Background: an optimization exercise with open tools, aiming at small area, a short achievable clock period and few clock cycles per item. Do not read the settings as production practice. The RTL was checked by simulation tests, not by an equivalence proof against the original design. The series may have gaps, and a smaller design here may also do less where the tests do not look.

**design/flow/run.sh**
```bash
#!/bin/bash
# synth_recipe.tcl (not shown) runs the flow's synth.tcl, then flattens the netlist and writes it again
# the make line also repeats each setting of config.mk as NAME=value (left out here)
make -C /OpenROAD-flow-scripts/flow DESIGN_CONFIG=/design/flow/config.mk WORK_HOME=/design/flow/orfs CLKGATE_MAP_FILE= SYNTH_SCRIPT=/design/flow/synth_recipe.tcl finish
```
**design/flow/config.mk**
```make
export PLATFORM = sky130hd
export DESIGN_NAME = SHA256_controller
export DESIGN_NICKNAME = SHA256_controller
export VERILOG_FILES = /design/flow/design.v
export SDC_FILE = /design/flow/constraint.sdc
export NUM_CORES = 4
export LEC_CHECK = 0
export CAP_MARGIN = 20
export CORE_MARGIN = 2
export CORE_UTILIZATION = 40
export SETUP_SLACK_MARGIN = 5.0
export SLEW_MARGIN = 20
```
**design/flow/constraint.sdc**
```tcl
create_clock -name core_clock -period 10.0 [get_ports {CLOCK_50}]
set_input_delay 2.0000 -clock core_clock [delete_from_list [all_inputs] [get_ports {CLOCK_50}]]
set_output_delay 2.0000 -clock core_clock [all_outputs]
set_load 0.01 [all_outputs]
```
**design/flow/design.v**
```verilog
module sigma0 (input [31:0] in, output [31:0] out);
	assign out = {in[6:0], in[31:7]} ^ {in[17:0], in[31:18]} ^ (in >> 3);
endmodule
module sigma1 (input [31:0] in, output [31:0] out);
	assign out = {in[16:0], in[31:17]} ^ {in[18:0], in[31:19]} ^ (in >> 10);
endmodule
module SIGMA0 (input [31:0] in, output [31:0] out);
	assign out = {in[1:0], in[31:2]} ^ {in[12:0], in[31:13]} ^ {in[21:0], in[31:22]};
endmodule
module SIGMA1 (input [31:0] in, output [31:0] out);
	assign out = {in[5:0], in[31:6]} ^ {in[10:0], in[31:11]} ^ {in[24:0], in[31:25]};
endmodule
module choice (input [31:0] in0, in1, in2, output [31:0] out);
	assign out = (in0 & in1) | (~in0 & in2);
endmodule
module majority (input [31:0] in0, in1, in2, output [31:0] out);
	assign out = (in0 & in1) | (in0 & in2) | (in1 & in2);
endmodule
module sha256_k_next (input [5:0] idx, output logic [31:0] k);
	always_comb
		case (idx)
			6'd0: k = 32'h71374491;
			6'd1: k = 32'hb5c0fbcf;
			6'd2: k = 32'he9b5dba5;
			6'd3: k = 32'h3956c25b;
			6'd4: k = 32'h59f111f1;
			6'd5: k = 32'h923f82a4;
			6'd6: k = 32'hab1c5ed5;
			6'd7: k = 32'hd807aa98;
			6'd8: k = 32'h12835b01;
			6'd9: k = 32'h243185be;
			6'd10: k = 32'h550c7dc3;
			6'd11: k = 32'h72be5d74;
			6'd12: k = 32'h80deb1fe;
			6'd13: k = 32'h9bdc06a7;
			6'd14: k = 32'hc19bf174;
			6'd15: k = 32'he49b69c1;
			6'd16: k = 32'hefbe4786;
			6'd17: k = 32'h0fc19dc6;
			6'd18: k = 32'h240ca1cc;
			6'd19: k = 32'h2de92c6f;
			6'd20: k = 32'h4a7484aa;
			6'd21: k = 32'h5cb0a9dc;
			6'd22: k = 32'h76f988da;
			6'd23: k = 32'h983e5152;
			6'd24: k = 32'ha831c66d;
			6'd25: k = 32'hb00327c8;
			6'd26: k = 32'hbf597fc7;
			6'd27: k = 32'hc6e00bf3;
			6'd28: k = 32'hd5a79147;
			6'd29: k = 32'h06ca6351;
			6'd30: k = 32'h14292967;
			6'd31: k = 32'h27b70a85;
			6'd32: k = 32'h2e1b2138;
			6'd33: k = 32'h4d2c6dfc;
			6'd34: k = 32'h53380d13;
			6'd35: k = 32'h650a7354;
			6'd36: k = 32'h766a0abb;
			6'd37: k = 32'h81c2c92e;
			6'd38: k = 32'h92722c85;
			6'd39: k = 32'ha2bfe8a1;
			6'd40: k = 32'ha81a664b;
			6'd41: k = 32'hc24b8b70;
			6'd42: k = 32'hc76c51a3;
			6'd43: k = 32'hd192e819;
			6'd44: k = 32'hd6990624;
			6'd45: k = 32'hf40e3585;
			6'd46: k = 32'h106aa070;
			6'd47: k = 32'h19a4c116;
			6'd48: k = 32'h1e376c08;
			6'd49: k = 32'h2748774c;
			6'd50: k = 32'h34b0bcb5;
			6'd51: k = 32'h391c0cb3;
			6'd52: k = 32'h4ed8aa4a;
			6'd53: k = 32'h5b9cca4f;
			6'd54: k = 32'h682e6ff3;
			6'd55: k = 32'h748f82ee;
			6'd56: k = 32'h78a5636f;
			6'd57: k = 32'h84c87814;
			6'd58: k = 32'h8cc70208;
			6'd59: k = 32'h90befffa;
			6'd60: k = 32'ha4506ceb;
			6'd61: k = 32'hbef9a3f7;
			6'd62: k = 32'hc67178f2;
			default: k = 32'h428a2f98;
		endcase
endmodule
module csa (input [31:0] x, y, z, output [31:0] s, c);
	assign s = x ^ y ^ z;
	assign c = {(x[30:0] & y[30:0]) | (x[30:0] & z[30:0]) | (y[30:0] & z[30:0]), 1'b0};
endmodule
module csa1 (input [31:0] x, y, z, output [31:0] s, c);
	assign s = x ^ y ^ z;
	assign c = {(x[30:0] & y[30:0]) | (x[30:0] & z[30:0]) | (y[30:0] & z[30:0]), 1'b1};
endmodule
module SHA256_core (
	input clk,
	input ld,
	input ld0,
	input ph2,            
	input lpre2,          
	input [3:0] ffe_w,    
	input [3:0] ffa_w,    
	input [3:0] esel,     
	input [3:0] asel,     
	input oph2,           
	input park_d,         
	input park_w,         
	input cmp_d,          
	input [1:0] cr,       
	input [1:0] ca,       
	input [1:0] wsel,     
	input [3:0] k,
	input [5:0] rnd,      
	input [255:0] midstate,
	input [95:0] data,
	input [31:0] n,
	input [255:0] target,
	output e_lt, e_eq,    
	output a_lt, a_eq     
);
	localparam [255:0] IV = 256'h6a09e667bb67ae853c6ef372a54ff53a510e527f9b05688c1f83d9ab5be0cd19;
	localparam [31:0] K0 = 32'h428a2f98;
	localparam [31:0] C2 = 32'h5be0cd19 + 32'h428a2f98 + 32'ha54ff53a;
	logic [31:0] a, b, c, d, e, f, g;
	logic [31:0] w [0:15];
	logic [31:0] pre_s, pre_c;
	logic [31:0] S0, S1, ch, mj;
	SIGMA0 SG0(a, S0);
	SIGMA1 SG1(e, S1);
	choice chs(e, f, g, ch);
	majority mjs(a, b, c, mj);
	logic [31:0] e1s, e1c, e2s, e2c, e_new;
	csa ce1(S1, ch, pre_s, e1s, e1c);
	csa ce2(e1s, e1c, pre_c, e2s, e2c);
	assign e_new = e2s + e2c;
	logic [31:0] a1s, a1c, a2s, a2c, a_new;
	csa  ca1(S0, mj, e, a1s, a1c);
	csa1 ca2(a1s, a1c, ~d, a2s, a2c);
	assign a_new = a2s + a2c;
	logic [31:0] s0w, s1w, wu, wv, wx, wy, wn;
	sigma0 sg0(w[1], s0w);
	sigma1 sg1(w[14], s1w);
	csa cw1(s1w, w[9], s0w, wu, wv);
	csa cw2(wu, wv, w[0], wx, wy);
	assign wn = wx + wy;
	logic [31:0] bw, w15;
	always_comb begin
		bw = 32'd0;
		if (wsel[0])
			case (k)
				4'd0: bw = data[95:64];
				4'd1: bw = data[63:32];
				4'd2: bw = data[31:0];
				4'd3: bw = {n[7:0], n[15:8], n[23:16], n[31:24]};
				4'd4: bw = 32'h80000000;
				4'd15: bw = 32'd640;
				default: bw = 32'd0;
			endcase
		else
			case (k)
				4'd8: bw = 32'h80000000;
				4'd15: bw = 32'd256;
				default: bw = 32'd0;
			endcase
	end
	assign w15 = (wsel == 2'd0) ? wn : bw;
	logic [31:0] kn, p1s, p1c, pn_s, pn_c;
	sha256_k_next kr(rnd, kn);
	csa cp1(g, kn, w[1], p1s, p1c);
	csa cp2(p1s, p1c, b, pn_s, pn_c);
	logic [31:0] l1s, l1c, q1s, q1c;
	csa cl1(midstate[31:0], K0, data[95:64], l1s, l1c);
	csa cl2(l1s, l1c, midstate[159:128], q1s, q1c);
	logic [31:0] opa, ope, opr_a, opr_e, ffa, ffe, ta, te, xa, xe, xd;
	always_comb begin
		ope = ({32{esel[0]}} & (oph2 ? IV[31:0]   : midstate[31:0]))
		    | ({32{esel[1]}} & (oph2 ? IV[63:32]  : midstate[63:32]))
		    | ({32{esel[2]}} & (oph2 ? IV[95:64]  : midstate[95:64]))
		    | ({32{esel[3]}} & (oph2 ? IV[127:96] : midstate[127:96]));
		opa = ({32{asel[0]}} & (oph2 ? IV[159:128] : midstate[159:128]))
		    | ({32{asel[1]}} & (oph2 ? IV[191:160] : midstate[191:160]))
		    | ({32{asel[2]}} & (oph2 ? IV[223:192] : midstate[223:192]))
		    | ({32{asel[3]}} & (oph2 ? IV[255:224] : midstate[255:224]));
		case (cr)
			2'd0: te = target[255:224];
			2'd1: te = target[223:192];
			2'd2: te = target[191:160];
			default: te = target[159:128];
		endcase
		case (ca)
			2'd0: ta = target[127:96];
			2'd1: ta = target[95:64];
			2'd2: ta = target[63:32];
			default: ta = target[31:0];
		endcase
	end
	always_ff @(posedge clk) begin
		opr_a <= opa;
		opr_e <= ope;
	end
	assign ffa = a + opr_a;
	assign ffe = e + opr_e;
	assign xd = cmp_d ? d : w[0];
	assign xe = {xd[7:0], xd[15:8], xd[23:16], xd[31:24]};
	assign xa = {w[6][7:0], w[6][15:8], w[6][23:16], w[6][31:24]};
	assign e_lt = xe < te;
	assign e_eq = xe == te;
	assign a_lt = xa < ta;
	assign a_eq = xa == ta;
	logic [255:0] lv;
	assign lv = ph2 ? IV : midstate;
	always_ff @(posedge clk) begin
		if (ld) begin
			{e, f, g} <= lv[127:32];
			{a, b, c} <= lv[223:128];
			if (lpre2)
				{pre_s, pre_c} <= {a ^ opr_a ^ C2, (a[30:0] & opr_a[30:0]) | (a[30:0] & C2[30:0]) | (opr_a[30:0] & C2[30:0]), 1'b0};
			else
				{pre_s, pre_c} <= {q1s, q1c};
		end else begin
			g <= f; f <= e; e <= e_new;
			c <= b; b <= a; a <= ld0 ? lv[255:224] : a_new;
			{pre_s, pre_c} <= {pn_s, pn_c};
		end
		d <= park_d ? ffe : c;
		for (int j = 0; j < 15; j++) w[j] <= w[j+1];
		w[15] <= w15;
		if (ffe_w[0]) w[11] <= ffe;
		if (ffe_w[1]) w[9]  <= ffe;
		if (ffe_w[2]) w[7]  <= ffe;
		if (ffe_w[3]) w[5]  <= ffe;
		if (ffa_w[0]) w[6]  <= ffa;
		if (ffa_w[1]) w[4]  <= ffa;
		if (ffa_w[2]) w[2]  <= ffa;
		if (ffa_w[3]) w[0]  <= ffa;
		if (park_w) begin
			w[0] <= ffe;
			w[6] <= ffa;
		end
	end
endmodule
module SHA256_controller (
	input CLOCK_50,
	input calculate,
	input [95:0] data,
	input [255:0] midstate,
	input [255:0] target,
	output [31:0] good_nonce,
	output reg done
);
	localparam [1:0] RELOAD = 2'd0, H1 = 2'd1, H2 = 2'd2, FOUND = 2'd3;
	logic [1:0] st;
	logic [6:0] rnd, rnd_n;
	logic [31:0] nonce;    
	logic slow;            
	logic e_lt, e_eq, a_lt, a_eq;
	logic edec, elt, adec, alt;
	logic dec;             
	logic acted;           
	logic r_lt, r_eq;
	logic [1:0] cr, ca;
	logic ld, ld0, ph2, lpre2, oph2, park_d, park_w;
	logic [3:0] ffe_w, ffa_w, esel, esel_n, asel_n, k;
	logic [1:0] wsel;
	logic [6:0] r60, r61, r62;
	assign r60 = rnd - 7'd60;
	assign r61 = rnd - 7'd61;
	assign r62 = rnd - 7'd62;
	always_comb begin
		rnd_n = rnd + 7'd1;
		case (st)
			RELOAD: if (rnd == 7'd61) rnd_n = 7'd0;
			H1: if (rnd == 7'd65) rnd_n = 7'd0;
			H2: if (!slow && rnd == 7'd61) rnd_n = 7'd0;
			    else if (slow && rnd == 7'd67) rnd_n = 7'd46;
			default: ;
		endcase
	end
	always_comb begin
		ld = 1'b0; ld0 = 1'b0; ph2 = 1'b0; lpre2 = 1'b0; oph2 = 1'b0;
		park_d = 1'b0; park_w = 1'b0;
		ffe_w = 4'd0; ffa_w = 4'd0;
		esel = 4'd0; esel_n = 4'd0; asel_n = 4'd0;
		wsel = 2'd0; k = rnd[3:0];
		if (rnd >= 7'd61 && rnd <= 7'd64) esel[r61[1:0]] = 1'b1;
		if (rnd >= 7'd60 && rnd <= 7'd63) esel_n[r60[1:0]] = 1'b1;
		if (rnd >= 7'd61 && rnd <= 7'd64) asel_n[r61[1:0]] = 1'b1;
		case (st)
			RELOAD: begin
				wsel = 2'd1;
				k = rnd[3:0] - 4'd14;
				if (rnd == 7'd61) ld = 1'b1;
			end
			H1: begin
				if (rnd == 7'd0) ld0 = 1'b1;
				if (rnd >= 7'd58) begin
					wsel = 2'd2;
					k = rnd[3:0] - 4'd2;
				end
				if (rnd >= 7'd61 && rnd <= 7'd64) ffe_w = esel;
				if (rnd >= 7'd62 && rnd <= 7'd65) ffa_w[r62[1:0]] = 1'b1;
				if (rnd == 7'd65) begin
					ld = 1'b1;
					ph2 = 1'b1;
					lpre2 = 1'b1;
				end
			end
			H2: begin
				oph2 = 1'b1;
				ph2 = 1'b1;
				if (rnd == 7'd0) ld0 = 1'b1;
				if (!slow) begin
					if (rnd >= 7'd46) begin
						wsel = 2'd1;
						k = rnd[3:0] - 4'd14;
					end
					if (rnd == 7'd61) begin
						park_d = 1'b1;
						ld = 1'b1;
						ph2 = 1'b0;
					end
				end else if (rnd >= 7'd61)
					park_w = 1'b1;
			end
			default: ;
		endcase
	end
	SHA256_core core (
		.clk(CLOCK_50),
		.ld(ld), .ld0(ld0), .ph2(ph2), .lpre2(lpre2),
		.ffe_w(ffe_w), .ffa_w(ffa_w), .esel(esel_n), .asel(asel_n), .oph2(oph2),
		.park_d(park_d), .park_w(park_w), .cmp_d(dec), .cr(cr), .ca(ca),
		.wsel(wsel), .k(k), .rnd(rnd[5:0]),
		.midstate(midstate), .data(data),
		.n(st == RELOAD ? nonce : nonce + 32'd1),
		.target(target),
		.e_lt(e_lt), .e_eq(e_eq), .a_lt(a_lt), .a_eq(a_eq)
	);
	always_ff @(posedge CLOCK_50) begin
		dec <= st == H2 && !slow && rnd == 7'd61;
		cr <= (st == H2 && !slow && rnd == 7'd61) ? 2'd0 : rnd_n[1:0] - 2'd2;   
		ca <= rnd_n[1:0] + 2'd1;                                               
		acted <= dec;
		r_lt <= e_lt;
		r_eq <= e_eq;
		if (rnd == 7'd62 || (!edec && rnd <= 7'd65)) begin
			edec <= !e_eq;
			elt <= e_lt;
		end
		if (rnd == 7'd63 || (!adec && rnd <= 7'd66)) begin
			adec <= !a_eq;
			alt <= a_lt;
		end
	end
	always_ff @(posedge CLOCK_50 or posedge calculate)
		if (calculate) begin
			st <= RELOAD;
			rnd <= 7'd46;
			slow <= 1'b0;
			nonce <= 32'h913914e3;
			done <= 1'b0;
		end else begin
			rnd <= rnd_n;
			case (st)
				RELOAD: if (rnd == 7'd61) st <= H1;
				H1: begin
					if (acted) begin
						if (!r_eq) begin
							if (r_lt) begin
								st <= FOUND;
								done <= 1'b1;
							end else
								nonce <= nonce + 32'd1;
						end else begin
							st <= RELOAD;
							slow <= 1'b1;
						end
					end
					if (rnd == 7'd65) st <= H2;
				end
				H2: begin
					if (!slow && rnd == 7'd61) st <= H1;
					if (slow && rnd == 7'd67) begin
						if (edec ? elt : alt) begin
							st <= FOUND;
							done <= 1'b1;
						end else begin
							st <= RELOAD;
							slow <= 1'b0;
							nonce <= nonce + 32'd1;
						end
					end
				end
				default: ;
			endcase
		end
	assign good_nonce = nonce;
endmodule
```
Fig. 1: run 1, supply network
Pins as bars on the die edge.
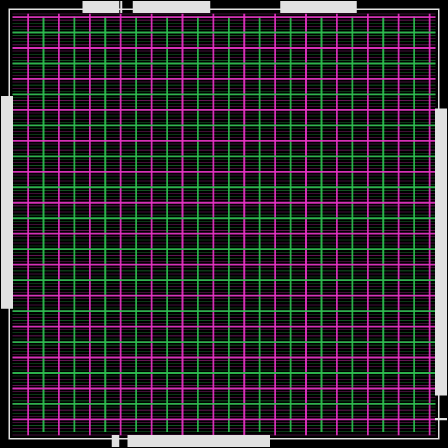
VDD -> green
VSS -> magenta
signal pins = 643
met4 straps = 27
Die W: 376 um
Die H: 376 um

Fig. 2: run 1, placement by cell class
Bar = 100 um.
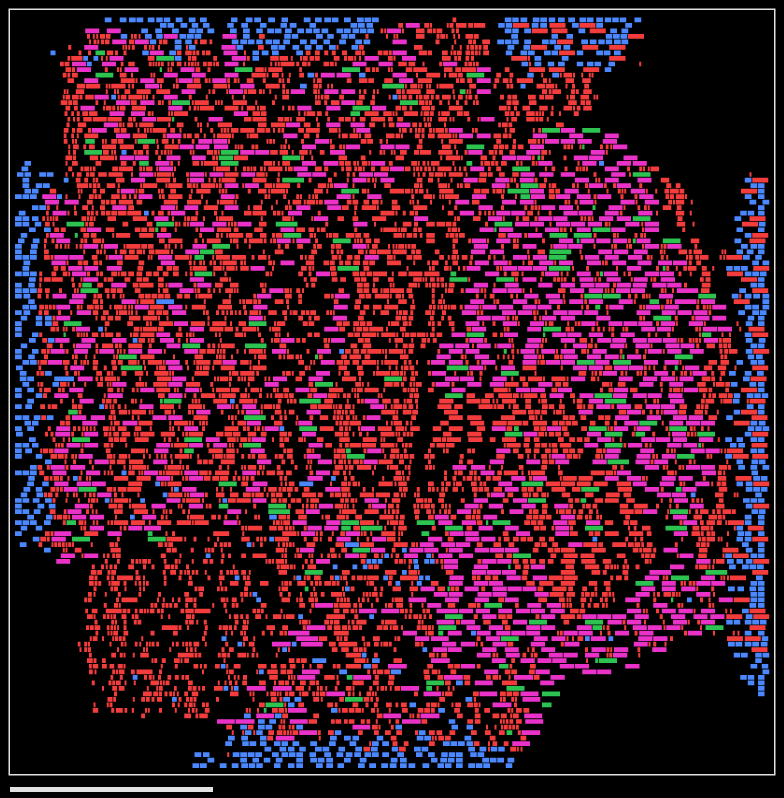
remaining buffers and delay cells -> blue  # cells 728
combinational and other logic -> red  # cells 4,897
sequential cells -> magenta  # cells 918
clock drivers and dummy loads -> green  # cells 179
row cnt: 136
Final Cell Area: 67,100 um^2
final core utilization: 0.488
Seq/total area: 0.279

==> out/qor.txt, run 1 <==
Status = complete, no violations
RSZ-0062 raised after global routing = false
Number of global-route vias before repair = 47,500
Final HPWL DP = 211,000 um
Clk latency of the worst-skew pair = 750 ps
Crit path time final = 4900 ps
Core area = 137,000 um^2
Hold violation count in the final report = 0
Via count = 50,300
FF-to-FF Start = core.a[27]
Worst Hold Class = register to register
Commonest non-fill, non-tap cell in the layout = dfxtp_1
Post-synth EDFFs = 4
Max-cap check violation count = 0
Setup CP Type = register to register
Setup TNS = 0 ps
FF-to-FF setup slack = 5100 ps
FF+latch count, synth = 918
Worst Path Required = 10,590 ps
Average wire per standard cell = 30.7 um
Area added between synthesis and finish = 21.1%
Worst reg-to-reg path cell count = 16
DR vias/cell = 5.91
Fill cells = 13,000
CTS Buf Count = 98
Congestion Overflow GR = 0
Initial Utilization = 0.403
Hold_buf cts = 0
First-pass GRT wire length = 359,000 um
Layout cells sized above 1 = 0.0802
Max incr delay on CP = 630 ps
Synth Cell Area = 55,400 um^2
Num ports = 643
Nature of the critical path endpoint = register
Async SR Flop Fraction = 0.0468
Pre-CTS WS = 4780 ps
Initial antenna violation count = 17
Netlist cell types = 109
Fmax = 0.204 GHz
Worst Setup SP = core.a[27]
Clk root buf = clkbuf_16
First drt pass iteration count = 8
Post-Syn Nets = 7,406
Worst-path fanout max = 6
Yosys warning count = 5
Post-CTS Repair Setup Buffers = 0
Post-Layout Cell Count = 8,522
Final-report setup violation count = 0
TritonCTS Sinks = 918
FF/Latch Area = 18,700 um^2
Largest net degree at the start of global routing = 175
Ys flop type = dfxtp_1
Crit path max-delay cell type = dfxtp_1
Routed Antenna Nets = 0
Setup Skew = 78.6 ps
Cell breakdown of the critical path = xnor2_1 > xnor2_1 > fa_1 > inv_1 > fa_1 > inv_1 > ha_1 > o21ai_0 > or4b_4 > a21oi_2 > a31oi_1 > o311ai_2 > nand2_1 > o21ai_1 > xnor2_1 > a22oi_1
Most frequent cells in the layout = dfxtp_1 (844), o21ai_0 (664), clkdlybuf4s50_1 (642), nand2_1 (627), inv_1 (581)
Drt initial violations = 6,462
Setup slack after layout = 5100 ps
CTS tree = yes
Post-synthesis sequential area ratio = 0.337
Data arrival time of the critical path = 5490 ps
WHS = 311 ps
Syn Inst Count = 6,222
Setup crit end = core.a[29]
H-tree levels = 3
Buffers on Ports = 642
Critical path startpoint category = register
Clock tree buffer depth = 3
Placed insts = 8,334
Nets = 7,827
Hold Crit Start = core.w[4][15]
Clock transition at path regs = 60 ps
Worst flop-to-flop path endpoint = core.a[29]
CP most frequent cell = xnor2_1
Die footprint = 141,000 um^2
Footprint of the multi-input gates = 33,200 um^2
Worst-margin pin slew = 1250 ps
Slew HR = 0.159
Cts repair resizes = 19
Period Utilization, post-route = 0.490
Syn avg cell area = 8.90 um^2
Slew Viols, Final = 0
# DRC = 0
Gp weighted congestion = 1.03
Testbench counts for the RTL of run 1, summed over its fixed seeds: cycles 1,043,776, nonces 8,126.
Fig. 3: run 1, clock wires, drivers and flops
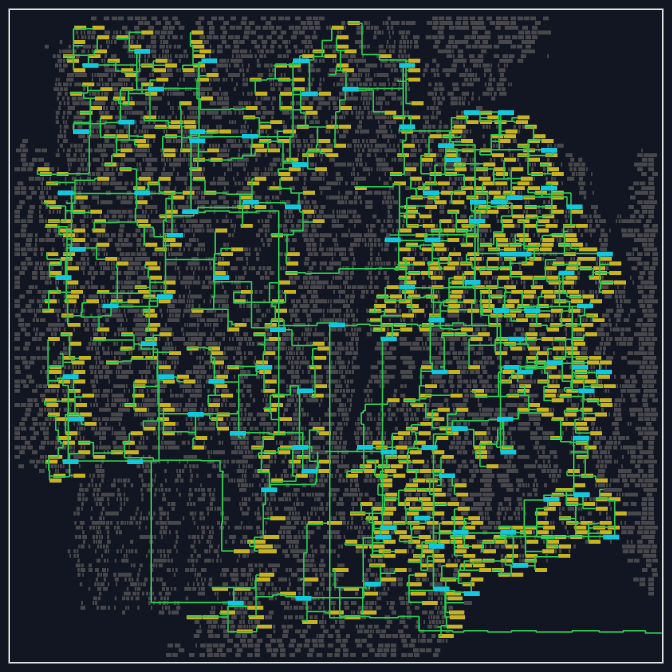
clock drivers -> cyan  # count 98
clock wires -> green  # length 12,300 um
flip-flops -> yellow  # count 918
flops lie = all over the die

Fig. 4: run 1, metal layers overlaid
Bar = 100 um.
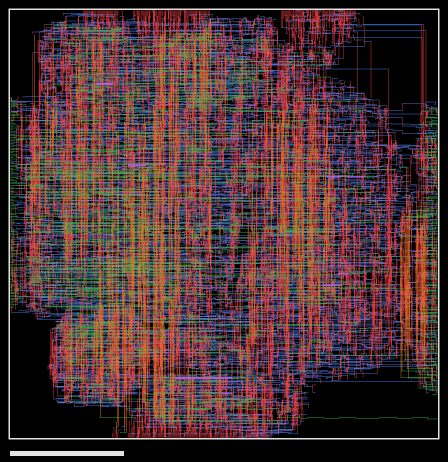
metal 2 -> red  # wire length 106 mm
metal 5 -> purple  # wire length 131 um
metal 4 -> orange  # wire length 19,400 um
metal 1 -> blue  # wire length 106 mm
metal 3 -> green  # wire length 30.0 mm
final WL: 261,000 um
GRT Util Overall: 0.358

-- run 1: flip-flops by register name, summed over array words and instances, names as in the netlist, 7 cells and up --
register / cells
core.a: 32
core.b: 32
core.c: 32
core.d: 32
core.e: 32
core.f: 32
core.g: 32
core.opr_a: 32
core.opr_e: 32
core.pre_c: 31
core.pre_s: 32
core.w: 512
nonce: 32
rnd: 7
-- run 1: kinds of logic (layout without fill, tap and decap cells) --
group | Yosys count | count (layout) | share of synthesized area
AOI/OAI and AO/OA | 1640 | 1640 | 0.184
and+or+nand+nor | 1430 | 1430 | 0.115
other | 0 | 6 | 0
muxes | 179 | 179 | 0.0503
buffers and inverters | 992 | 1492 | 0.0687
adders and majority gates | 606 | 606 | 0.173
DFF | 918 | 918 | 0.337
xor gates and xnor gates | 457 | 457 | 0.0724
-- run 1: metal layers --
layer  share of wire  up-vias  global-route usage
met3            0.11      605              0.0966
met2            0.41     3250               0.512
li1                -    22100                   -
met5         0.00050        -                   0
met4           0.074       16               0.223
met1            0.40    24400               0.479
-- run 1: final cells by class --
cell class | count | area share
Multi-Input combinational cell | 4312 | 0.494
Antenna cell | 6 | 0.000224
Tap cell | 1794 | 0.0335
Sequential cell | 918 | 0.279
Clock buffer | 128 | 0.0412
Clock inverter | 51 | 0.0121
Timing Repair Buffer | 728 | 0.107
Inverter | 585 | 0.0327
-- run 1: per-stage QoR --
stage,instance area (um^2),util
after floorplan,55400,-
after global placement,63200,0.460
after detailed placement,63300,0.460
after CTS,66900,0.487
after global routing,67100,0.488
final,67100,0.488
-- run 1: Yosys cell counts (10+ instances only) --
| library cell | number | share of area |
|---|---|---|
| dfxtp_1 | 871 | 0.31 |
| o21a_1 | 48 | 0.0065 |
| dfrtp_1 | 25 | 0.011 |
| maj3_1 | 32 | 0.0058 |
| a221oi_1 | 49 | 0.0077 |
| mux4_2 | 73 | 0.030 |
| a31oi_1 | 36 | 0.0041 |
| a221o_1 | 10 | 0.0018 |
| mux2i_1 | 43 | 0.0078 |
| a22o_1 | 26 | 0.0041 |
| or3_1 | 12 | 0.0014 |
| o22ai_1 | 50 | 0.0056 |
| buf_1 | 29 | 0.0020 |
| a211oi_1 | 46 | 0.0062 |
| or2_2 | 12 | 0.0014 |
| nor3_1 | 122 | 0.011 |
| clkbuf_1 | 351 | 0.024 |
| nand3_1 | 116 | 0.010 |
| dfstp_2 | 18 | 0.0085 |
| fa_1 | 279 | 0.10 |
| o211ai_1 | 45 | 0.0061 |
| a21o_1 | 93 | 0.013 |
| o21ai_0 | 670 | 0.061 |
| xor2_1 | 123 | 0.019 |
| a222oi_1 | 15 | 0.0027 |
| and2_1 | 16 | 0.0018 |
| nand4_1 | 39 | 0.0044 |
| ha_1 | 295 | 0.067 |
| a21oi_1 | 300 | 0.027 |
| o21ai_1 | 15 | 0.0014 |
| mux2_2 | 63 | 0.013 |
| a22oi_1 | 84 | 0.011 |
| and3_1 | 23 | 0.0026 |
| nand2_1 | 636 | 0.043 |
| nor2_1 | 332 | 0.023 |
| buf_2 | 14 | 0.0013 |
| inv_1 | 582 | 0.039 |
| nand2b_1 | 40 | 0.0045 |
| o31ai_1 | 27 | 0.0037 |
| o21bai_1 | 21 | 0.0028 |
| xnor2_1 | 333 | 0.053 |
| nor2b_1 | 39 | 0.0044 |
-- run 1: worst min-delay path by stage --
stage,endpoint,slack [ps],depth (start not counted)
after floorplan,core.w[10][0],310,0
after global routing,core.w[3][21],330,0
after global placement,core.w[14][13],310,0
final,core.w[3][15],310,0
after detailed placement,core.w[12][5],310,0
after CTS,core.w[3][15],300,0
-- run 1: worst max-delay path, delay by kind of cell (launching register included) --
| family | cells | cell delay, ps |
|---|---|---|
| buffers and inverters | 2 | 90 |
| xor gates and xnor gates | 3 | 600 |
| and+or+nand+nor | 2 | 740 |
| AOI/OAI and AO/OA | 6 | 1340 |
| DFF | 1 | 630 |
| adders and majority gates | 3 | 1350 |
Fig. 5: run 1, final layout
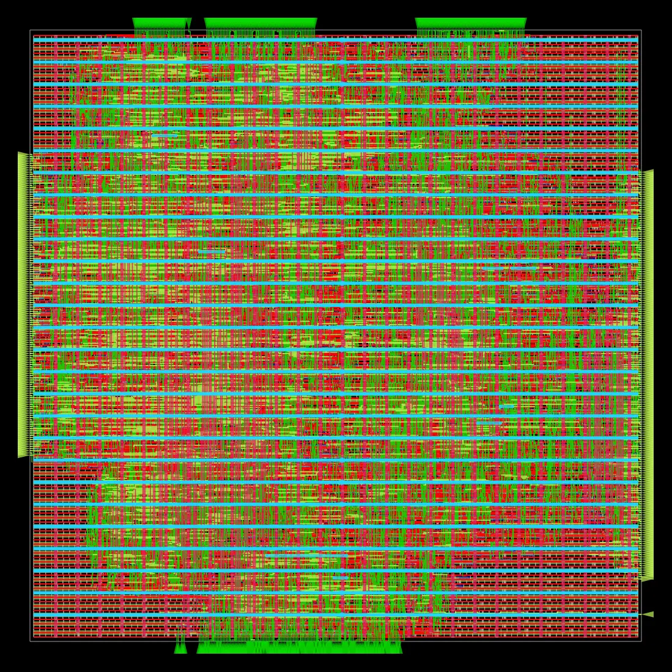

==> run 1 -> run 2 <==
==> design/flow/flow/run.sh (new file) <==
#!/bin/bash
# The standard layout (standard.sh: standard synthesis, floorplan, place,
# CTS, route, finish), with the port buffers made from buf_1 cells instead of
# the default choice.  make's full output goes to make.log in this folder;
# ORFS keeps each step's own log under orfs/logs.
set -euo pipefail
bash standard.sh BUFFER_PORTS_ARGS="-buffer_cell sky130_fd_sc_hd__buf_1" finish > make.log 2>&1
==> design/flow/standard.sh (new file) <==
#!/bin/bash
# synth_recipe.tcl (not shown) runs the flow's synth.tcl, then flattens the netlist and writes it again
# the make line also repeats each setting of config.mk as NAME=value (left out here)
make -C /OpenROAD-flow-scripts/flow DESIGN_CONFIG=/design/flow/config.mk WORK_HOME=/design/flow/orfs CLKGATE_MAP_FILE= SYNTH_SCRIPT=/design/flow/synth_recipe.tcl "${@:-finish}"
removed: design/flow/run.sh
Fig. 6: run 2, final layout
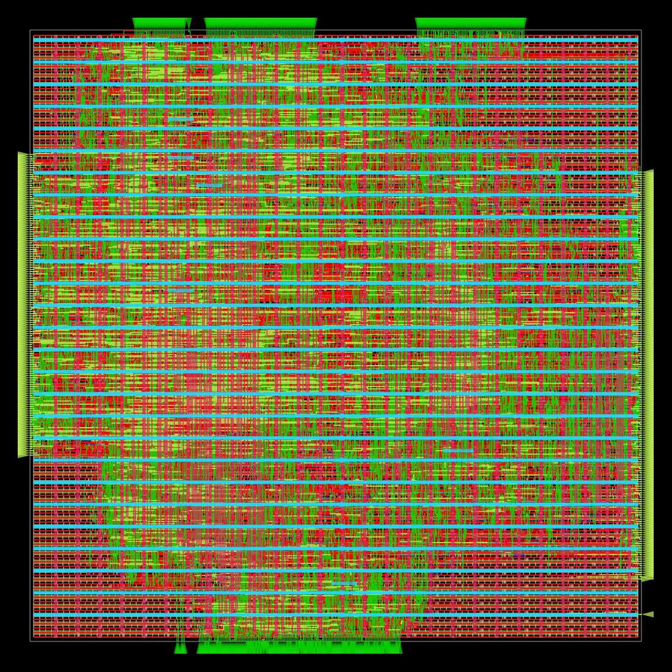
Final Cell Area: 63,100 um^2
final core utilization: 0.459
final WL: 259,000 um
num ports: 643

Fig. 7: run 2, congestion heat map
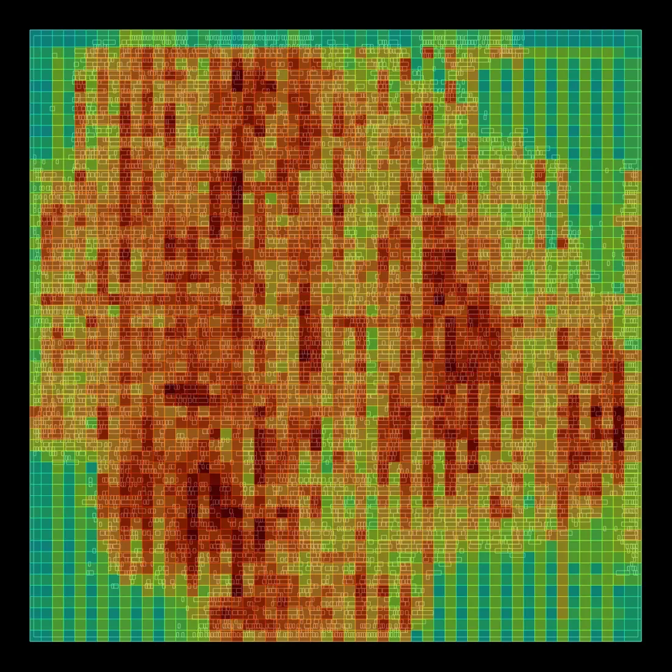
met2 Use GR: 0.505
busiest grt layer: met2
grt met1 use: 0.478
GRT Util Overall: 0.356
average wire per standard cell: 30.3 um

==> out/qor.txt, run 2 <==
Via count = 50,100 (was 50,300)
Synth Area in Adders = 0.173 (unchanged)
Top cell type's share of synthesized area = 0.315 (unchanged)
Gp weighted congestion = 1.04 (was 1.03)
Fill cells = 13,500 (was 13,000)
Worst Path Required = 10,630 ps (was 10,590 ps)
Largest net degree at the start of global routing = 167 (was 175)
FF/Latch Area = 18,700 um^2 (about the same)
Post-Synth XOR/XNOR Area = 0.0724 (unchanged)
H-tree levels = 3 (unchanged)
CTS tree = yes (unchanged)
Post-synthesis sequential area ratio = 0.337 (unchanged)
Clk root buf = clkbuf_16 (unchanged)
Footprint of the multi-input gates = 33,200 um^2 (about the same)
Pre-CTS WS = 4660 ps (was 4780 ps)
Netlist cell types = 109 (unchanged)
Final-report setup violation count = 0 (unchanged)
Cell breakdown of the critical path = ha_1 > a21o_1 > a311oi_4 > or2_4 > o311ai_4 > nand2b_1 > nor3_4 > buf_16 > a222oi_1 > o21ai_0 > a22o_1 (was xnor2_1 > xnor2_1 > fa_1 > inv_1 > fa_1 > inv_1 > ha_1 > o21ai_0 > or4b_4 > a21oi_2 > a31oi_1 > o311ai_2 > nand2_1 > o21ai_1 > xnor2_1 > a22oi_1)
Post-synth EDFFs = 4 (unchanged)
Die H = 376 um (unchanged)
Worst-margin pin slew = 1270 ps (was 1250 ps)
Number of global-route vias before repair = 47,000 (was 47,500)
Slew Viols, Final = 0 (unchanged)
Slew HR = 0.146 (was 0.159)
Area added between synthesis and finish = 13.8% (was 21.1%)
Ys flop type = dfxtp_1 (unchanged)
Commonest non-fill, non-tap cell in the layout = dfxtp_1 (unchanged)
Post-Layout Cell Count = 8,534 (was 8,522)
Clk latency of the worst-skew pair = 760 ps (was 750 ps)
Worst Hold Class = register to register (unchanged)
Worst Setup SP = rnd[1] (was core.a[27])
Setup Skew = 65.8 ps (was 78.6 ps)
Buffers on Ports = 642 (unchanged)
Yosys warning count = 5 (unchanged)
Multiplexer area fraction after synthesis = 0.0503 (unchanged)
Layout cells sized above 1 = 0.0842 (was 0.0802)
# DRC = 0 (unchanged)
Async SR Flop Fraction = 0.0468 (unchanged)
Nature of the critical path endpoint = register (unchanged)
FF-to-FF Start = rnd[1] (was core.a[27])
Initial antenna violation count = 15 (was 17)
FF-to-FF setup slack = 5150 ps (was 5100 ps)
Setup slack after layout = 5150 ps (was 5100 ps)
Post-Syn Nets = 7,406 (unchanged)
Congestion Overflow GR = 0 (unchanged)
Initial Utilization = 0.403 (unchanged)
Status = complete, no violations (unchanged)
First drt pass iteration count = 8 (unchanged)
Setup CP Type = register to register (unchanged)
First-pass GRT wire length = 356,000 um (was 359,000 um)
Worst flop-to-flop path endpoint = core.w[15][4] (was core.a[29])
Critical path startpoint category = register (unchanged)
CTS Buf Count = 102 (was 98)
Period Utilization, post-route = 0.485 (was 0.490)
Data arrival time of the critical path = 5480 ps (was 5490 ps)
Worst reg-to-reg path cell count = 11 (was 16)
Fmax = 0.206 GHz (was 0.204 GHz)
Crit path max-delay cell type = dfstp_4 (was dfxtp_1)
Largest Register = core.w (unchanged)
Hold violation count in the final report = 0 (unchanged)
FF+latch count, synth = 918 (unchanged)
Most frequent cell after synthesis = dfxtp_1 (unchanged)
Synth Cell Area = 55,400 um^2 (unchanged)
DR vias/cell = 5.87 (was 5.91)
Max-cap check violation count = 0 (unchanged)
Crit path time final = 4850 ps (was 4900 ps)
Largest area contributor in the synthesized netlist = dfxtp_1 (unchanged)
Max incr delay on CP = 840 ps (was 630 ps)
WHS = 303 ps (was 311 ps)
Post-synth top cells = dfxtp_1 (871), o21ai_0 (670), nand2_1 (636) (unchanged)
Synth Area in Compound Gates = 0.184 (unchanged)
Die W = 376 um (unchanged)
Synth area leaders = dfxtp_1 (31%), fa_1 (10%), ha_1 (6.7%) (unchanged)
Nets = 7,830 (was 7,827)
TritonCTS Sinks = 918 (unchanged)
Most frequent cells in the layout = dfxtp_1 (833), o21ai_0 (665), buf_1 (642), nand2_1 (627), inv_1 (581) (was dfxtp_1 (844), o21ai_0 (664), clkdlybuf4s50_1 (642), nand2_1 (627), inv_1 (581))
Largest family of logic cells by synthesized area = compound AO/OA/AOI/OAI gates (unchanged)
Max FFs per register = 512 (unchanged)
Syn avg cell area = 8.90 um^2 (unchanged)
Post-Synth Simple-Gate Area = 0.115 (unchanged)
Clock transition at path regs = 70 ps (was 60 ps)
Syn Inst Count = 6,222 (unchanged)
Row cnt = 136 (unchanged)
Drt initial violations = 6,674 (was 6,462)
Setup crit end = core.w[15][4] (was core.a[29])
Clock tree buffer depth = 3 (unchanged)
Routed Antenna Nets = 0 (unchanged)
RSZ-0062 raised after global routing = true (was false)
Setup TNS = 0 ps (unchanged)
Final HPWL DP = 209,000 um (was 211,000 um)
Placed insts = 8,331 (was 8,334)
Die footprint = 141,000 um^2 (unchanged)
Worst-path fanout max = 25 (was 6)
Fig. 8: run 2, placement by cell class
Bar = 100 um.
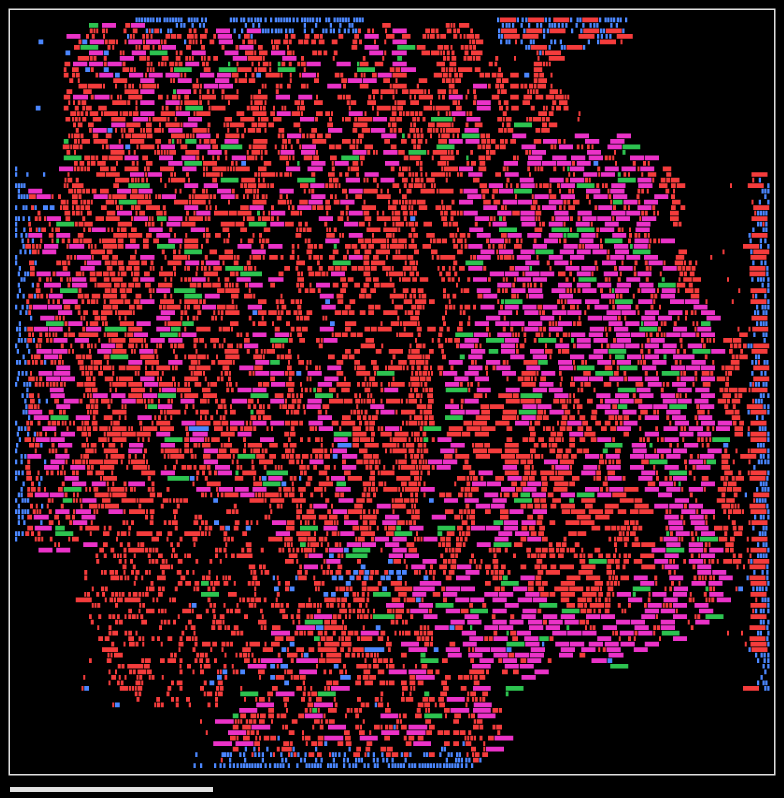
core area: 137,000 um^2
Seq/total area: 0.297

==> run 2: cell count changes in the layout (fill, tap and decap cells not counted), moves of 8 or more <==
cell | previous run | this run
clkinvlp_4 | 5 | 13
clkdlybuf4s50_1 | 642 | 0
clkinv_2 | 15 | 24
buf_1 | 0 | 642
dfxtp_1 | 844 | 833
dfxtp_2 | 25 | 34
==> run 2: metal layers <==
metal / vias to the layer above / GRT usage / part of all wire / wire length (um)
met2: 3028 / 0.505 / 0.41 / 105000
met4: 12 / 0.224 / 0.073 / 19000
li1: 22100 / - / - / -
met1: 24400 / 0.478 / 0.41 / 105000
met3: 566 / 0.0943 / 0.11 / 29300
met5: - / 0.000343 / 0.00033 / 85
==> run 2: worst min-delay path by stage <==
stage	from	endpoint	depth (start not counted)
after detailed placement	core.w[2][16]	core.w[1][16]	0
after CTS	core.w[15][30]	core.w[14][30]	0
after global placement	core.w[11][20]	core.w[10][20]	0
final	core.w[15][30]	core.w[14][30]	0
after global routing	core.w[15][9]	core.w[14][9]	0
after floorplan	core.w[11][0]	core.w[10][0]	0
==> run 2: cell families (layout without fill, tap and decap cells) <==
family          after synthesis  after routing
compound gates             1640           1640
other cells                   0              9
mux                         179            179
flops                       918            918
buf+inv                     992           1500
fa+ha+maj                   606            606
xor+xnor                    457            457
simple gates               1430           1431
==> run 2: final cells by class <==
class                   instances  share of cell area
clock inverters                55              0.0104
well taps                    1794              0.0356
clock buffers                 134              0.0456
multi-input cells            4313               0.527
repair buffers                726              0.0493
inverters                     585              0.0349
flip-flops and latches        918               0.297
diodes                          9            0.000357
==> run 2: critical path, delay by kind of cell, from the launching register on <==
kind	cells	cell delay (ps)
AO/OA/AOI/OAI	6	2060
AND/OR/NAND/NOR	3	970
flip-flops	1	840
adder cells (fa/ha/maj)	1	630
buffers and inverters	1	210
==> run 2: per-stage QoR <==
| step | cell area [um^2] | utilization |
|---|---|---|
| finish | 63100 | 0.459 |
| global route | 63000 | 0.458 |
| CTS | 62800 | 0.457 |
| detailed placement | 59200 | 0.431 |
| global placement | 59200 | 0.430 |
| floorplan | 55400 | - |
==> run 2: what timing repair did <==
| action | 4_1_cts | 5_1_grt |
|---|---|---|
| hold endpoints to repair | 0 | 0 |
| hold buffers | 0 | 0 |
| pin swaps | 1 | 4 |
| setup endpoints to repair | 33 | 70 |
| resized for setup | 24 | 44 |
| cloned | 1 | 0 |
| setup buffers | 2 | 1 |
Fig. 9: run 2, clock wires, drivers and flops
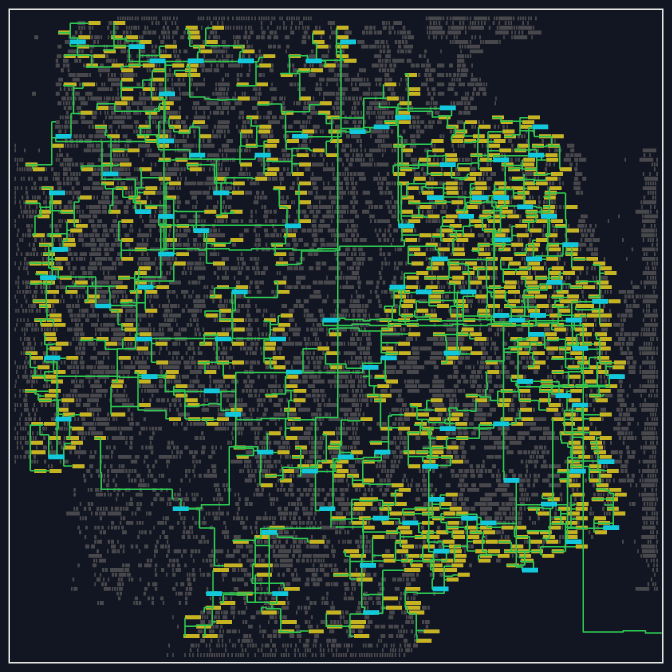

==> run 2 -> run 3 <==
--- a/design/flow/config.mk
+++ b/design/flow/config.mk
@@ -8,5 +8,7 @@
 export CAP_MARGIN = 20
 export CORE_MARGIN = 2
 export CORE_UTILIZATION = 40
+export CTS_BUF_LIST = sky130_fd_sc_hd__clkbuf_8
+export CTS_CLUSTER_SIZE = 40
 export SETUP_SLACK_MARGIN = 5.0
 export SLEW_MARGIN = 20
Fig. 10: run 3, clock wires, drivers and flops
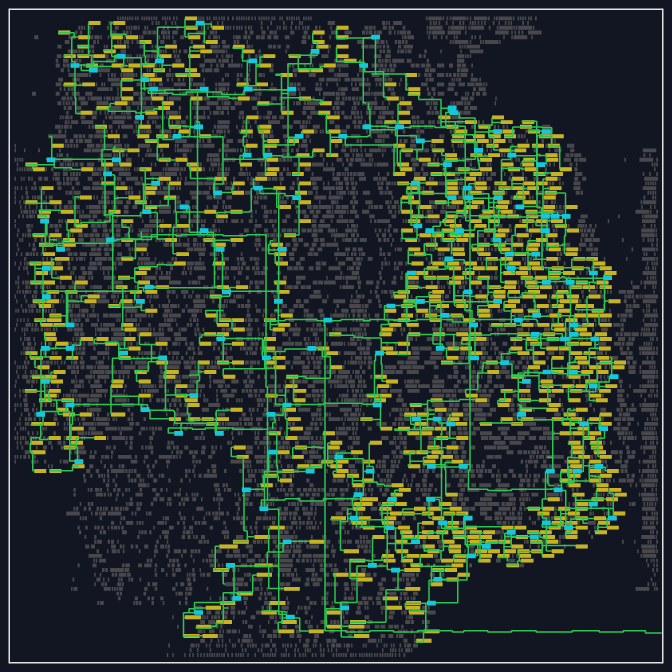
Setup Skew: 86.5 ps
clk latency of the worst-skew pair: 960 ps

Fig. 11: run 3, congestion heat map
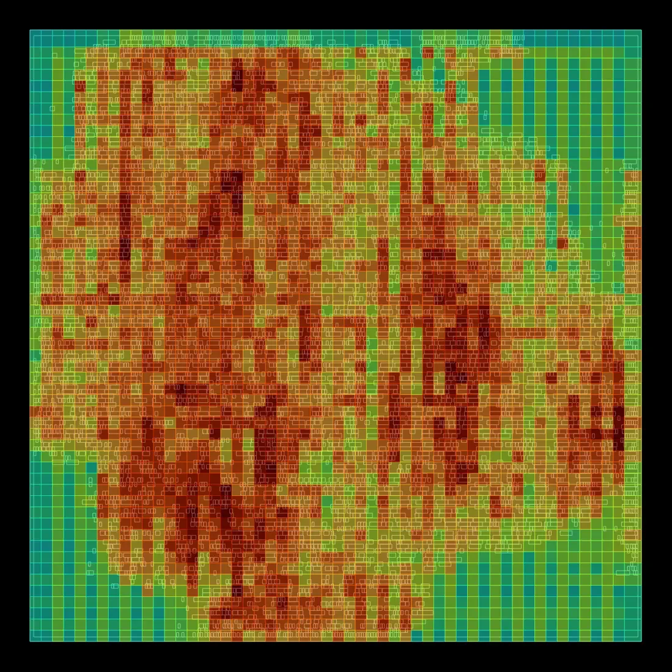
average wire per standard cell: 30.1 um
M3 GR Usage: 0.102

==> out/qor.txt, run 3 <==
Status = complete, no violations (unchanged)
Data arrival time of the critical path = 5670 ps (was 5480 ps)
Clock tree buffer depth = 3 (unchanged)
Post-synthesis sequential area ratio = 0.337 (unchanged)
Gp weighted congestion = 1.04 (unchanged)
Largest area contributor in the synthesized netlist = dfxtp_1 (unchanged)
Congestion Overflow GR = 0 (unchanged)
Synth Cell Area = 55,400 um^2 (unchanged)
Post-synth top cells = dfxtp_1 (871), o21ai_0 (670), nand2_1 (636) (unchanged)
Setup TNS = 0 ps (unchanged)
Nets = 7,893 (was 7,830)
Clock transition at path regs = 70 ps (about the same)
Max-cap check violation count = 0 (unchanged)
Crit path time final = 4880 ps (was 4850 ps)
Row cnt = 136 (unchanged)
Yosys warning count = 5 (unchanged)
Setup slack after layout = 5120 ps (was 5150 ps)
Synth Area in Compound Gates = 0.184 (unchanged)
# DRC = 0 (unchanged)
Final HPWL DP = 209,000 um (unchanged)
Async SR Flop Fraction = 0.0468 (unchanged)
Pre-CTS WS = 4660 ps (unchanged)
First-pass GRT wire length = 357,000 um (was 356,000 um)
Layout cells sized above 1 = 0.0915 (was 0.0842)
Most frequent cell after synthesis = dfxtp_1 (unchanged)
Setup CP Type = register to register (unchanged)
Netlist cell types = 109 (unchanged)
Worst-margin pin slew = 1220 ps (was 1270 ps)
Commonest non-fill, non-tap cell in the layout = dfxtp_1 (unchanged)
Initial Utilization = 0.403 (unchanged)
DR vias/cell = 5.87 (about the same)
CTS tree = yes (unchanged)
Initial antenna violation count = 21 (was 15)
Fmax = 0.205 GHz (was 0.206 GHz)
Multiplexer area fraction after synthesis = 0.0503 (unchanged)
Period Utilization, post-route = 0.488 (was 0.485)
Largest family of logic cells by synthesized area = compound AO/OA/AOI/OAI gates (unchanged)
Area added between synthesis and finish = 13.4% (was 13.8%)
Largest net degree at the start of global routing = 167 (unchanged)
Routed Antenna Nets = 0 (unchanged)
Max FFs per register = 512 (unchanged)
H-tree levels = 4 (was 3)
Syn avg cell area = 8.90 um^2 (unchanged)
Synth Area in Adders = 0.173 (unchanged)
Number of global-route vias before repair = 47,600 (was 47,000)
Ys flop type = dfxtp_1 (unchanged)
Die W = 376 um (unchanged)
Slew Viols, Final = 0 (unchanged)
Final-report setup violation count = 0 (unchanged)
Most frequent cells in the layout = dfxtp_1 (833), o21ai_0 (665), buf_1 (642), nand2_1 (627), inv_1 (625) (was dfxtp_1 (833), o21ai_0 (665), buf_1 (642), nand2_1 (627), inv_1 (581))
Slew HR = 0.181 (was 0.146)
Clk root buf = clkbuf_8 (was clkbuf_16)
Nature of the critical path endpoint = register (unchanged)
Worst-path fanout max = 25 (unchanged)
FF+latch count, synth = 918 (unchanged)
Drt initial violations = 6,578 (was 6,674)
Core area = 137,000 um^2 (unchanged)
Synth area leaders = dfxtp_1 (31%), fa_1 (10%), ha_1 (6.7%) (unchanged)
Worst Hold Class = register to register (unchanged)
Syn Inst Count = 6,222 (unchanged)
Fill cells = 13,600 (was 13,500)
Critical path startpoint category = register (unchanged)
Num ports = 643 (unchanged)
Via count = 50,600 (was 50,100)
RSZ-0062 raised after global routing = true (unchanged)
CTS Buf Count = 162 (was 102)
Worst Path Required = 10,790 ps (was 10,630 ps)
Largest Register = core.w (unchanged)
Post-Synth Simple-Gate Area = 0.115 (unchanged)
Post-Syn Nets = 7,406 (unchanged)
Die H = 376 um (unchanged)
Hold violation count in the final report = 0 (unchanged)
TritonCTS Sinks = 918 (unchanged)
First drt pass iteration count = 7 (was 8)
Buffers on Ports = 642 (unchanged)
Top cell type's share of synthesized area = 0.315 (unchanged)
Placed Area = 59,200 um^2 (unchanged)
FF-to-FF setup slack = 5120 ps (was 5150 ps)
Post-Synth XOR/XNOR Area = 0.0724 (unchanged)
Post-synth EDFFs = 4 (unchanged)
GRT Util Overall = 0.358 (was 0.356)
Fig. 12: run 3, final layout
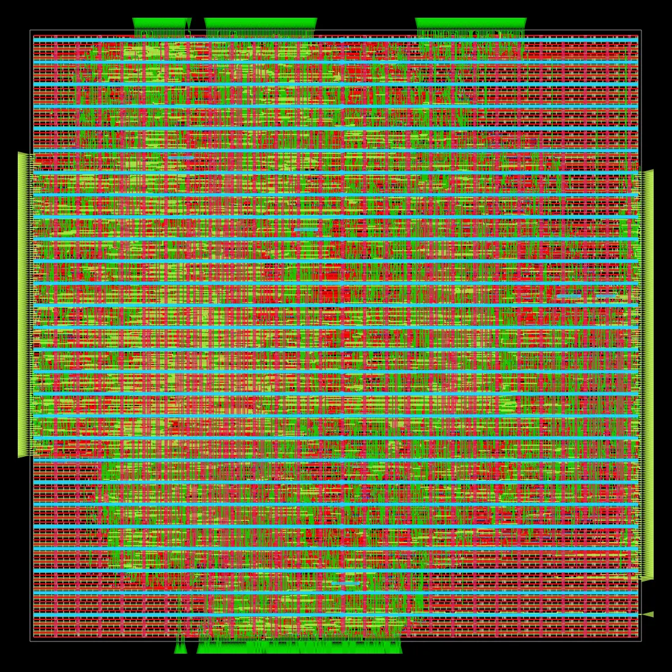
final WL: 260,000 um
Final Cell Area: 62,800 um^2
final core utilization: 0.457
die footprint: 141,000 um^2
Post-Layout Cell Count: 8,626

==> run 3: final cells by class <==
type / instances / area [um^2] / share of cell area
clock inverter: 77 / 528 / 0.00840
tap: 1794 / 2240 / 0.0357
clock buffer: 201 / 2770 / 0.0440
inverter: 585 / 2200 / 0.0350
timing repair buffer: 729 / 3130 / 0.0498
sequential: 918 / 18700 / 0.298
multi-input combinational: 4313 / 33200 / 0.529
antenna: 9 / 22.5 / 0.000358
==> run 3: final timing paths <==
path | startpoint | endpoint | cells after the start
worst max-delay path | rnd[1] | core.pre_s[19] | 13
worst min-delay path | core.w[15][31] | core.w[14][31] | 0
worst max register to register | rnd[1] | core.pre_s[19] | 13
worst min register to register | core.w[15][31] | core.w[14][31] | 0
max in group asynchronous | calculate | slow | 3
min in group asynchronous | calculate | nonce[13] | 3
==> run 3: metal layers <==
| metal | wire (um) | part of all wire | track usage |
|---|---|---|---|
| met1 | 105000 | 0.40 | 0.477 |
| met2 | 106000 | 0.41 | 0.509 |
| met3 | 30300 | 0.12 | 0.102 |
| met4 | 18900 | 0.073 | 0.226 |
| met5 | 65 | 0.00025 | 0 |
==> run 3: timing repair <==
action	CTS	global route
pin swaps	1	3
hold buffers	0	0
setup endpoints to repair	31	65
gates cloned	1	0
resized for setup	25	39
setup buffers	2	4
==> run 3: cells by family after synthesis <==
kind of cell               Yosys count
AOI/OAI and AO/OA                 1640
and+or+nand+nor                   1430
buffers and inverters              992
DFF                                918
adders and majority gates          606
xor gates and xnor gates           457
muxes                              179
==> run 3: metrics by stage <==
step	cells	hold slack, ps	util
2_1_floorplan	6222	310	-
3_3_place_gp	8328	310	0.430
3_5_place_dp	8331	312	0.431
4_1_cts	8612	299	0.455
5_1_grt	8619	300	0.457
6_report	8626	304	0.457
==> run 3: critical path, stage by stage, from the launching register on <==
cell	delay, ps
dfstp_4	580
inv_1	340
ha_1	700
inv_1	210
nor2_1	610
o21ai_0	160
nand2_1	120
a221oi_1	80
a21oi_1	770
fa_1	550
inv_1	80
fa_1	400
nand2_1	60
o21ai_0	100
Fig. 13: run 3, placement by cell class
Bar = 100 um.
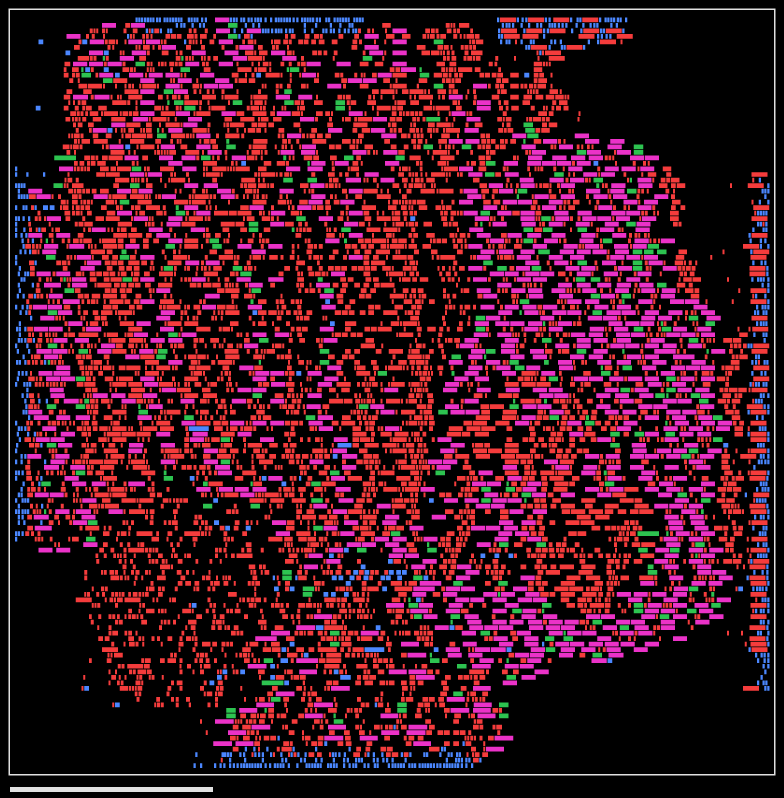

==> run 3 -> run 4 <==
==> design/flow/flow/run.sh (replaced) <==
#!/bin/bash
# The standard layout (standard.sh: standard synthesis, floorplan, place,
# CTS, route, finish), with the port buffers made from buf_1 cells instead of
# the default choice, and timing repair aiming at 6.2 ns of setup slack.  make's full output goes to make.log in this folder;
# ORFS keeps each step's own log under orfs/logs.
set -euo pipefail
bash standard.sh BUFFER_PORTS_ARGS="-buffer_cell sky130_fd_sc_hd__buf_1" SETUP_SLACK_MARGIN=6.2 finish > make.log 2>&1
--- a/design/flow/config.mk
+++ b/design/flow/config.mk
@@ -12,3 +12,4 @@
 export CTS_CLUSTER_SIZE = 40
 export SETUP_SLACK_MARGIN = 5.0
 export SLEW_MARGIN = 20
+export TNS_END_PERCENT = 5
Fig. 14: run 4, placement by cell class
Bar = 100 um.
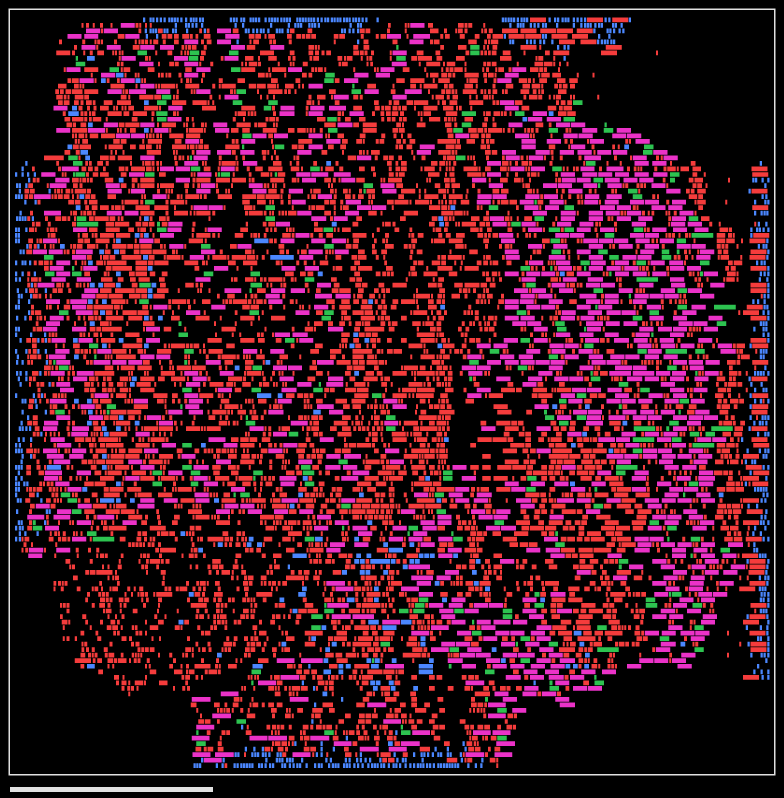
combinational and other logic -> red  # cells 4,902
remaining buffers and delay cells -> blue  # cells 833
sequential cells -> magenta  # cells 918
clock drivers and dummy loads -> green  # cells 289
final core utilization: 0.478
Seq/total area: 0.288
Final Cell Area: 65,700 um^2

Fig. 15: run 4, congestion heat map
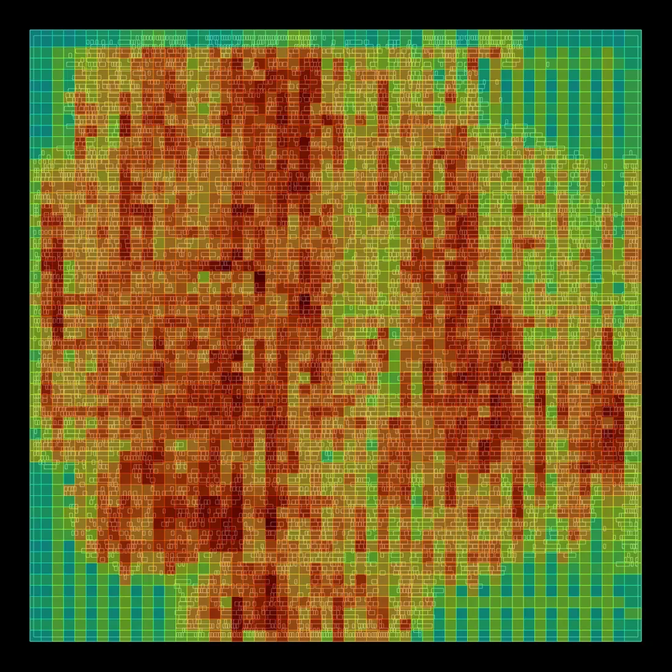
grt met1 use: 0.499
M3 GR Usage: 0.114
GRT Util Overall: 0.369
average wire per standard cell: 30.7 um
met2 Use GR: 0.516

Fig. 16: run 4, supply network
Pins as bars on the die edge.
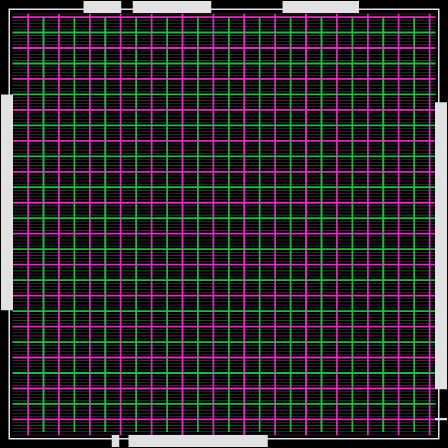
VSS -> magenta
VDD -> green
signal pins = 643
met1 rails = 137
met4 straps = 27

==> out/qor.txt, run 4 <==
Fmax = 0.228 GHz (was 0.205 GHz)
Slew Viols, Final = 0 (unchanged)
Period Utilization, post-route = 0.439 (was 0.488)
Setup TNS = 0 ps (unchanged)
Die H = 376 um (unchanged)
FF-to-FF Start = rnd[4] (was rnd[1])
Syn avg cell area = 8.90 um^2 (unchanged)
Hold violation count in the final report = 0 (unchanged)
Worst-margin pin slew = 1170 ps (was 1220 ps)
Gp weighted congestion = 1.03 (was 1.04)
First-pass GRT wire length = 367,000 um (was 357,000 um)
Post-Syn Nets = 7,406 (unchanged)
Congestion Overflow GR = 0 (unchanged)
Post-synth top cells = dfxtp_1 (871), o21ai_0 (670), nand2_1 (636) (unchanged)
Initial antenna violation count = 18 (was 21)
Hold_buf cts = 0 (unchanged)
Slew HR = 0.216 (was 0.181)
Synth Cell Area = 55,400 um^2 (unchanged)
Data arrival time of the critical path = 5200 ps (was 5670 ps)
Core area = 137,000 um^2 (unchanged)
Max FFs per register = 512 (unchanged)
FF+latch count, synth = 918 (unchanged)
Routed Antenna Nets = 0 (unchanged)
Commonest non-fill, non-tap cell in the layout = dfxtp_1 (unchanged)
CTS Buf Count = 161 (was 162)
Die footprint = 141,000 um^2 (unchanged)
DR vias/cell = 5.87 (about the same)
Post-Layout Cell Count = 8,742 (was 8,626)
Clock tree buffer depth = 3 (unchanged)
Post-synth EDFFs = 4 (unchanged)
Most frequent cells in the layout = dfxtp_1 (765), buf_1 (642), o21ai_0 (634), nand2_1 (623), inv_1 (618) (was dfxtp_1 (833), o21ai_0 (665), buf_1 (642), nand2_1 (627), inv_1 (625))
TritonCTS Sinks = 918 (unchanged)
Synth area leaders = dfxtp_1 (31%), fa_1 (10%), ha_1 (6.7%) (unchanged)
Largest Register = core.w (unchanged)
Number of global-route vias before repair = 48,200 (was 47,600)
H-tree levels = 4 (unchanged)
Placed insts = 8,321 (was 8,331)
Top cell type's share of synthesized area = 0.315 (unchanged)
Setup Skew = 60.8 ps (was 86.5 ps)
Final WL = 268,000 um (was 260,000 um)
Netlist cell types = 109 (unchanged)
Hold Crit Start = core.w[15][26] (was core.w[15][31])
Yosys warning count = 5 (unchanged)
Status = complete, no violations (unchanged)
Drt initial violations = 6,711 (was 6,578)
Nets = 8,000 (was 7,893)
Critical path startpoint category = register (unchanged)
Post-synthesis sequential area ratio = 0.337 (unchanged)
Row cnt = 136 (unchanged)
Setup CP Type = register to register (unchanged)
Largest area contributor in the synthesized netlist = dfxtp_1 (unchanged)
First drt pass iteration count = 6 (was 7)
Final HPWL DP = 210,000 um (was 209,000 um)
Nature of the critical path endpoint = register (unchanged)
Syn Inst Count = 6,222 (unchanged)
Clk latency of the worst-skew pair = 960 ps (about the same)
RSZ-0062 raised after global routing = true (unchanged)
Async SR Flop Fraction = 0.0468 (unchanged)
Final-report setup violation count = 0 (unchanged)
Via count = 51,300 (was 50,600)
Largest net degree at the start of global routing = 141 (was 167)
Most frequent cell after synthesis = dfxtp_1 (unchanged)
Buffers on Ports = 642 (unchanged)
Area added between synthesis and finish = 18.5% (was 13.4%)
Ys flop type = dfxtp_1 (unchanged)
Setup slack after layout = 5610 ps (was 5120 ps)
Num ports = 643 (unchanged)
Clk root buf = clkbuf_8 (unchanged)
Die W = 376 um (unchanged)
CTS tree = yes (unchanged)
Worst Setup SP = rnd[4] (was rnd[1])
Clock transition at path regs = 60 ps (was 70 ps)
Crit path time final = 4390 ps (was 4880 ps)
Initial Utilization = 0.403 (unchanged)
Worst-path fanout max = 89 (was 25)
Worst Hold Class = register to register (unchanged)
# DRC = 0 (unchanged)
Layout cells sized above 1 = 0.144 (was 0.0915)
Pre-CTS WS = 4440 ps (was 4660 ps)
Worst Path Required = 10,810 ps (was 10,790 ps)
Max-cap check violation count = 0 (unchanged)
run 4: cell types whose count changed in the layout (fill, tap and decap cells not counted), moves of 31 or more:
cell,previous run,this run
buf_4,80,165
dfxtp_1,833,765
dfxtp_4,5,54
xnor2_1,326,284
ha_1,293,260
xnor2_2,8,40
o21ai_0,665,634
run 4: metal layers:
layer / global-route usage / vias up / part of all wire
met4: 0.213 / 14 / 0.067
li1: - / 22500 / -
met1: 0.499 / 24900 / 0.41
met2: 0.516 / 3311 / 0.40
met3: 0.114 / 593 / 0.12
met5: 0 / - / 0.00034
run 4: stage by stage:
step           utilization  instance area, um^2  hold WS [ps]
6_report             0.478                65700           282
4_1_cts              0.469                64500           280
3_3_place_gp         0.430                59200           310
3_5_place_dp         0.430                59200           312
5_1_grt              0.477                65600           296
2_1_floorplan            -                55400           310
run 4: cell families after synthesis:
family	Yosys count	share of synthesized area
AOI/OAI and AO/OA	1640	0.184
and+or+nand+nor	1430	0.115
buffers and inverters	992	0.0687
DFF	918	0.337
adders and majority gates	606	0.173
xor gates and xnor gates	457	0.0724
muxes	179	0.0503
run 4: area by class of cell:
class                      instances  area (um^2)
fill                           13300        71800
sequential                       918        18900
antenna                            6         15.0
multi-input combinational       4317        34600
clock buffer                     198         2730
inverter                         585         2210
clock inverter                    91          845
tap                             1794         2240
timing repair buffer             833         4070
run 4: critical path, stage by stage, from the launching register on:
cell and delay (ps):
dfrtp_2 640, buf_4 850, nand2_1 450, a31oi_1 290, o21ai_0 110, o21ai_0 660, fa_1 540, inv_1 80
fa_1 400, nand2_1 70, o21ai_0 100
run 4: worst paths after layout:
check	endpoint	slack, ps	cells past startpoint
worst max-delay path	core.pre_s[15]	5610	10
worst min-delay path	core.w[14][26]	280	0
worst max register to register	core.pre_s[15]	5610	10
worst min register to register	core.w[14][26]	280	0
max in group asynchronous	rnd[4]	8240	2
min in group asynchronous	nonce[8]	1180	2
run 4: timing repair:
action	CTS	global route
setup endpoints to repair	605	348
setup buffers	68	52
resized for setup	331	141
pin swaps	77	78
gates cloned	6	0
endpoints found under the hold margin	0	0
Fig. 17: run 4, final layout
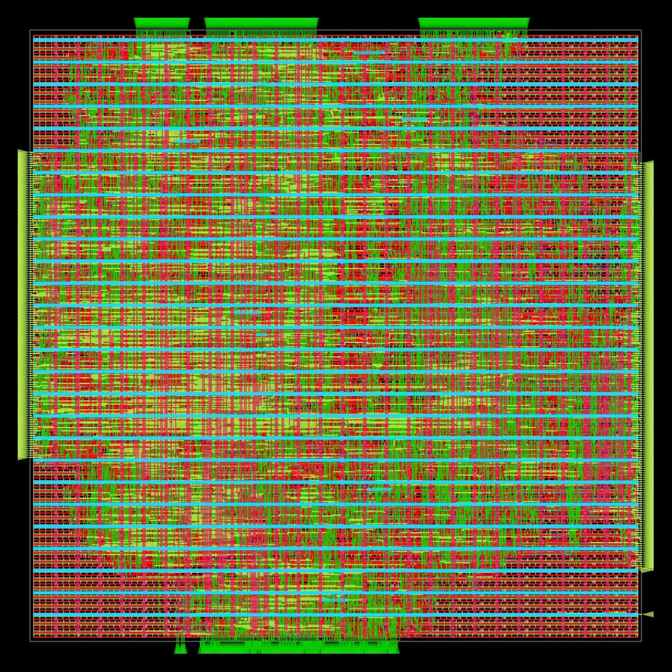

==> run 4 -> run 5 <==
--- a/design/flow/config.mk
+++ b/design/flow/config.mk
@@ -8,8 +8,6 @@
 export CAP_MARGIN = 20
 export CORE_MARGIN = 2
 export CORE_UTILIZATION = 40
-export CTS_BUF_LIST = sky130_fd_sc_hd__clkbuf_8
-export CTS_CLUSTER_SIZE = 40
 export SETUP_SLACK_MARGIN = 5.0
 export SLEW_MARGIN = 20
 export TNS_END_PERCENT = 5
Fig. 18: run 5, final layout
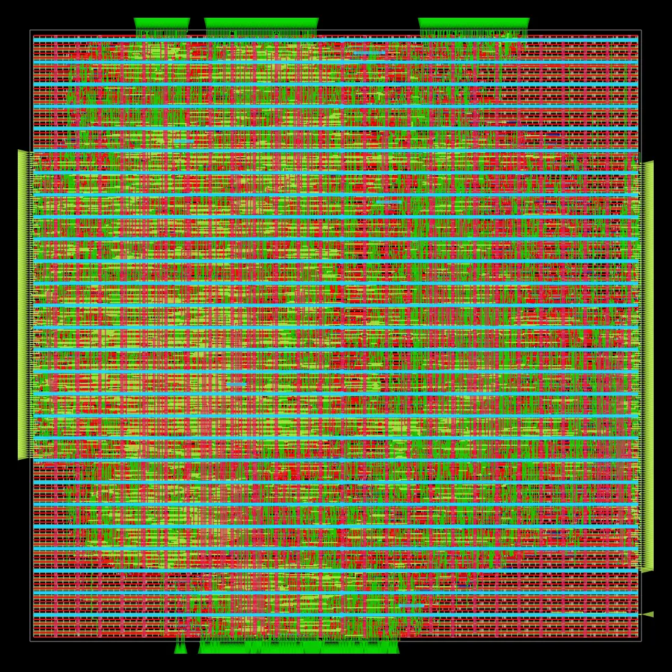
final core utilization: 0.477
Final Cell Area: 65,600 um^2
Post-Layout Cell Count: 8,630
final WL: 267,000 um

Fig. 19: run 5, congestion heat map
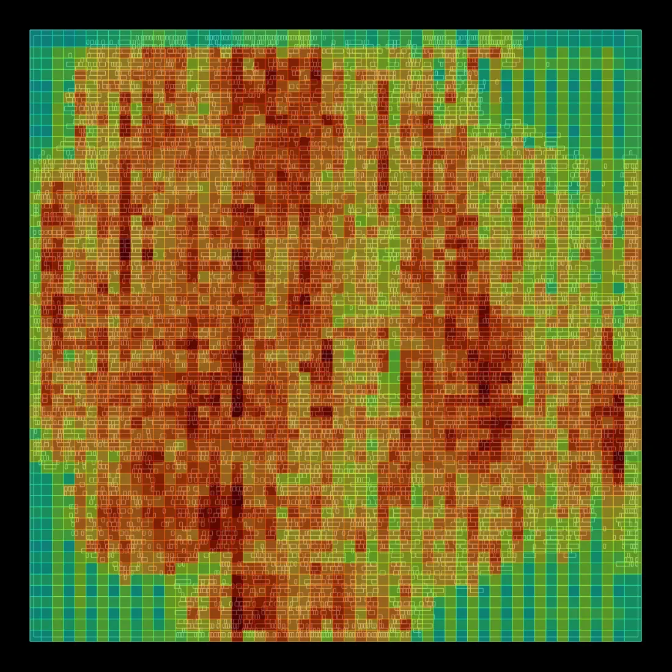
GRT Util Overall: 0.366
average wire per standard cell: 30.9 um
grt met1 use: 0.499
M3 GR Usage: 0.108

Fig. 20: run 5, placement by cell class
Bar = 100 um.
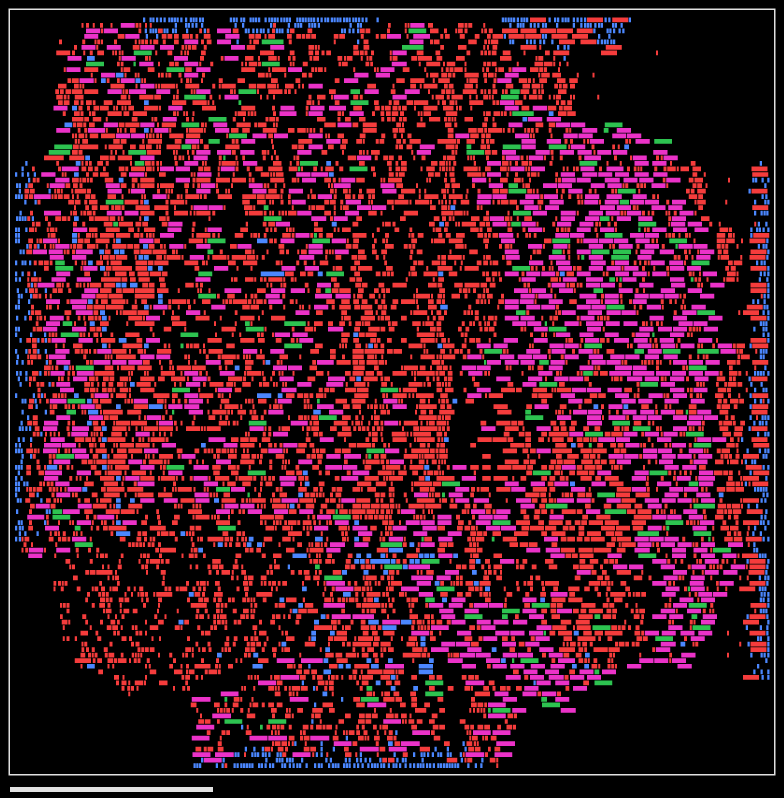
Seq/total area: 0.289

==> out/qor.txt, run 5 <==
FF+latch count, synth = 918 (unchanged)
Largest Register = core.w (unchanged)
Drt initial violations = 6,581 (was 6,711)
Clk root buf = clkbuf_16 (was clkbuf_8)
Commonest non-fill, non-tap cell in the layout = dfxtp_1 (unchanged)
CTS Buf Count = 101 (was 161)
Post-synthesis sequential area ratio = 0.337 (unchanged)
Nets = 7,931 (was 8,000)
Worst Hold Class = register to register (unchanged)
Netlist cell types = 109 (unchanged)
Worst reg-to-reg path cell count = 15 (was 10)
Gp weighted congestion = 1.03 (unchanged)
Row cnt = 136 (unchanged)
Max incr delay on CP = 520 ps (was 850 ps)
Largest net degree at the start of global routing = 141 (unchanged)
Worst Path Required = 10,610 ps (was 10,810 ps)
Synth area leaders = dfxtp_1 (31%), fa_1 (10%), ha_1 (6.7%) (unchanged)
Final-report setup violation count = 0 (unchanged)
Top cell type's share of synthesized area = 0.315 (unchanged)
Synth Cell Area = 55,400 um^2 (unchanged)
Setup CP Type = register to register (unchanged)
Crit path max-delay cell type = dfstp_4 (was buf_4)
Slew Viols, Final = 0 (unchanged)
Die W = 376 um (unchanged)
Worst-path fanout max = 11 (was 89)
Num ports = 643 (unchanged)
CP most frequent cell = a211oi_1 (was o21ai_0)
Async SR Flop Fraction = 0.0468 (unchanged)
Syn Inst Count = 6,222 (unchanged)
Post-synth EDFFs = 4 (unchanged)
Slew HR = 0.222 (was 0.216)
Period Utilization, post-route = 0.437 (was 0.439)
CTS tree = yes (unchanged)
RSZ-0062 raised after global routing = true (unchanged)
Die H = 376 um (unchanged)
Post-Syn Nets = 7,406 (unchanged)
Die footprint = 141,000 um^2 (unchanged)
Via count = 51,000 (was 51,300)
Crit path time final = 4370 ps (was 4390 ps)
First-pass GRT wire length = 364,000 um (was 367,000 um)
Data arrival time of the critical path = 4990 ps (was 5200 ps)
Largest area contributor in the synthesized netlist = dfxtp_1 (unchanged)
Core area = 137,000 um^2 (unchanged)
# DRC = 0 (unchanged)
Routed Antenna Nets = 0 (unchanged)
Nature of the critical path endpoint = register (unchanged)
Hold_buf cts = 0 (unchanged)
Most frequent cell after synthesis = dfxtp_1 (unchanged)
Clock tree buffer depth = 3 (unchanged)
Buffers on Ports = 642 (unchanged)
Most frequent cells in the layout = dfxtp_1 (761), buf_1 (642), o21ai_0 (631), nand2_1 (622), inv_1 (572) (was dfxtp_1 (765), buf_1 (642), o21ai_0 (634), nand2_1 (623), inv_1 (618))
Fill cells = 13,200 (was 13,300)
Cell breakdown of the critical path = clkinvlp_4 > buf_4 > buf_4 > ha_2 > inv_1 > nor2_2 > a211oi_1 > a211oi_1 > a211oi_1 > a31oi_2 > fa_1 > inv_1 > fa_1 > nand2_1 > o21ai_0 (was buf_4 > nand2_1 > a31oi_1 > o21ai_0 > o21ai_0 > fa_1 > inv_1 > fa_1 > nand2_1 > o21ai_0)
Hold Path Cell Cnt = 0 (unchanged)
Critical path startpoint category = register (unchanged)
Worst-margin pin slew = 1160 ps (was 1170 ps)
Max FFs per register = 512 (unchanged)
Setup Skew = 79.5 ps (was 60.8 ps)
Syn avg cell area = 8.90 um^2 (unchanged)
Setup TNS = 0 ps (unchanged)
Hold violation count in the final report = 0 (unchanged)
Initial Utilization = 0.403 (unchanged)
TritonCTS Sinks = 918 (unchanged)
Congestion Overflow GR = 0 (unchanged)
Clk latency of the worst-skew pair = 770 ps (was 960 ps)
Status = complete, no violations (unchanged)
First drt pass iteration count = 6 (unchanged)
Yosys warning count = 5 (unchanged)
Max-cap check violation count = 0 (unchanged)
Number of global-route vias before repair = 47,400 (was 48,200)
Initial antenna violation count = 16 (was 18)
Placed insts = 8,321 (unchanged)
Final HPWL DP = 210,000 um (unchanged)
Area added between synthesis and finish = 18.4% (was 18.5%)
Fmax = 0.229 GHz (was 0.228 GHz)
DR vias/cell = 5.91 (was 5.87)
Post-synth top cells = dfxtp_1 (871), o21ai_0 (670), nand2_1 (636) (unchanged)
Layout cells sized above 1 = 0.135 (was 0.144)
Clock transition at path regs = 60 ps (about the same)
Footprint of the multi-input gates = 34,600 um^2 (about the same)
Ys flop type = dfxtp_1 (unchanged)
FF/Latch Area = 18,900 um^2 (about the same)
H-tree levels = 3 (was 4)
## run 5: cell counts after synthesis
No cell type changed its count.
## run 5: repair_timing
action / 4_1_cts / 5_1_grt
pin swaps: 59 / 87
cloned: 5 / 0
gates resized for setup: 311 / 177
setup buffers: 56 / 56
setup endpoints to repair: 601 / 388
## run 5: through the flow
stage | hold slack (ps) | setup slack (ps) | util | cell area [um^2]
after floorplan | 310 | 5830 | - | 55400
after global placement | 310 | 4350 | 0.430 | 59200
after detailed placement | 312 | 4440 | 0.430 | 59200
after CTS | 292 | 5530 | 0.468 | 64300
after global routing | 303 | 5570 | 0.477 | 65600
final | 291 | 5630 | 0.477 | 65600
## run 5: kinds of logic after synthesis
| logic type | count (synthesis) | share of synthesized area |
|---|---|---|
| AO/OA/AOI/OAI | 1640 | 0.184 |
| AND/OR/NAND/NOR | 1430 | 0.115 |
| buffers and inverters | 992 | 0.0687 |
| flip-flops | 918 | 0.337 |
| adder cells (fa/ha/maj) | 606 | 0.173 |
| XOR/XNOR | 457 | 0.0724 |
| multiplexers | 179 | 0.0503 |
## run 5: final timing paths
kind / start / end / slack, ps
max: rnd[1] / core.pre_s[18] / 5630
min: core.w[2][31] / core.w[1][31] / 290
max reg2reg: rnd[1] / core.pre_s[18] / 5630
min reg2reg: core.w[2][31] / core.w[1][31] / 290
max in group asynchronous: calculate / rnd[4] / 8020
min in group asynchronous: calculate / nonce[8] / 1340
## run 5: layer usage
layer	up-vias	global-route usage	part of all wire
met1	24900	0.499	0.41
met2	3253	0.519	0.41
met5	-	0	0.00024
met3	532	0.108	0.12
li1	22300	-	-
met4	10	0.195	0.064
## run 5: final cells by class
class / instances / area share
clock buffers: 140 / 0.0441
multi-input cells: 4316 / 0.528
well taps: 1794 / 0.0342
inverters: 585 / 0.0337
flip-flops and latches: 918 / 0.289
clock inverters: 46 / 0.00956
repair buffers: 825 / 0.0613
diodes: 6 / 0.000229
## run 5: worst max-delay path, delay by kind of cell, from the launching register on
kind                       cells  cell delay, ps
AOI/OAI and AO/OA              5            1230
adders and majority gates      3            1350
buffers and inverters          5             610
DFF                            1             520
and+or+nand+nor                2             540
Fig. 21: run 5, metal layers overlaid
Bar = 100 um.
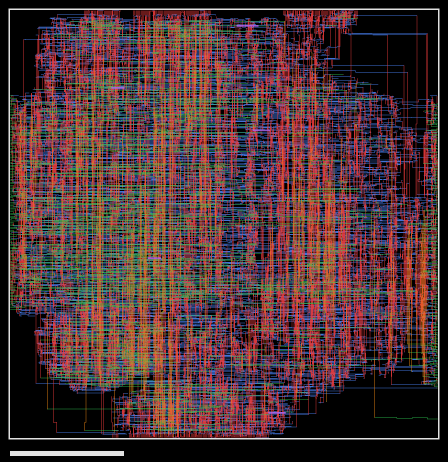

==> run 5 -> run 6 <==
--- a/design/flow/config.mk
+++ b/design/flow/config.mk
@@ -5,6 +5,7 @@
 export SDC_FILE = /design/flow/constraint.sdc
 export NUM_CORES = 4
 export LEC_CHECK = 0
+export ABC_AREA = 1
 export CAP_MARGIN = 20
 export CORE_MARGIN = 2
 export CORE_UTILIZATION = 40
Fig. 22: run 6, metal layers overlaid
Bar = 100 um.
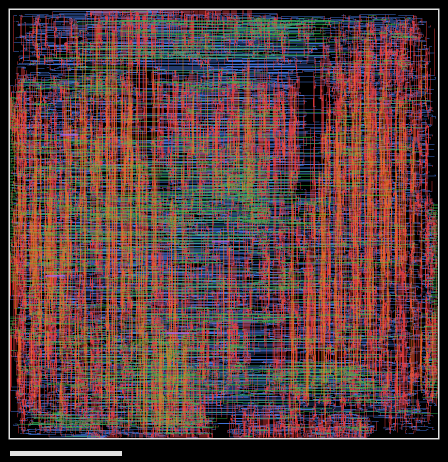
final WL: 334,000 um
average wire per standard cell: 32.9 um
GRT Util Overall: 0.440
via count: 59,100

Fig. 23: run 6, supply network
Pins as bars on the die edge.
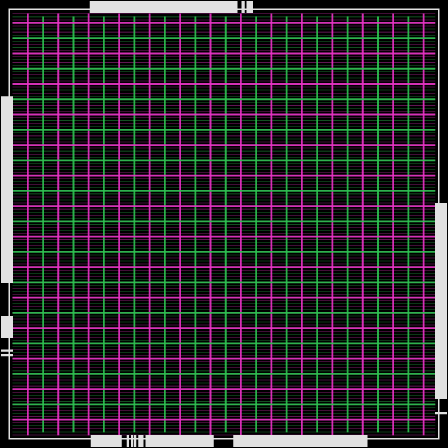
core area: 141,000 um^2
Die W: 381 um
Die H: 381 um

Fig. 24: run 6, placement by cell class
Bar = 100 um.
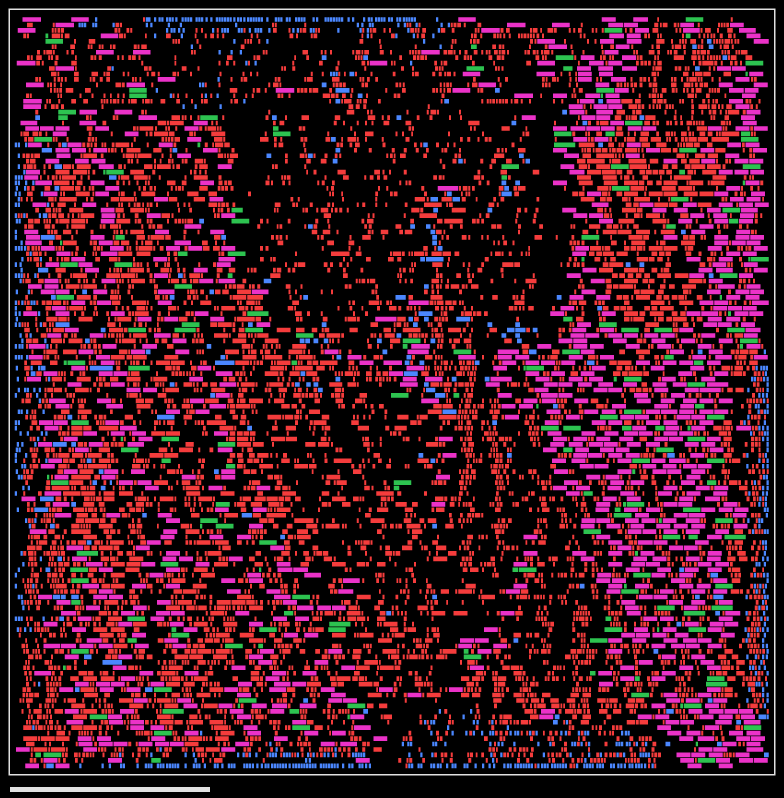
Final Cell Area: 68,100 um^2
row cnt: 138

==> out/qor.txt, run 6 <==
CP most frequent cell = inv_1 (was a211oi_1)
Clk latency of the worst-skew pair = 750 ps (was 770 ps)
Clock tree buffer depth = 3 (unchanged)
Largest area contributor in the synthesized netlist = dfxtp_1 (unchanged)
Hold violation count in the final report = 0 (unchanged)
Synth Area in Compound Gates = 0.160 (was 0.184)
Fmax = 0.245 GHz (was 0.229 GHz)
Top cell type's share of synthesized area = 0.306 (was 0.315)
Period Utilization, post-route = 0.409 (was 0.437)
Worst Path Required = 10,600 ps (was 10,610 ps)
Max incr delay on CP = 600 ps (was 520 ps)
Largest net degree at the start of global routing = 140 (was 141)
Max FFs per register = 512 (unchanged)
Setup Skew = 62.1 ps (was 79.5 ps)
Congestion Overflow GR = 0 (unchanged)
First-pass GRT wire length = 444,000 um (was 364,000 um)
Status = complete, no violations (unchanged)
Die footprint = 146,000 um^2 (was 141,000 um^2)
Slew Viols, Final = 0 (unchanged)
Cell breakdown of the critical path = inv_1 > buf_6 > ha_2 > nor2_1 > inv_1 > nor2_4 > a221oi_1 > o211ai_1 > fa_1 > inv_1 > fa_1 > nand2_1 > o21ai_0 (was clkinvlp_4 > buf_4 > buf_4 > ha_2 > inv_1 > nor2_2 > a211oi_1 > a211oi_1 > a211oi_1 > a31oi_2 > fa_1 > inv_1 > fa_1 > nand2_1 > o21ai_0)
Post-synth top cells = nand2_1 (1,559), inv_1 (1,006), o21ai_0 (874) (was dfxtp_1 (871), o21ai_0 (670), nand2_1 (636))
First drt pass iteration count = 6 (unchanged)
M3 GR Usage = 0.145 (was 0.108)
Worst Hold Class = register to register (unchanged)
DR vias/cell = 5.83 (was 5.91)
Final HPWL DP = 268,000 um (was 210,000 um)
Ys flop type = dfxtp_1 (unchanged)
Layout cells sized above 1 = 0.112 (was 0.135)
Post-Layout Cell Count = 10,100 (was 8,630)
TritonCTS Sinks = 918 (unchanged)
Number of global-route vias before repair = 54,800 (was 47,400)
Worst Setup SP = rnd[0] (was rnd[1])
Critical path startpoint category = register (unchanged)
Buffers on Ports = 642 (unchanged)
H-tree levels = 3 (unchanged)
Most frequent cell after synthesis = nand2_1 (was dfxtp_1)
FF+latch count, synth = 918 (unchanged)
Post-synth EDFFs = 4 (unchanged)
Post-Syn Nets = 8,727 (was 7,406)
Largest Register = core.w (unchanged)
Final-report setup violation count = 0 (unchanged)
Synth Cell Area = 57,000 um^2 (was 55,400 um^2)
Met2 Use GR = 0.611 (was 0.519)
Syn Inst Count = 7,543 (was 6,222)
Busiest grt layer = met2 (unchanged)
CTS Buf Count = 103 (was 101)
Gp weighted congestion = 1.07 (was 1.03)
Worst-margin pin slew = 1350 ps (was 1160 ps)
Grt met1 use = 0.581 (was 0.499)
CTS tree = yes (unchanged)
Worst-path fanout max = 16 (was 11)
Yosys warning count = 5 (unchanged)
Post-synthesis sequential area ratio = 0.327 (was 0.337)
Max-cap check violation count = 0 (unchanged)
Area added between synthesis and finish = 19.5% (was 18.4%)
Slew HR = 0.0956 (was 0.222)
Most frequent cells in the layout = nand2_1 (1,520), inv_1 (989), o21ai_0 (832), dfxtp_1 (773), buf_1 (642) (was dfxtp_1 (761), buf_1 (642), o21ai_0 (631), nand2_1 (622), inv_1 (572))
Commonest non-fill, non-tap cell in the layout = nand2_1 (was dfxtp_1)
Placed insts = 9,823 (was 8,321)
Num ports = 643 (unchanged)
Async SR Flop Fraction = 0.0468 (unchanged)
Clk root buf = clkbuf_16 (unchanged)
Initial Utilization = 0.403 (about the same)
Netlist cell types = 72 (was 109)
RSZ-0062 raised after global routing = true (unchanged)
Initial antenna violation count = 26 (was 16)
Family with the most delay on the worst path = adder cells (unchanged)
Bufs and invs on worst path = 4 (was 5)
Drt initial violations = 7,729 (was 6,581)
Hold_buf cts = 0 (unchanged)
Setup CP Type = register to register (unchanged)
Syn avg cell area = 7.56 um^2 (was 8.90 um^2)
Crit path time final = 4090 ps (was 4370 ps)
Post-Synth XOR/XNOR Area = 0.0538 (was 0.0724)
FF-to-FF Start = rnd[0] (was rnd[1])
Synth Area in Adders = 0.168 (was 0.173)
Nets = 9,321 (was 7,931)
Hold Crit Start = core.w[13][16] (was core.w[2][31])
Post-Synth Simple-Gate Area = 0.192 (was 0.115)
Synth area leaders = dfxtp_1 (31%), nand2_1 (10%), fa_1 (9.8%) (was dfxtp_1 (31%), fa_1 (10%), ha_1 (6.7%))
Setup TNS = 0 ps (unchanged)
Largest family of logic cells by synthesized area = simple AND/OR/NAND/NOR gates (was compound AO/OA/AOI/OAI gates)
Nature of the critical path endpoint = register (unchanged)
Routed Antenna Nets = 0 (unchanged)
Clock transition at path regs = 60 ps (about the same)
Crit path max-delay cell type = fa_1 (was dfstp_4)
Data arrival time of the critical path = 4680 ps (was 4990 ps)
WHS = 308 ps (was 291 ps)
Multiplexer area fraction after synthesis = 0.00606 (was 0.0503)
# DRC = 0 (unchanged)
## run 6: timing repair
| item | 4_1_cts | 5_1_grt |
|---|---|---|
| gates resized for setup | 328 | 358 |
| gates cloned | 4 | 5 |
| buffers inserted | 27 | 63 |
| endpoints found under the setup margin | 549 | 478 |
| pin swaps | 21 | 77 |
## run 6: per-stage QoR
stage                     instance area [um^2]  worst slack [ps]  utilization
after floorplan                          57000              6240            -
after global placement                   61100              4220        0.432
after detailed placement                 61200              4090        0.432
after CTS                                66100              5920        0.468
after global routing                     68100              5880        0.481
final                                    68100              5910        0.482
## run 6: cells by family after synthesis
family / after synthesis
buf+inv: 1387
simple gates: 2632
xor+xnor: 350
flops: 918
compound gates: 1623
fa+ha+maj: 602
mux: 31
## run 6: path summary, 6_finish.rpt
kind	slack (ps)	to	cells after the start
setup reg to reg	5910	core.pre_c[22]	13
max in group asynchronous	7860	rnd[0]	3
hold reg to reg	310	core.w[12][16]	0
min in group asynchronous	1450	nonce[23]	3
hold / removal	310	core.w[12][16]	0
setup / recovery	5910	core.pre_c[22]	13
## run 6: area by class of cell
type,instances,area [um^2]
clock buffers,147,3040
well taps,1890,2360
diodes,12,30.0
flip-flops and latches,918,18900
repair inverters,2,13.8
fillers,14300,73300
clock inverters,47,599
repair buffers,833,4200
inverters,1037,4010
multi-input cells,5242,34900
## run 6: routing by layer
| layer | vias up | routed length (um) |
|---|---|---|
| li1 | 25700 | - |
| met1 | 28600 | 134000 |
| met2 | 3932 | 133000 |
| met3 | 801 | 41300 |
| met4 | 8 | 25600 |
| met5 | - | 62 |
Fig. 25: run 6, final layout
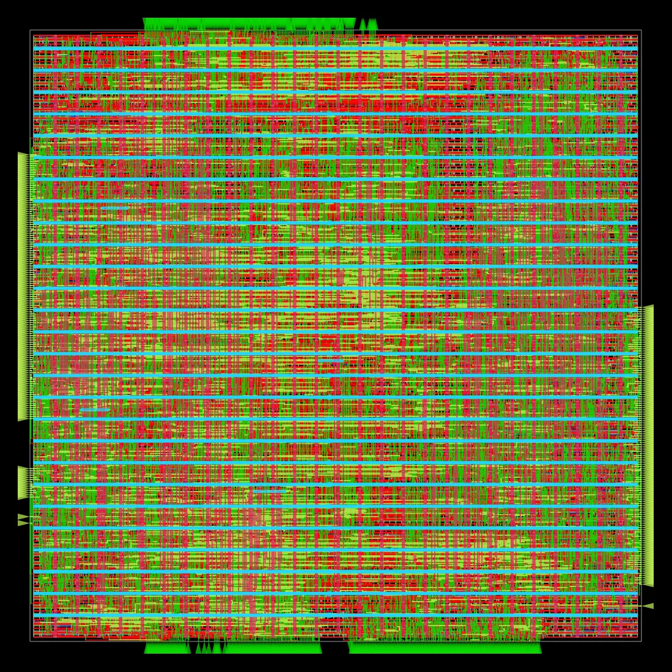

==> run 6 -> run 7 <==
--- a/design/flow/config.mk
+++ b/design/flow/config.mk
@@ -5,10 +5,10 @@
 export SDC_FILE = /design/flow/constraint.sdc
 export NUM_CORES = 4
 export LEC_CHECK = 0
-export ABC_AREA = 1
 export CAP_MARGIN = 20
 export CORE_MARGIN = 2
 export CORE_UTILIZATION = 40
+export PLACE_DENSITY = 0.75
 export SETUP_SLACK_MARGIN = 5.0
 export SLEW_MARGIN = 20
 export TNS_END_PERCENT = 5
Fig. 26: run 7, final layout
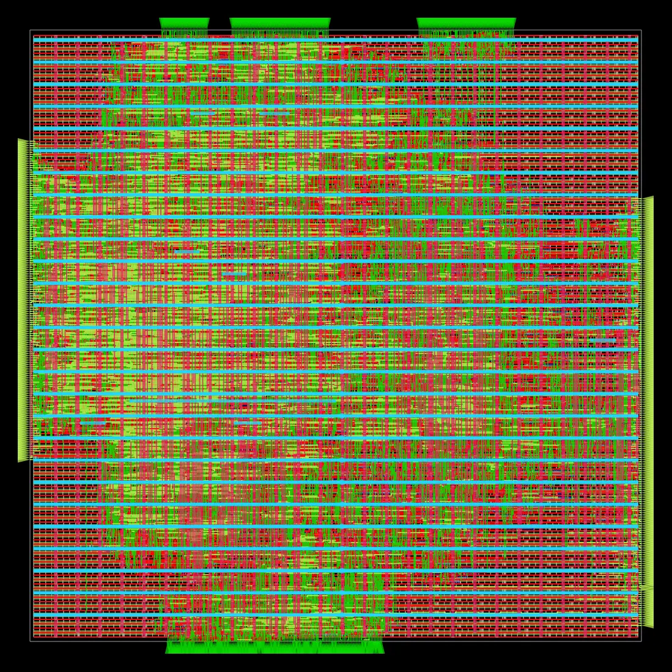
Post-Layout Cell Count: 8,662
final core utilization: 0.478

Fig. 27: run 7, supply network
Pins as bars on the die edge.
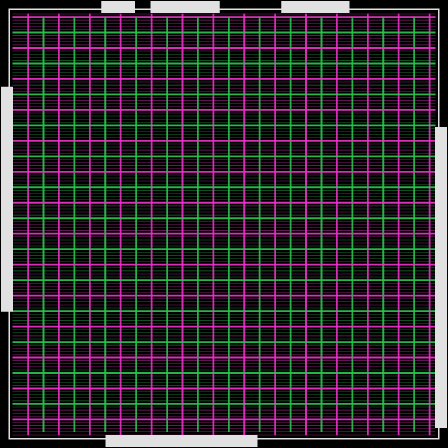
VSS -> magenta
VDD -> green
met5 straps = 27
met1 rails = 137
rows = 136
met4 straps = 27
core area: 137,000 um^2

Fig. 28: run 7, clock wires, drivers and flops
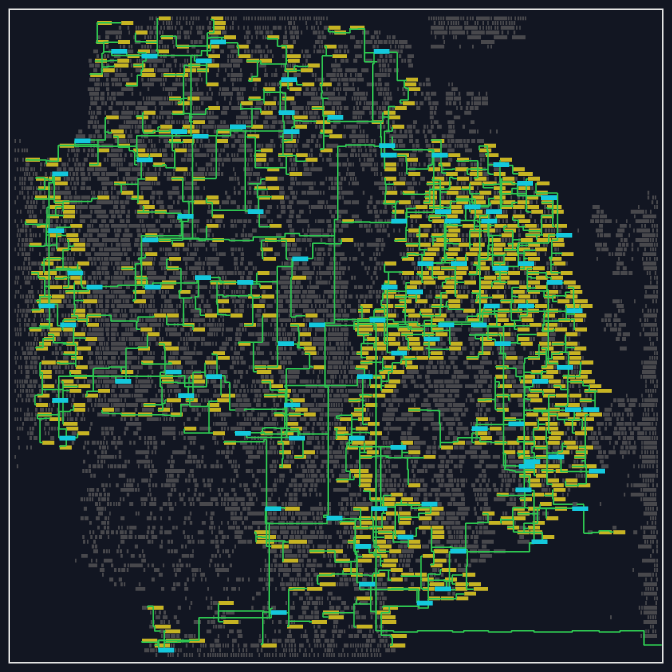
clk latency of the worst-skew pair: 740 ps

==> out/qor.txt, run 7 <==
Status = complete, no violations (unchanged)
Placed insts = 8,324 (was 9,823)
Routed Antenna Nets = 0 (unchanged)
Final-report setup violation count = 0 (unchanged)
Synth Cell Area = 55,400 um^2 (was 57,000 um^2)
Clock transition at path regs = 60 ps (about the same)
CTS Buf Count = 95 (was 103)
Num ports = 643 (unchanged)
RSZ-0062 raised after global routing = true (unchanged)
Yosys warning count = 5 (unchanged)
Most frequent cell after synthesis = dfxtp_1 (was nand2_1)
Fill cells = 12,900 (was 14,300)
Worst Path Required = 10,550 ps (was 10,600 ps)
Area added between synthesis and finish = 18.7% (was 19.5%)
Synth area leaders = dfxtp_1 (31%), fa_1 (10%), ha_1 (6.7%) (was dfxtp_1 (31%), nand2_1 (10%), fa_1 (9.8%))
Netlist cell types = 109 (was 72)
Most frequent cells in the layout = dfxtp_1 (749), buf_1 (642), o21ai_0 (639), nand2_1 (623), inv_1 (576) (was nand2_1 (1,520), inv_1 (989), o21ai_0 (832), dfxtp_1 (773), buf_1 (642))
FF/Latch Area = 19,000 um^2 (was 18,900 um^2)
Hold_buf cts = 0 (unchanged)
Gp weighted congestion = 1.07 (about the same)
Setup Skew = 74.1 ps (was 62.1 ps)
Via count = 51,800 (was 59,100)
GRT Util Overall = 0.364 (was 0.440)
Grt met1 use = 0.464 (was 0.581)
Average wire per standard cell = 30.7 um (was 32.9 um)
Post-synth EDFFs = 4 (unchanged)
CTS tree = yes (unchanged)
First-pass GRT wire length = 364,000 um (was 444,000 um)
DR vias/cell = 5.98 (was 5.83)
Max FFs per register = 512 (unchanged)
Post-Synth XOR/XNOR Area = 0.0724 (was 0.0538)
FF+latch count, synth = 918 (unchanged)
Row cnt = 136 (was 138)
Max-cap check violation count = 0 (unchanged)
Post-Synth Simple-Gate Area = 0.115 (was 0.192)
Slew HR = 0.102 (was 0.0956)
Hold violation count in the final report = 0 (unchanged)
Multiplexer area fraction after synthesis = 0.0503 (was 0.00606)
First drt pass iteration count = 7 (was 6)
Largest family of logic cells by synthesized area = compound AO/OA/AOI/OAI gates (was simple AND/OR/NAND/NOR gates)
Period Utilization, post-route = 0.442 (was 0.409)
# DRC = 0 (unchanged)
H-tree levels = 3 (unchanged)
Fmax = 0.226 GHz (was 0.245 GHz)
Top cell type's share of synthesized area = 0.315 (was 0.306)
Final HPWL DP = 206,000 um (was 268,000 um)
Worst-path fanout max = 6 (was 16)
Nature of the critical path endpoint = register (unchanged)
Nets = 7,968 (was 9,321)
Crit path time final = 4420 ps (was 4090 ps)
Met2 Use GR = 0.509 (was 0.611)
Largest net degree at the start of global routing = 150 (was 140)
Largest area contributor in the synthesized netlist = dfxtp_1 (unchanged)
Crit path max-delay cell type = fa_1 (unchanged)
Layout cells sized above 1 = 0.139 (was 0.112)
Die H = 376 um (was 381 um)
Initial antenna violation count = 20 (was 26)
Syn avg cell area = 8.90 um^2 (was 7.56 um^2)
Final WL = 266,000 um (was 334,000 um)
Clock tree buffer depth = 3 (unchanged)
Commonest non-fill, non-tap cell in the layout = dfxtp_1 (was nand2_1)
Setup CP Type = register to register (unchanged)
Clk root buf = clkbuf_16 (unchanged)
Die footprint = 141,000 um^2 (was 146,000 um^2)
Post-Syn Nets = 7,406 (was 8,727)
Synth Area in Adders = 0.173 (was 0.168)
Largest Register = core.w (unchanged)
Setup TNS = 0 ps (unchanged)
Ys flop type = dfxtp_1 (unchanged)
Buffers on Ports = 642 (unchanged)
Synth Area in Compound Gates = 0.184 (was 0.160)
Async SR Flop Fraction = 0.0468 (unchanged)
Die W = 376 um (was 381 um)
Slew Viols, Final = 0 (unchanged)
Max incr delay on CP = 520 ps (was 600 ps)
Worst-margin pin slew = 1330 ps (was 1350 ps)
Congestion Overflow GR = 0 (unchanged)
Initial Utilization = 0.403 (about the same)
Number of global-route vias before repair = 49,000 (was 54,800)
Post-synth top cells = dfxtp_1 (871), o21ai_0 (670), nand2_1 (636) (was nand2_1 (1,559), inv_1 (1,006), o21ai_0 (874))
TritonCTS Sinks = 918 (unchanged)
Syn Inst Count = 6,222 (was 7,543)
Drt initial violations = 7,159 (was 7,729)
Footprint of the multi-input gates = 34,600 um^2 (was 34,900 um^2)
Busiest grt layer = met2 (unchanged)
Worst Hold Class = register to register (unchanged)
Data arrival time of the critical path = 4980 ps (was 4680 ps)
Cell breakdown of the critical path = maj3_1 > fa_1 > inv_1 > fa_1 > inv_1 > ha_4 > a21o_1 > a21oi_1 > nor2b_1 > o31ai_4 > o211ai_1 > buf_4 > buf_4 > a31o_2 > a21oi_1 > xor2_1 > o22ai_1 (was inv_1 > buf_6 > ha_2 > nor2_1 > inv_1 > nor2_4 > a221oi_1 > o211ai_1 > fa_1 > inv_1 > fa_1 > nand2_1 > o21ai_0)
Critical path startpoint category = register (unchanged)
M3 GR Usage = 0.126 (was 0.145)
Post-synthesis sequential area ratio = 0.337 (was 0.327)
run 7: cell count changes after synthesis, sizes merged, moves of 67 or more:
cell / previous run / this run
nand2: 1567 / 636
inv: 1029 / 582
nand3: 377 / 117
o21ai: 917 / 687
xnor2: 162 / 334
nor2: 476 / 332
clkbuf: 259 / 351
a22oi: 10 / 85
a21o: 20 / 94
mux4: 0 / 73
nor3: 59 / 126
run 7: critical path, delay by kind of cell (launching register included):
kind,cells,cell delay (ps)
flops,1,410
compound gates,7,1380
xor+xnor,1,250
simple gates,1,110
fa+ha+maj,4,1640
buf+inv,4,440
run 7: timing repair:
action / in CTS / in global routing
cloned: 2 / 0
buffers inserted: 123 / 32
setup endpoints to repair: 607 / 262
resized for setup: 399 / 94
pin swaps: 98 / 62
run 7: cell type report:
type | instances | area share
Clock buffer | 126 | 0.0409
Tap cell | 1794 | 0.0341
Clock inverter | 47 | 0.00879
Sequential cell | 918 | 0.289
Inverter | 585 | 0.0337
Multi-Input combinational cell | 4313 | 0.526
Timing Repair Buffer | 871 | 0.0676
Antenna cell | 8 | 0.000304
run 7: worst paths after layout:
kind / slack [ps] / endpoint / start / depth (start not counted)
hold / removal: 300 / core.w[1][20] / core.w[2][20] / 0
setup / recovery: 5580 / core.a[20] / core.a[5] / 17
setup reg to reg: 5580 / core.a[20] / core.a[5] / 17
hold reg to reg: 300 / core.w[1][20] / core.w[2][20] / 0
min in group asynchronous: 1490 / nonce[14] / calculate / 2
max in group asynchronous: 7760 / rnd[4] / calculate / 2
run 7: routing by layer:
| layer | part of all wire | up-vias |
|---|---|---|
| met3 | 0.14 | 685 |
| met1 | 0.37 | 25000 |
| met4 | 0.089 | 16 |
| met5 | 0.00084 | - |
| met2 | 0.40 | 3793 |
| li1 | - | 22400 |
run 7: cells by family after synthesis:
kind of cell,count (synthesis)
AO/OA/AOI/OAI,1640
multiplexers,179
XOR/XNOR,457
AND/OR/NAND/NOR,1430
flip-flops,918
adder cells (fa/ha/maj),606
buffers and inverters,992
run 7: through the flow:
| stage | setup slack, ps | utilization | instance area [um^2] | hold slack (ps) |
|---|---|---|---|---|
| final | 5580 | 0.478 | 65800 | 301 |
| after global routing | 5460 | 0.478 | 65700 | 299 |
| after CTS | 5630 | 0.473 | 65000 | 303 |
| after detailed placement | 4680 | 0.431 | 59200 | 312 |
| after global placement | 4730 | 0.430 | 59200 | 310 |
| after floorplan | 5830 | - | 55400 | 310 |
Fig. 29: run 7, congestion heat map
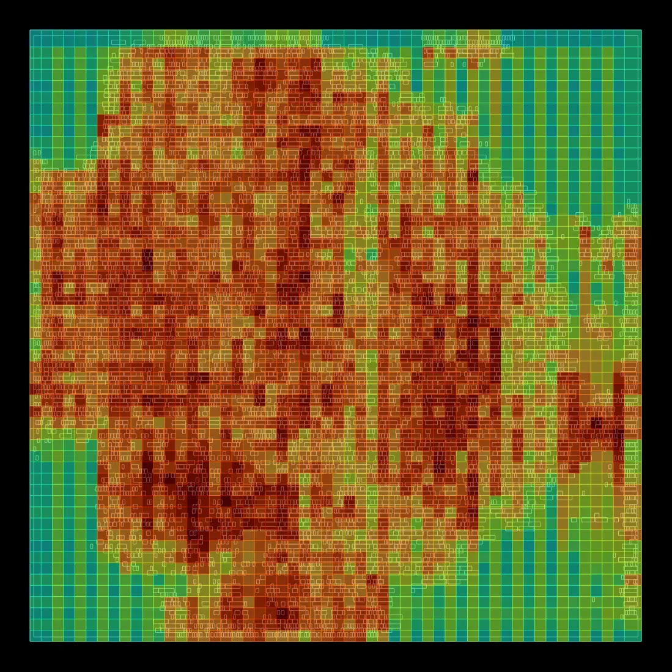

==> run 7 -> run 8 <==
==> design/flow/flow/run.sh (replaced) <==
#!/bin/bash
# The standard layout (standard.sh: standard synthesis, floorplan, place,
# CTS, route, finish), with the port buffers made from buf_1 cells instead of
# the default choice, and timing repair aiming at 6.8 ns of setup slack.  make's full output goes to make.log in this folder;
# ORFS keeps each step's own log under orfs/logs.
set -euo pipefail
bash standard.sh BUFFER_PORTS_ARGS="-buffer_cell sky130_fd_sc_hd__buf_1" SETUP_SLACK_MARGIN=6.8 finish > make.log 2>&1
--- a/design/flow/config.mk
+++ b/design/flow/config.mk
@@ -8,7 +8,6 @@
 export CAP_MARGIN = 20
 export CORE_MARGIN = 2
 export CORE_UTILIZATION = 40
-export PLACE_DENSITY = 0.75
 export SETUP_SLACK_MARGIN = 5.0
 export SLEW_MARGIN = 20
 export TNS_END_PERCENT = 5
Fig. 30: run 8, congestion heat map
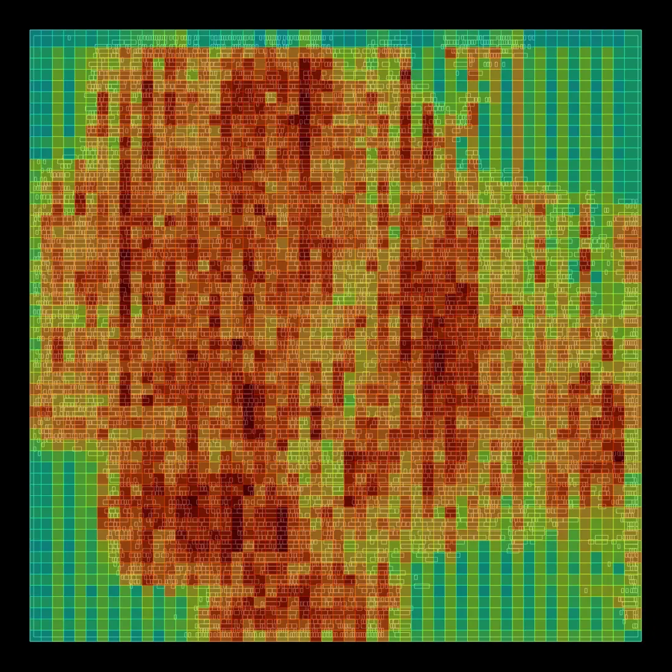
M3 GR Usage: 0.113
final core utilization: 0.490
met2 Use GR: 0.516
GRT Util Overall: 0.367

Fig. 31: run 8, supply network
Pins as bars on the die edge.
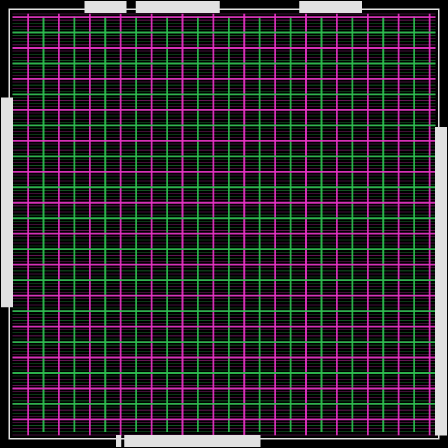
Die H: 376 um
Die W: 376 um

==> out/qor.txt, run 8 <==
Status = complete, no violations (unchanged)
Async SR Flop Fraction = 0.0468 (unchanged)
FF/Latch Area = 18,900 um^2 (was 19,000 um^2)
Clk root buf = clkbuf_16 (unchanged)
Max FFs per register = 512 (unchanged)
Buffers on Ports = 642 (unchanged)
Hold violation count in the final report = 0 (unchanged)
Synth Cell Area = 55,400 um^2 (unchanged)
Placed Area = 59,400 um^2 (was 59,200 um^2)
Hold_buf cts = 0 (unchanged)
Post-synth top cells = dfxtp_1 (871), o21ai_0 (670), nand2_1 (636) (unchanged)
Congestion Overflow GR = 0 (unchanged)
First-pass GRT wire length = 366,000 um (was 364,000 um)
CTS tree = yes (unchanged)
Most frequent cells in the layout = dfxtp_1 (772), buf_1 (642), nand2_1 (613), o21ai_0 (608), inv_1 (565) (was dfxtp_1 (749), buf_1 (642), o21ai_0 (639), nand2_1 (623), inv_1 (576))
Initial antenna violation count = 32 (was 20)
Slew Viols, Final = 0 (unchanged)
Yosys warning count = 5 (unchanged)
Data arrival time of the critical path = 5080 ps (was 4980 ps)
Clock tree buffer depth = 3 (unchanged)
Final Cell Area = 67,300 um^2 (was 65,800 um^2)
Post-Layout Cell Count = 8,730 (was 8,662)
Layout cells sized above 1 = 0.161 (was 0.139)
Critical path startpoint category = register (unchanged)
TritonCTS Sinks = 918 (unchanged)
Setup TNS = 0 ps (unchanged)
Worst-margin pin slew = 1250 ps (was 1330 ps)
Netlist cell types = 109 (unchanged)
Row cnt = 136 (unchanged)
# DRC = 0 (unchanged)
Num ports = 643 (unchanged)
Setup CP Type = register to register (unchanged)
Final HPWL DP = 209,000 um (was 206,000 um)
Worst-path fanout max = 5 (was 6)
Crit path time final = 4490 ps (was 4420 ps)
Nets = 8,024 (was 7,968)
Ys flop type = dfxtp_1 (unchanged)
Synth area leaders = dfxtp_1 (31%), fa_1 (10%), ha_1 (6.7%) (unchanged)
Worst Path Required = 10,580 ps (was 10,550 ps)
Post-Syn Nets = 7,406 (unchanged)
Syn Inst Count = 6,222 (unchanged)
RSZ-0062 raised after global routing = true (unchanged)
Number of global-route vias before repair = 48,300 (was 49,000)
Area added between synthesis and finish = 21.6% (was 18.7%)
Clk latency of the worst-skew pair = 760 ps (was 740 ps)
Routed Antenna Nets = 0 (unchanged)
Worst Hold Class = register to register (unchanged)
Commonest non-fill, non-tap cell in the layout = dfxtp_1 (unchanged)
DR vias/cell = 5.99 (was 5.98)
Gp weighted congestion = 1.08 (was 1.07)
Largest net degree at the start of global routing = 196 (was 150)
Slew HR = 0.159 (was 0.102)
Max-cap check violation count = 0 (unchanged)
Footprint of the multi-input gates = 35,500 um^2 (was 34,600 um^2)
First drt pass iteration count = 8 (was 7)
Nature of the critical path endpoint = register (unchanged)
Fill cells = 13,000 (was 12,900)
Largest area contributor in the synthesized netlist = dfxtp_1 (unchanged)
Period Utilization, post-route = 0.449 (was 0.442)
Drt initial violations = 7,137 (was 7,159)
Largest Register = core.w (unchanged)
Post-synth EDFFs = 4 (unchanged)
Setup Skew = 64.2 ps (was 74.1 ps)
Post-synthesis sequential area ratio = 0.337 (unchanged)
FF+latch count, synth = 918 (unchanged)
Initial Utilization = 0.403 (unchanged)
H-tree levels = 3 (unchanged)
Fig. 32: run 8, metal layers overlaid
Bar = 100 um.
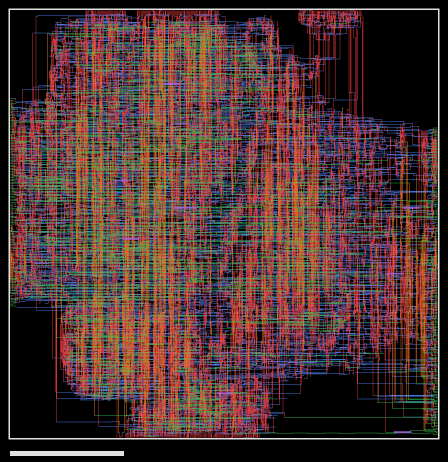
metal 2 -> red  # wire length 109 mm
metal 4 -> orange  # wire length 22.1 mm
metal 3 -> green  # wire length 34.9 mm
metal 5 -> purple  # wire length 107 um
metal 1 -> blue  # wire length 103 mm
average wire per standard cell: 30.9 um
final WL: 269,000 um
via count: 52,300

==> run 8: cell counts after synthesis <==
Identical to the previous run, type by type.
==> run 8: path summary, 6_finish.rpt <==
kind | startpoint | end | slack (ps) | cells past startpoint
worst max-delay path | core.a[3] | core.a[31] | 5510 | 18
worst min-delay path | core.w[4][14] | core.w[3][14] | 310 | 0
worst max register to register | core.a[3] | core.a[31] | 5510 | 18
worst min register to register | core.w[4][14] | core.w[3][14] | 310 | 0
max in group asynchronous | calculate | rnd[4] | 8020 | 2
min in group asynchronous | calculate | nonce[4] | 1360 | 2
==> run 8: layout make-up <==
| class | count | area share |
|---|---|---|
| multi-input cells | 4316 | 0.527 |
| flip-flops and latches | 918 | 0.281 |
| repair buffers | 922 | 0.0759 |
| clock buffers | 133 | 0.0418 |
| well taps | 1794 | 0.0333 |
| inverters | 585 | 0.0329 |
| clock inverters | 43 | 0.00777 |
| diodes | 19 | 0.000706 |
==> run 8: logic make-up (layout without fill, tap and decap cells) <==
family	count (synthesis)	count (layout)	share of synthesized area
flops	918	918	0.337
compound gates	1640	1642	0.184
simple gates	1430	1432	0.115
mux	179	179	0.0503
xor+xnor	457	457	0.0724
fa+ha+maj	606	606	0.173
other cells	0	19	0
buf+inv	992	1683	0.0687
==> run 8: routing by layer <==
metal	wire, um	GRT usage
met3	34900	0.113
met2	109000	0.516
met1	103000	0.478
met5	106	0
met4	22100	0.251
==> run 8: metrics by stage <==
| stage | worst slack [ps] | util | hold WS, ps |
|---|---|---|---|
| finish | 5510 | 0.490 | 310 |
| global route | 5440 | 0.490 | 325 |
| CTS | 5490 | 0.476 | 307 |
| detailed placement | 4520 | 0.432 | 312 |
| global placement | 4610 | 0.432 | 310 |
| floorplan | 5830 | - | 310 |
==> run 8: what timing repair did <==
action,CTS,global route
cloned,6,3
resized for setup,424,231
hold endpoints to repair,0,0
buffers inserted,110,92
pin swaps,91,119
setup endpoints to repair,691,657
==> run 8: worst max-delay path, stage by stage, from the launching register on <==
cell,delay [ps]
dfxtp_4,390
buf_4,150
xnor2_2,140
xnor2_2,150
fa_1,540
inv_1,60
fa_1,480
inv_1,60
ha_4,290
nand3_4,80
nor2_4,90
or4b_4,510
a21oi_4,230
a31oi_4,150
o311ai_4,380
a311oi_2,180
o21bai_2,210
xnor2_1,150
o21ai_1,70
Fig. 33: run 8, placement by cell class
Bar = 100 um.
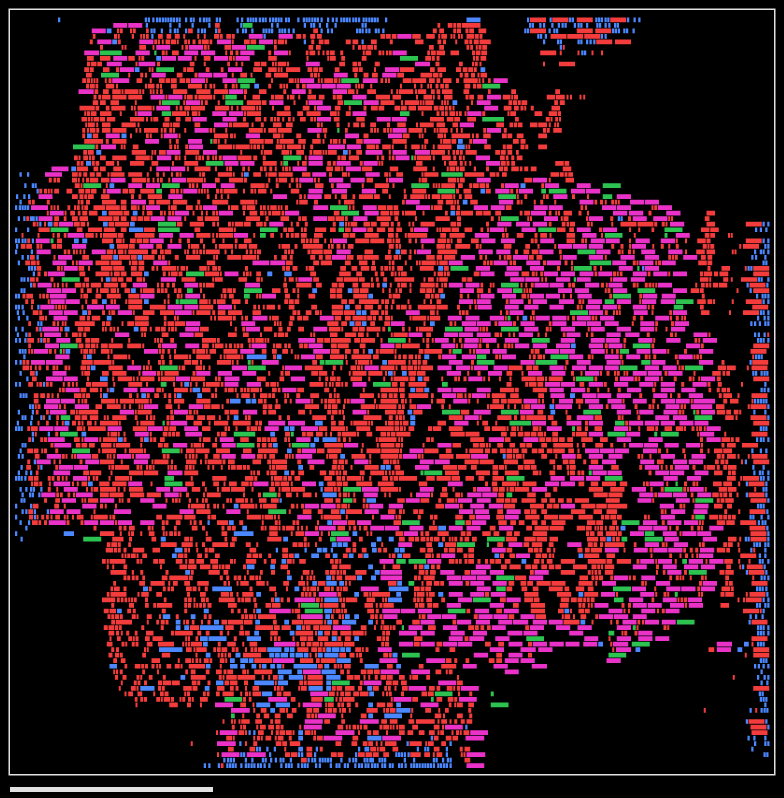

==> run 8 -> run 9 <==
--- a/design/flow/config.mk
+++ b/design/flow/config.mk
@@ -5,6 +5,7 @@
 export SDC_FILE = /design/flow/constraint.sdc
 export NUM_CORES = 4
 export LEC_CHECK = 0
+export ABC_AREA = 1
 export CAP_MARGIN = 20
 export CORE_MARGIN = 2
 export CORE_UTILIZATION = 40
Fig. 34: run 9, placement by cell class
Bar = 100 um.
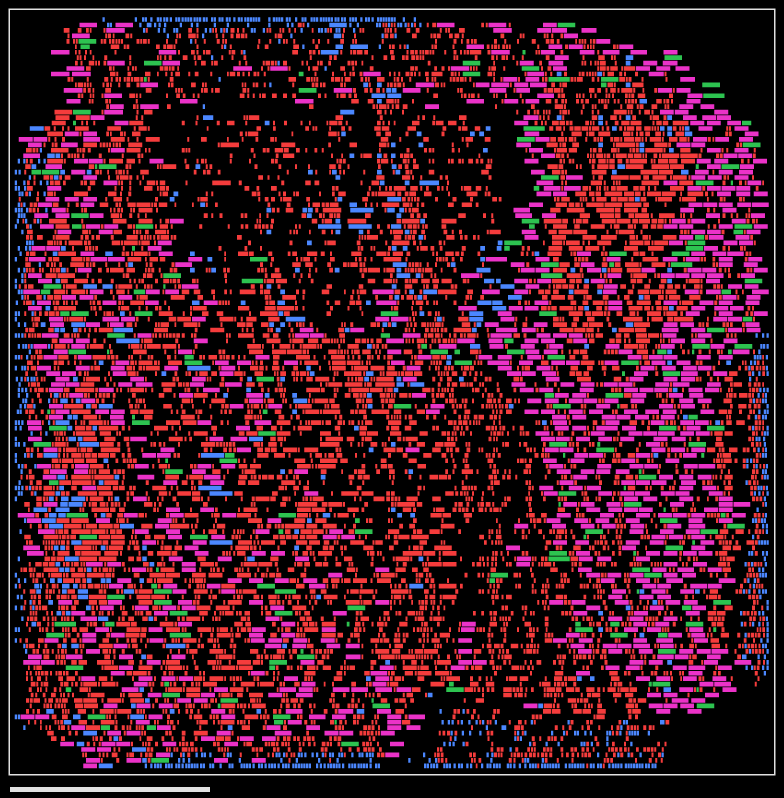
Seq/total area: 0.265
final core utilization: 0.507

Fig. 35: run 9, supply network
Pins as bars on the die edge.
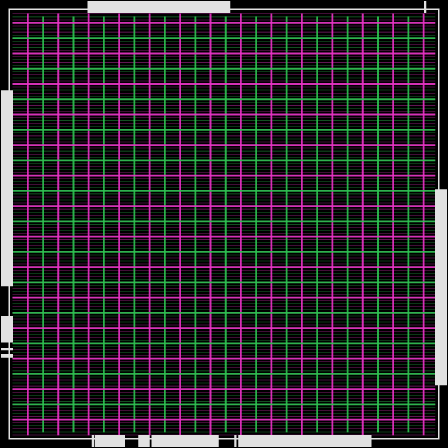
core area: 141,000 um^2
Die H: 381 um

==> out/qor.txt, run 9 <==
Async SR Flop Fraction = 0.0468 (unchanged)
CTS Buf Count = 104 (was 97)
Data arrival time of the critical path = 4560 ps (was 5080 ps)
DR WL met2 = 131,000 um (was 109,000 um)
Post-Synth Simple-Gate Area = 0.192 (was 0.115)
Met3 WL = 42,700 um (was 34,900 um)
Worst-path fanout max = 6 (was 5)
Syn Inst Count = 7,543 (was 6,222)
Slew Viols, Final = 0 (unchanged)
Crit path max-delay cell type = o2bb2ai_1 (was fa_1)
Crit path time final = 4000 ps (was 4490 ps)
Post-synth EDFFs = 4 (unchanged)
Gp weighted congestion = 1.09 (was 1.08)
Number of global-route vias before repair = 55,800 (was 48,300)
Max FFs per register = 512 (unchanged)
Worst flop-to-flop path endpoint = core.w[7][23] (was core.a[31])
Final-report setup violation count = 0 (unchanged)
Setup CP Type = register to register (unchanged)
Fmax = 0.250 GHz (was 0.223 GHz)
DR vias/cell = 5.87 (was 5.99)
Layout cells sized above 1 = 0.159 (was 0.161)
Clk latency of the worst-skew pair = 770 ps (was 760 ps)
Highest routed layer = met5 (unchanged)
Status = complete, no violations (unchanged)
Pre-CTS WS = 4360 ps (was 4520 ps)
Setup TNS = 0 ps (unchanged)
Initial Utilization = 0.403 (about the same)
Slew HR = 0.204 (was 0.159)
Setup Skew = 40.2 ps (was 64.2 ps)
Fill cells = 13,800 (was 13,000)
Critical Path Stages = 9 (was 18)
TritonCTS Sinks = 918 (unchanged)
Congestion Overflow GR = 0 (unchanged)
Die W = 381 um (was 376 um)
Drt initial violations = 8,177 (was 7,137)
Family with the most delay on the worst path = compound AO/OA/AOI/OAI gates (was adder cells)
CTS tree = yes (unchanged)
FF-to-FF Start = core.e[2] (was core.a[3])
H-tree levels = 3 (unchanged)
Num ports = 643 (unchanged)
Worst Setup SP = core.e[2] (was core.a[3])
Period Utilization, post-route = 0.400 (was 0.449)
Clock transition at path regs = 70 ps (was 60 ps)
Initial antenna violation count = 23 (was 32)
Worst Hold Class = register to register (unchanged)
Area added between synthesis and finish = 25.9% (was 21.6%)
First-pass GRT wire length = 439,000 um (was 366,000 um)
Max incr delay on CP = 730 ps (was 540 ps)
First drt pass iteration count = 6 (was 8)
Post-Synth XOR/XNOR Area = 0.0538 (was 0.0724)
Synth Area in Adders = 0.168 (was 0.173)
Largest net degree at the start of global routing = 77 (was 196)
Worst-margin pin slew = 1190 ps (was 1250 ps)
Commonest non-fill, non-tap cell in the layout = nand2_1 (was dfxtp_1)
Row cnt = 138 (was 136)
Most frequent cells in the layout = nand2_1 (1,473), inv_1 (965), o21ai_0 (791), dfxtp_1 (768), buf_1 (642) (was dfxtp_1 (772), buf_1 (642), nand2_1 (613), o21ai_0 (608), inv_1 (565))
Max-cap check violation count = 0 (unchanged)
Setup crit end = core.w[7][23] (was core.a[31])
Most frequent cell after synthesis = nand2_1 (was dfxtp_1)
Worst Path Required = 10,570 ps (was 10,580 ps)
Syn avg cell area = 7.56 um^2 (was 8.90 um^2)
Synth Area in Compound Gates = 0.160 (was 0.184)
Clk root buf = clkbuf_16 (unchanged)
Worst reg-to-reg path cell count = 9 (was 18)
FF+latch count, synth = 918 (unchanged)
WHS = 315 ps (was 310 ps)
CP most frequent cell = nand3_1
Synth area leaders = dfxtp_1 (31%), nand2_1 (10%), fa_1 (9.8%) (was dfxtp_1 (31%), fa_1 (10%), ha_1 (6.7%))
Hold Path Cell Cnt = 0 (unchanged)
Largest Register = core.w (unchanged)
M1 WL = 127,000 um (was 103,000 um)
Largest family of logic cells by synthesized area = simple AND/OR/NAND/NOR gates (was compound AO/OA/AOI/OAI gates)
Nature of the critical path endpoint = register (unchanged)
RSZ-0062 raised after global routing = true (unchanged)
Buffers on Ports = 642 (unchanged)
Post-synth top cells = nand2_1 (1,559), inv_1 (1,006), o21ai_0 (874) (was dfxtp_1 (871), o21ai_0 (670), nand2_1 (636))
Via count = 60,300 (was 52,300)
Yosys warning count = 5 (unchanged)
Netlist cell types = 72 (was 109)
Fig. 36: run 9, congestion heat map
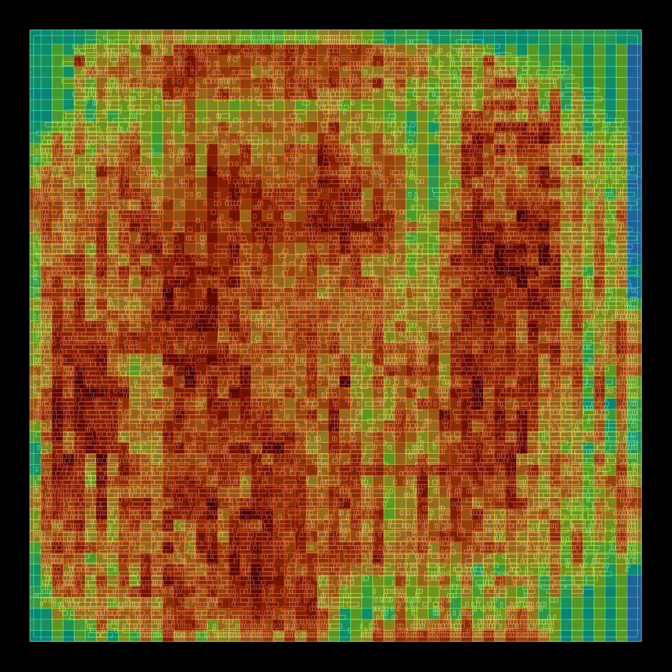
grt met1 use: 0.565
average wire per standard cell: 31.8 um
GRT Util Overall: 0.432

[run 9: changes by cell type after synthesis, sizes merged, moves of 67 or more]
| cell | previous run | this run |
|---|---|---|
| nand2 | 636 | 1567 |
| inv | 582 | 1029 |
| nand3 | 117 | 377 |
| o21ai | 687 | 917 |
| xnor2 | 334 | 162 |
| nor2 | 332 | 476 |
| clkbuf | 351 | 259 |
| a22oi | 85 | 10 |
| a21o | 94 | 20 |
| mux4 | 73 | 0 |
| nor3 | 126 | 59 |
[run 9: cell families after synthesis]
group,after synthesis
xor gates and xnor gates,350
muxes,31
adders and majority gates,602
buffers and inverters,1387
DFF,918
AOI/OAI and AO/OA,1623
and+or+nand+nor,2632
[run 9: timing repair]
item                                    in CTS  in global routing
cloned                                      17                  4
setup buffers                              117                114
pin swaps                                   97                180
endpoints found under the setup margin     700                671
gates resized for setup                    582                550
[run 9: how the worst min path moves through the flow]
stage | start | endpoint | slack [ps]
after CTS | core.w[15][21] | core.w[14][21] | 320
after global placement | core.w[11][30] | core.w[10][30] | 310
final | core.w[15][21] | core.w[14][21] | 310
after global routing | core.w[15][21] | core.w[14][21] | 320
after floorplan | core.w[2][8] | core.w[1][8] | 310
after detailed placement | core.w[11][19] | core.w[10][19] | 310
[run 9: per-layer routing]
| layer | global-route usage | up-vias |
|---|---|---|
| met5 | 0 | - |
| met4 | 0.276 | 12 |
| met3 | 0.142 | 923 |
| met2 | 0.607 | 4273 |
| met1 | 0.565 | 29100 |
| li1 | - | 26000 |
[run 9: area by class of cell]
type / instances / area [um^2] / area share
multi-input cells: 5240 / 36700 / 0.511
clock buffers: 144 / 3020 / 0.0421
well taps: 1890 / 2360 / 0.0330
inverters: 1037 / 4050 / 0.0564
diodes: 8 / 20.0 / 0.000279
clock inverters: 53 / 614 / 0.00856
repair buffers: 982 / 6000 / 0.0836
repair inverters: 4 / 35.0 / 0.000488
flip-flops and latches: 918 / 19000 / 0.265
[run 9: worst register-to-register path: cells and delay by family, from the launching register on]
kind	cells	cell delay [ps]
AOI/OAI and AO/OA	3	1530
adders and majority gates	1	350
buffers and inverters	1	190
DFF	1	390
and+or+nand+nor	4	1340
[run 9: through the flow]
| stage | instances | area, um^2 |
|---|---|---|
| global route | 10300 | 71700 |
| detailed placement | 9819 | 61300 |
| floorplan | 7543 | 57300 |
| finish | 10300 | 71700 |
| global placement | 9819 | 61300 |
| CTS | 10200 | 68400 |

## static timing again, ports no longer ideal
In the flow no input, the clock included, has a driving cell. The finished layouts below were timed again as built, in two steps.
Step 1, drivers: a clkbuf_16 drives CLOCK_50 and a buf_2 each remaining input, both assumed.
Step 2, shift: input delay + t, output delay - t, t = (earliest + latest rising clock arrival at the registers) / 2. This alone moves slack from input paths to output paths.
Three values: ideal ports, drivers, drivers and shift; two values: the first two.
| run | t (ns) | slack for setup (ns) | worst data-port slew with drivers (ns) |
|---|---|---|---|
| run 1 | 0.795 | 5.099 / 5.099 / 4.764 | 0.07 |
| run 2 | 0.815 | 5.153 / 5.153 / 5.086 | 0.14 |
| run 3 | 0.995 | 5.117 / 5.117 / 5.074 | 0.15 |
| run 4 | 1.016 | 5.609 / 5.609 / 5.004 | 0.11 |
| run 5 | 0.817 | 5.628 / 5.628 / 5.043 | 0.11 |
| run 6 | 0.807 | 5.914 / 5.914 / 5.480 | 0.10 |
| run 7 | 0.792 | 5.576 / 5.576 / 4.938 | 0.19 |
| run 8 | 0.808 | 5.506 / 5.506 / 5.095 | 0.24 |
| run 9 | 0.841 | 6.005 / 6.005 / 5.582 | 0.08 |
After both steps setup and hold are still met in every run listed. For run 7, which loses most, drivers alone change the setup slack by 0.000 ns; drivers and shift together by -0.638 ns.
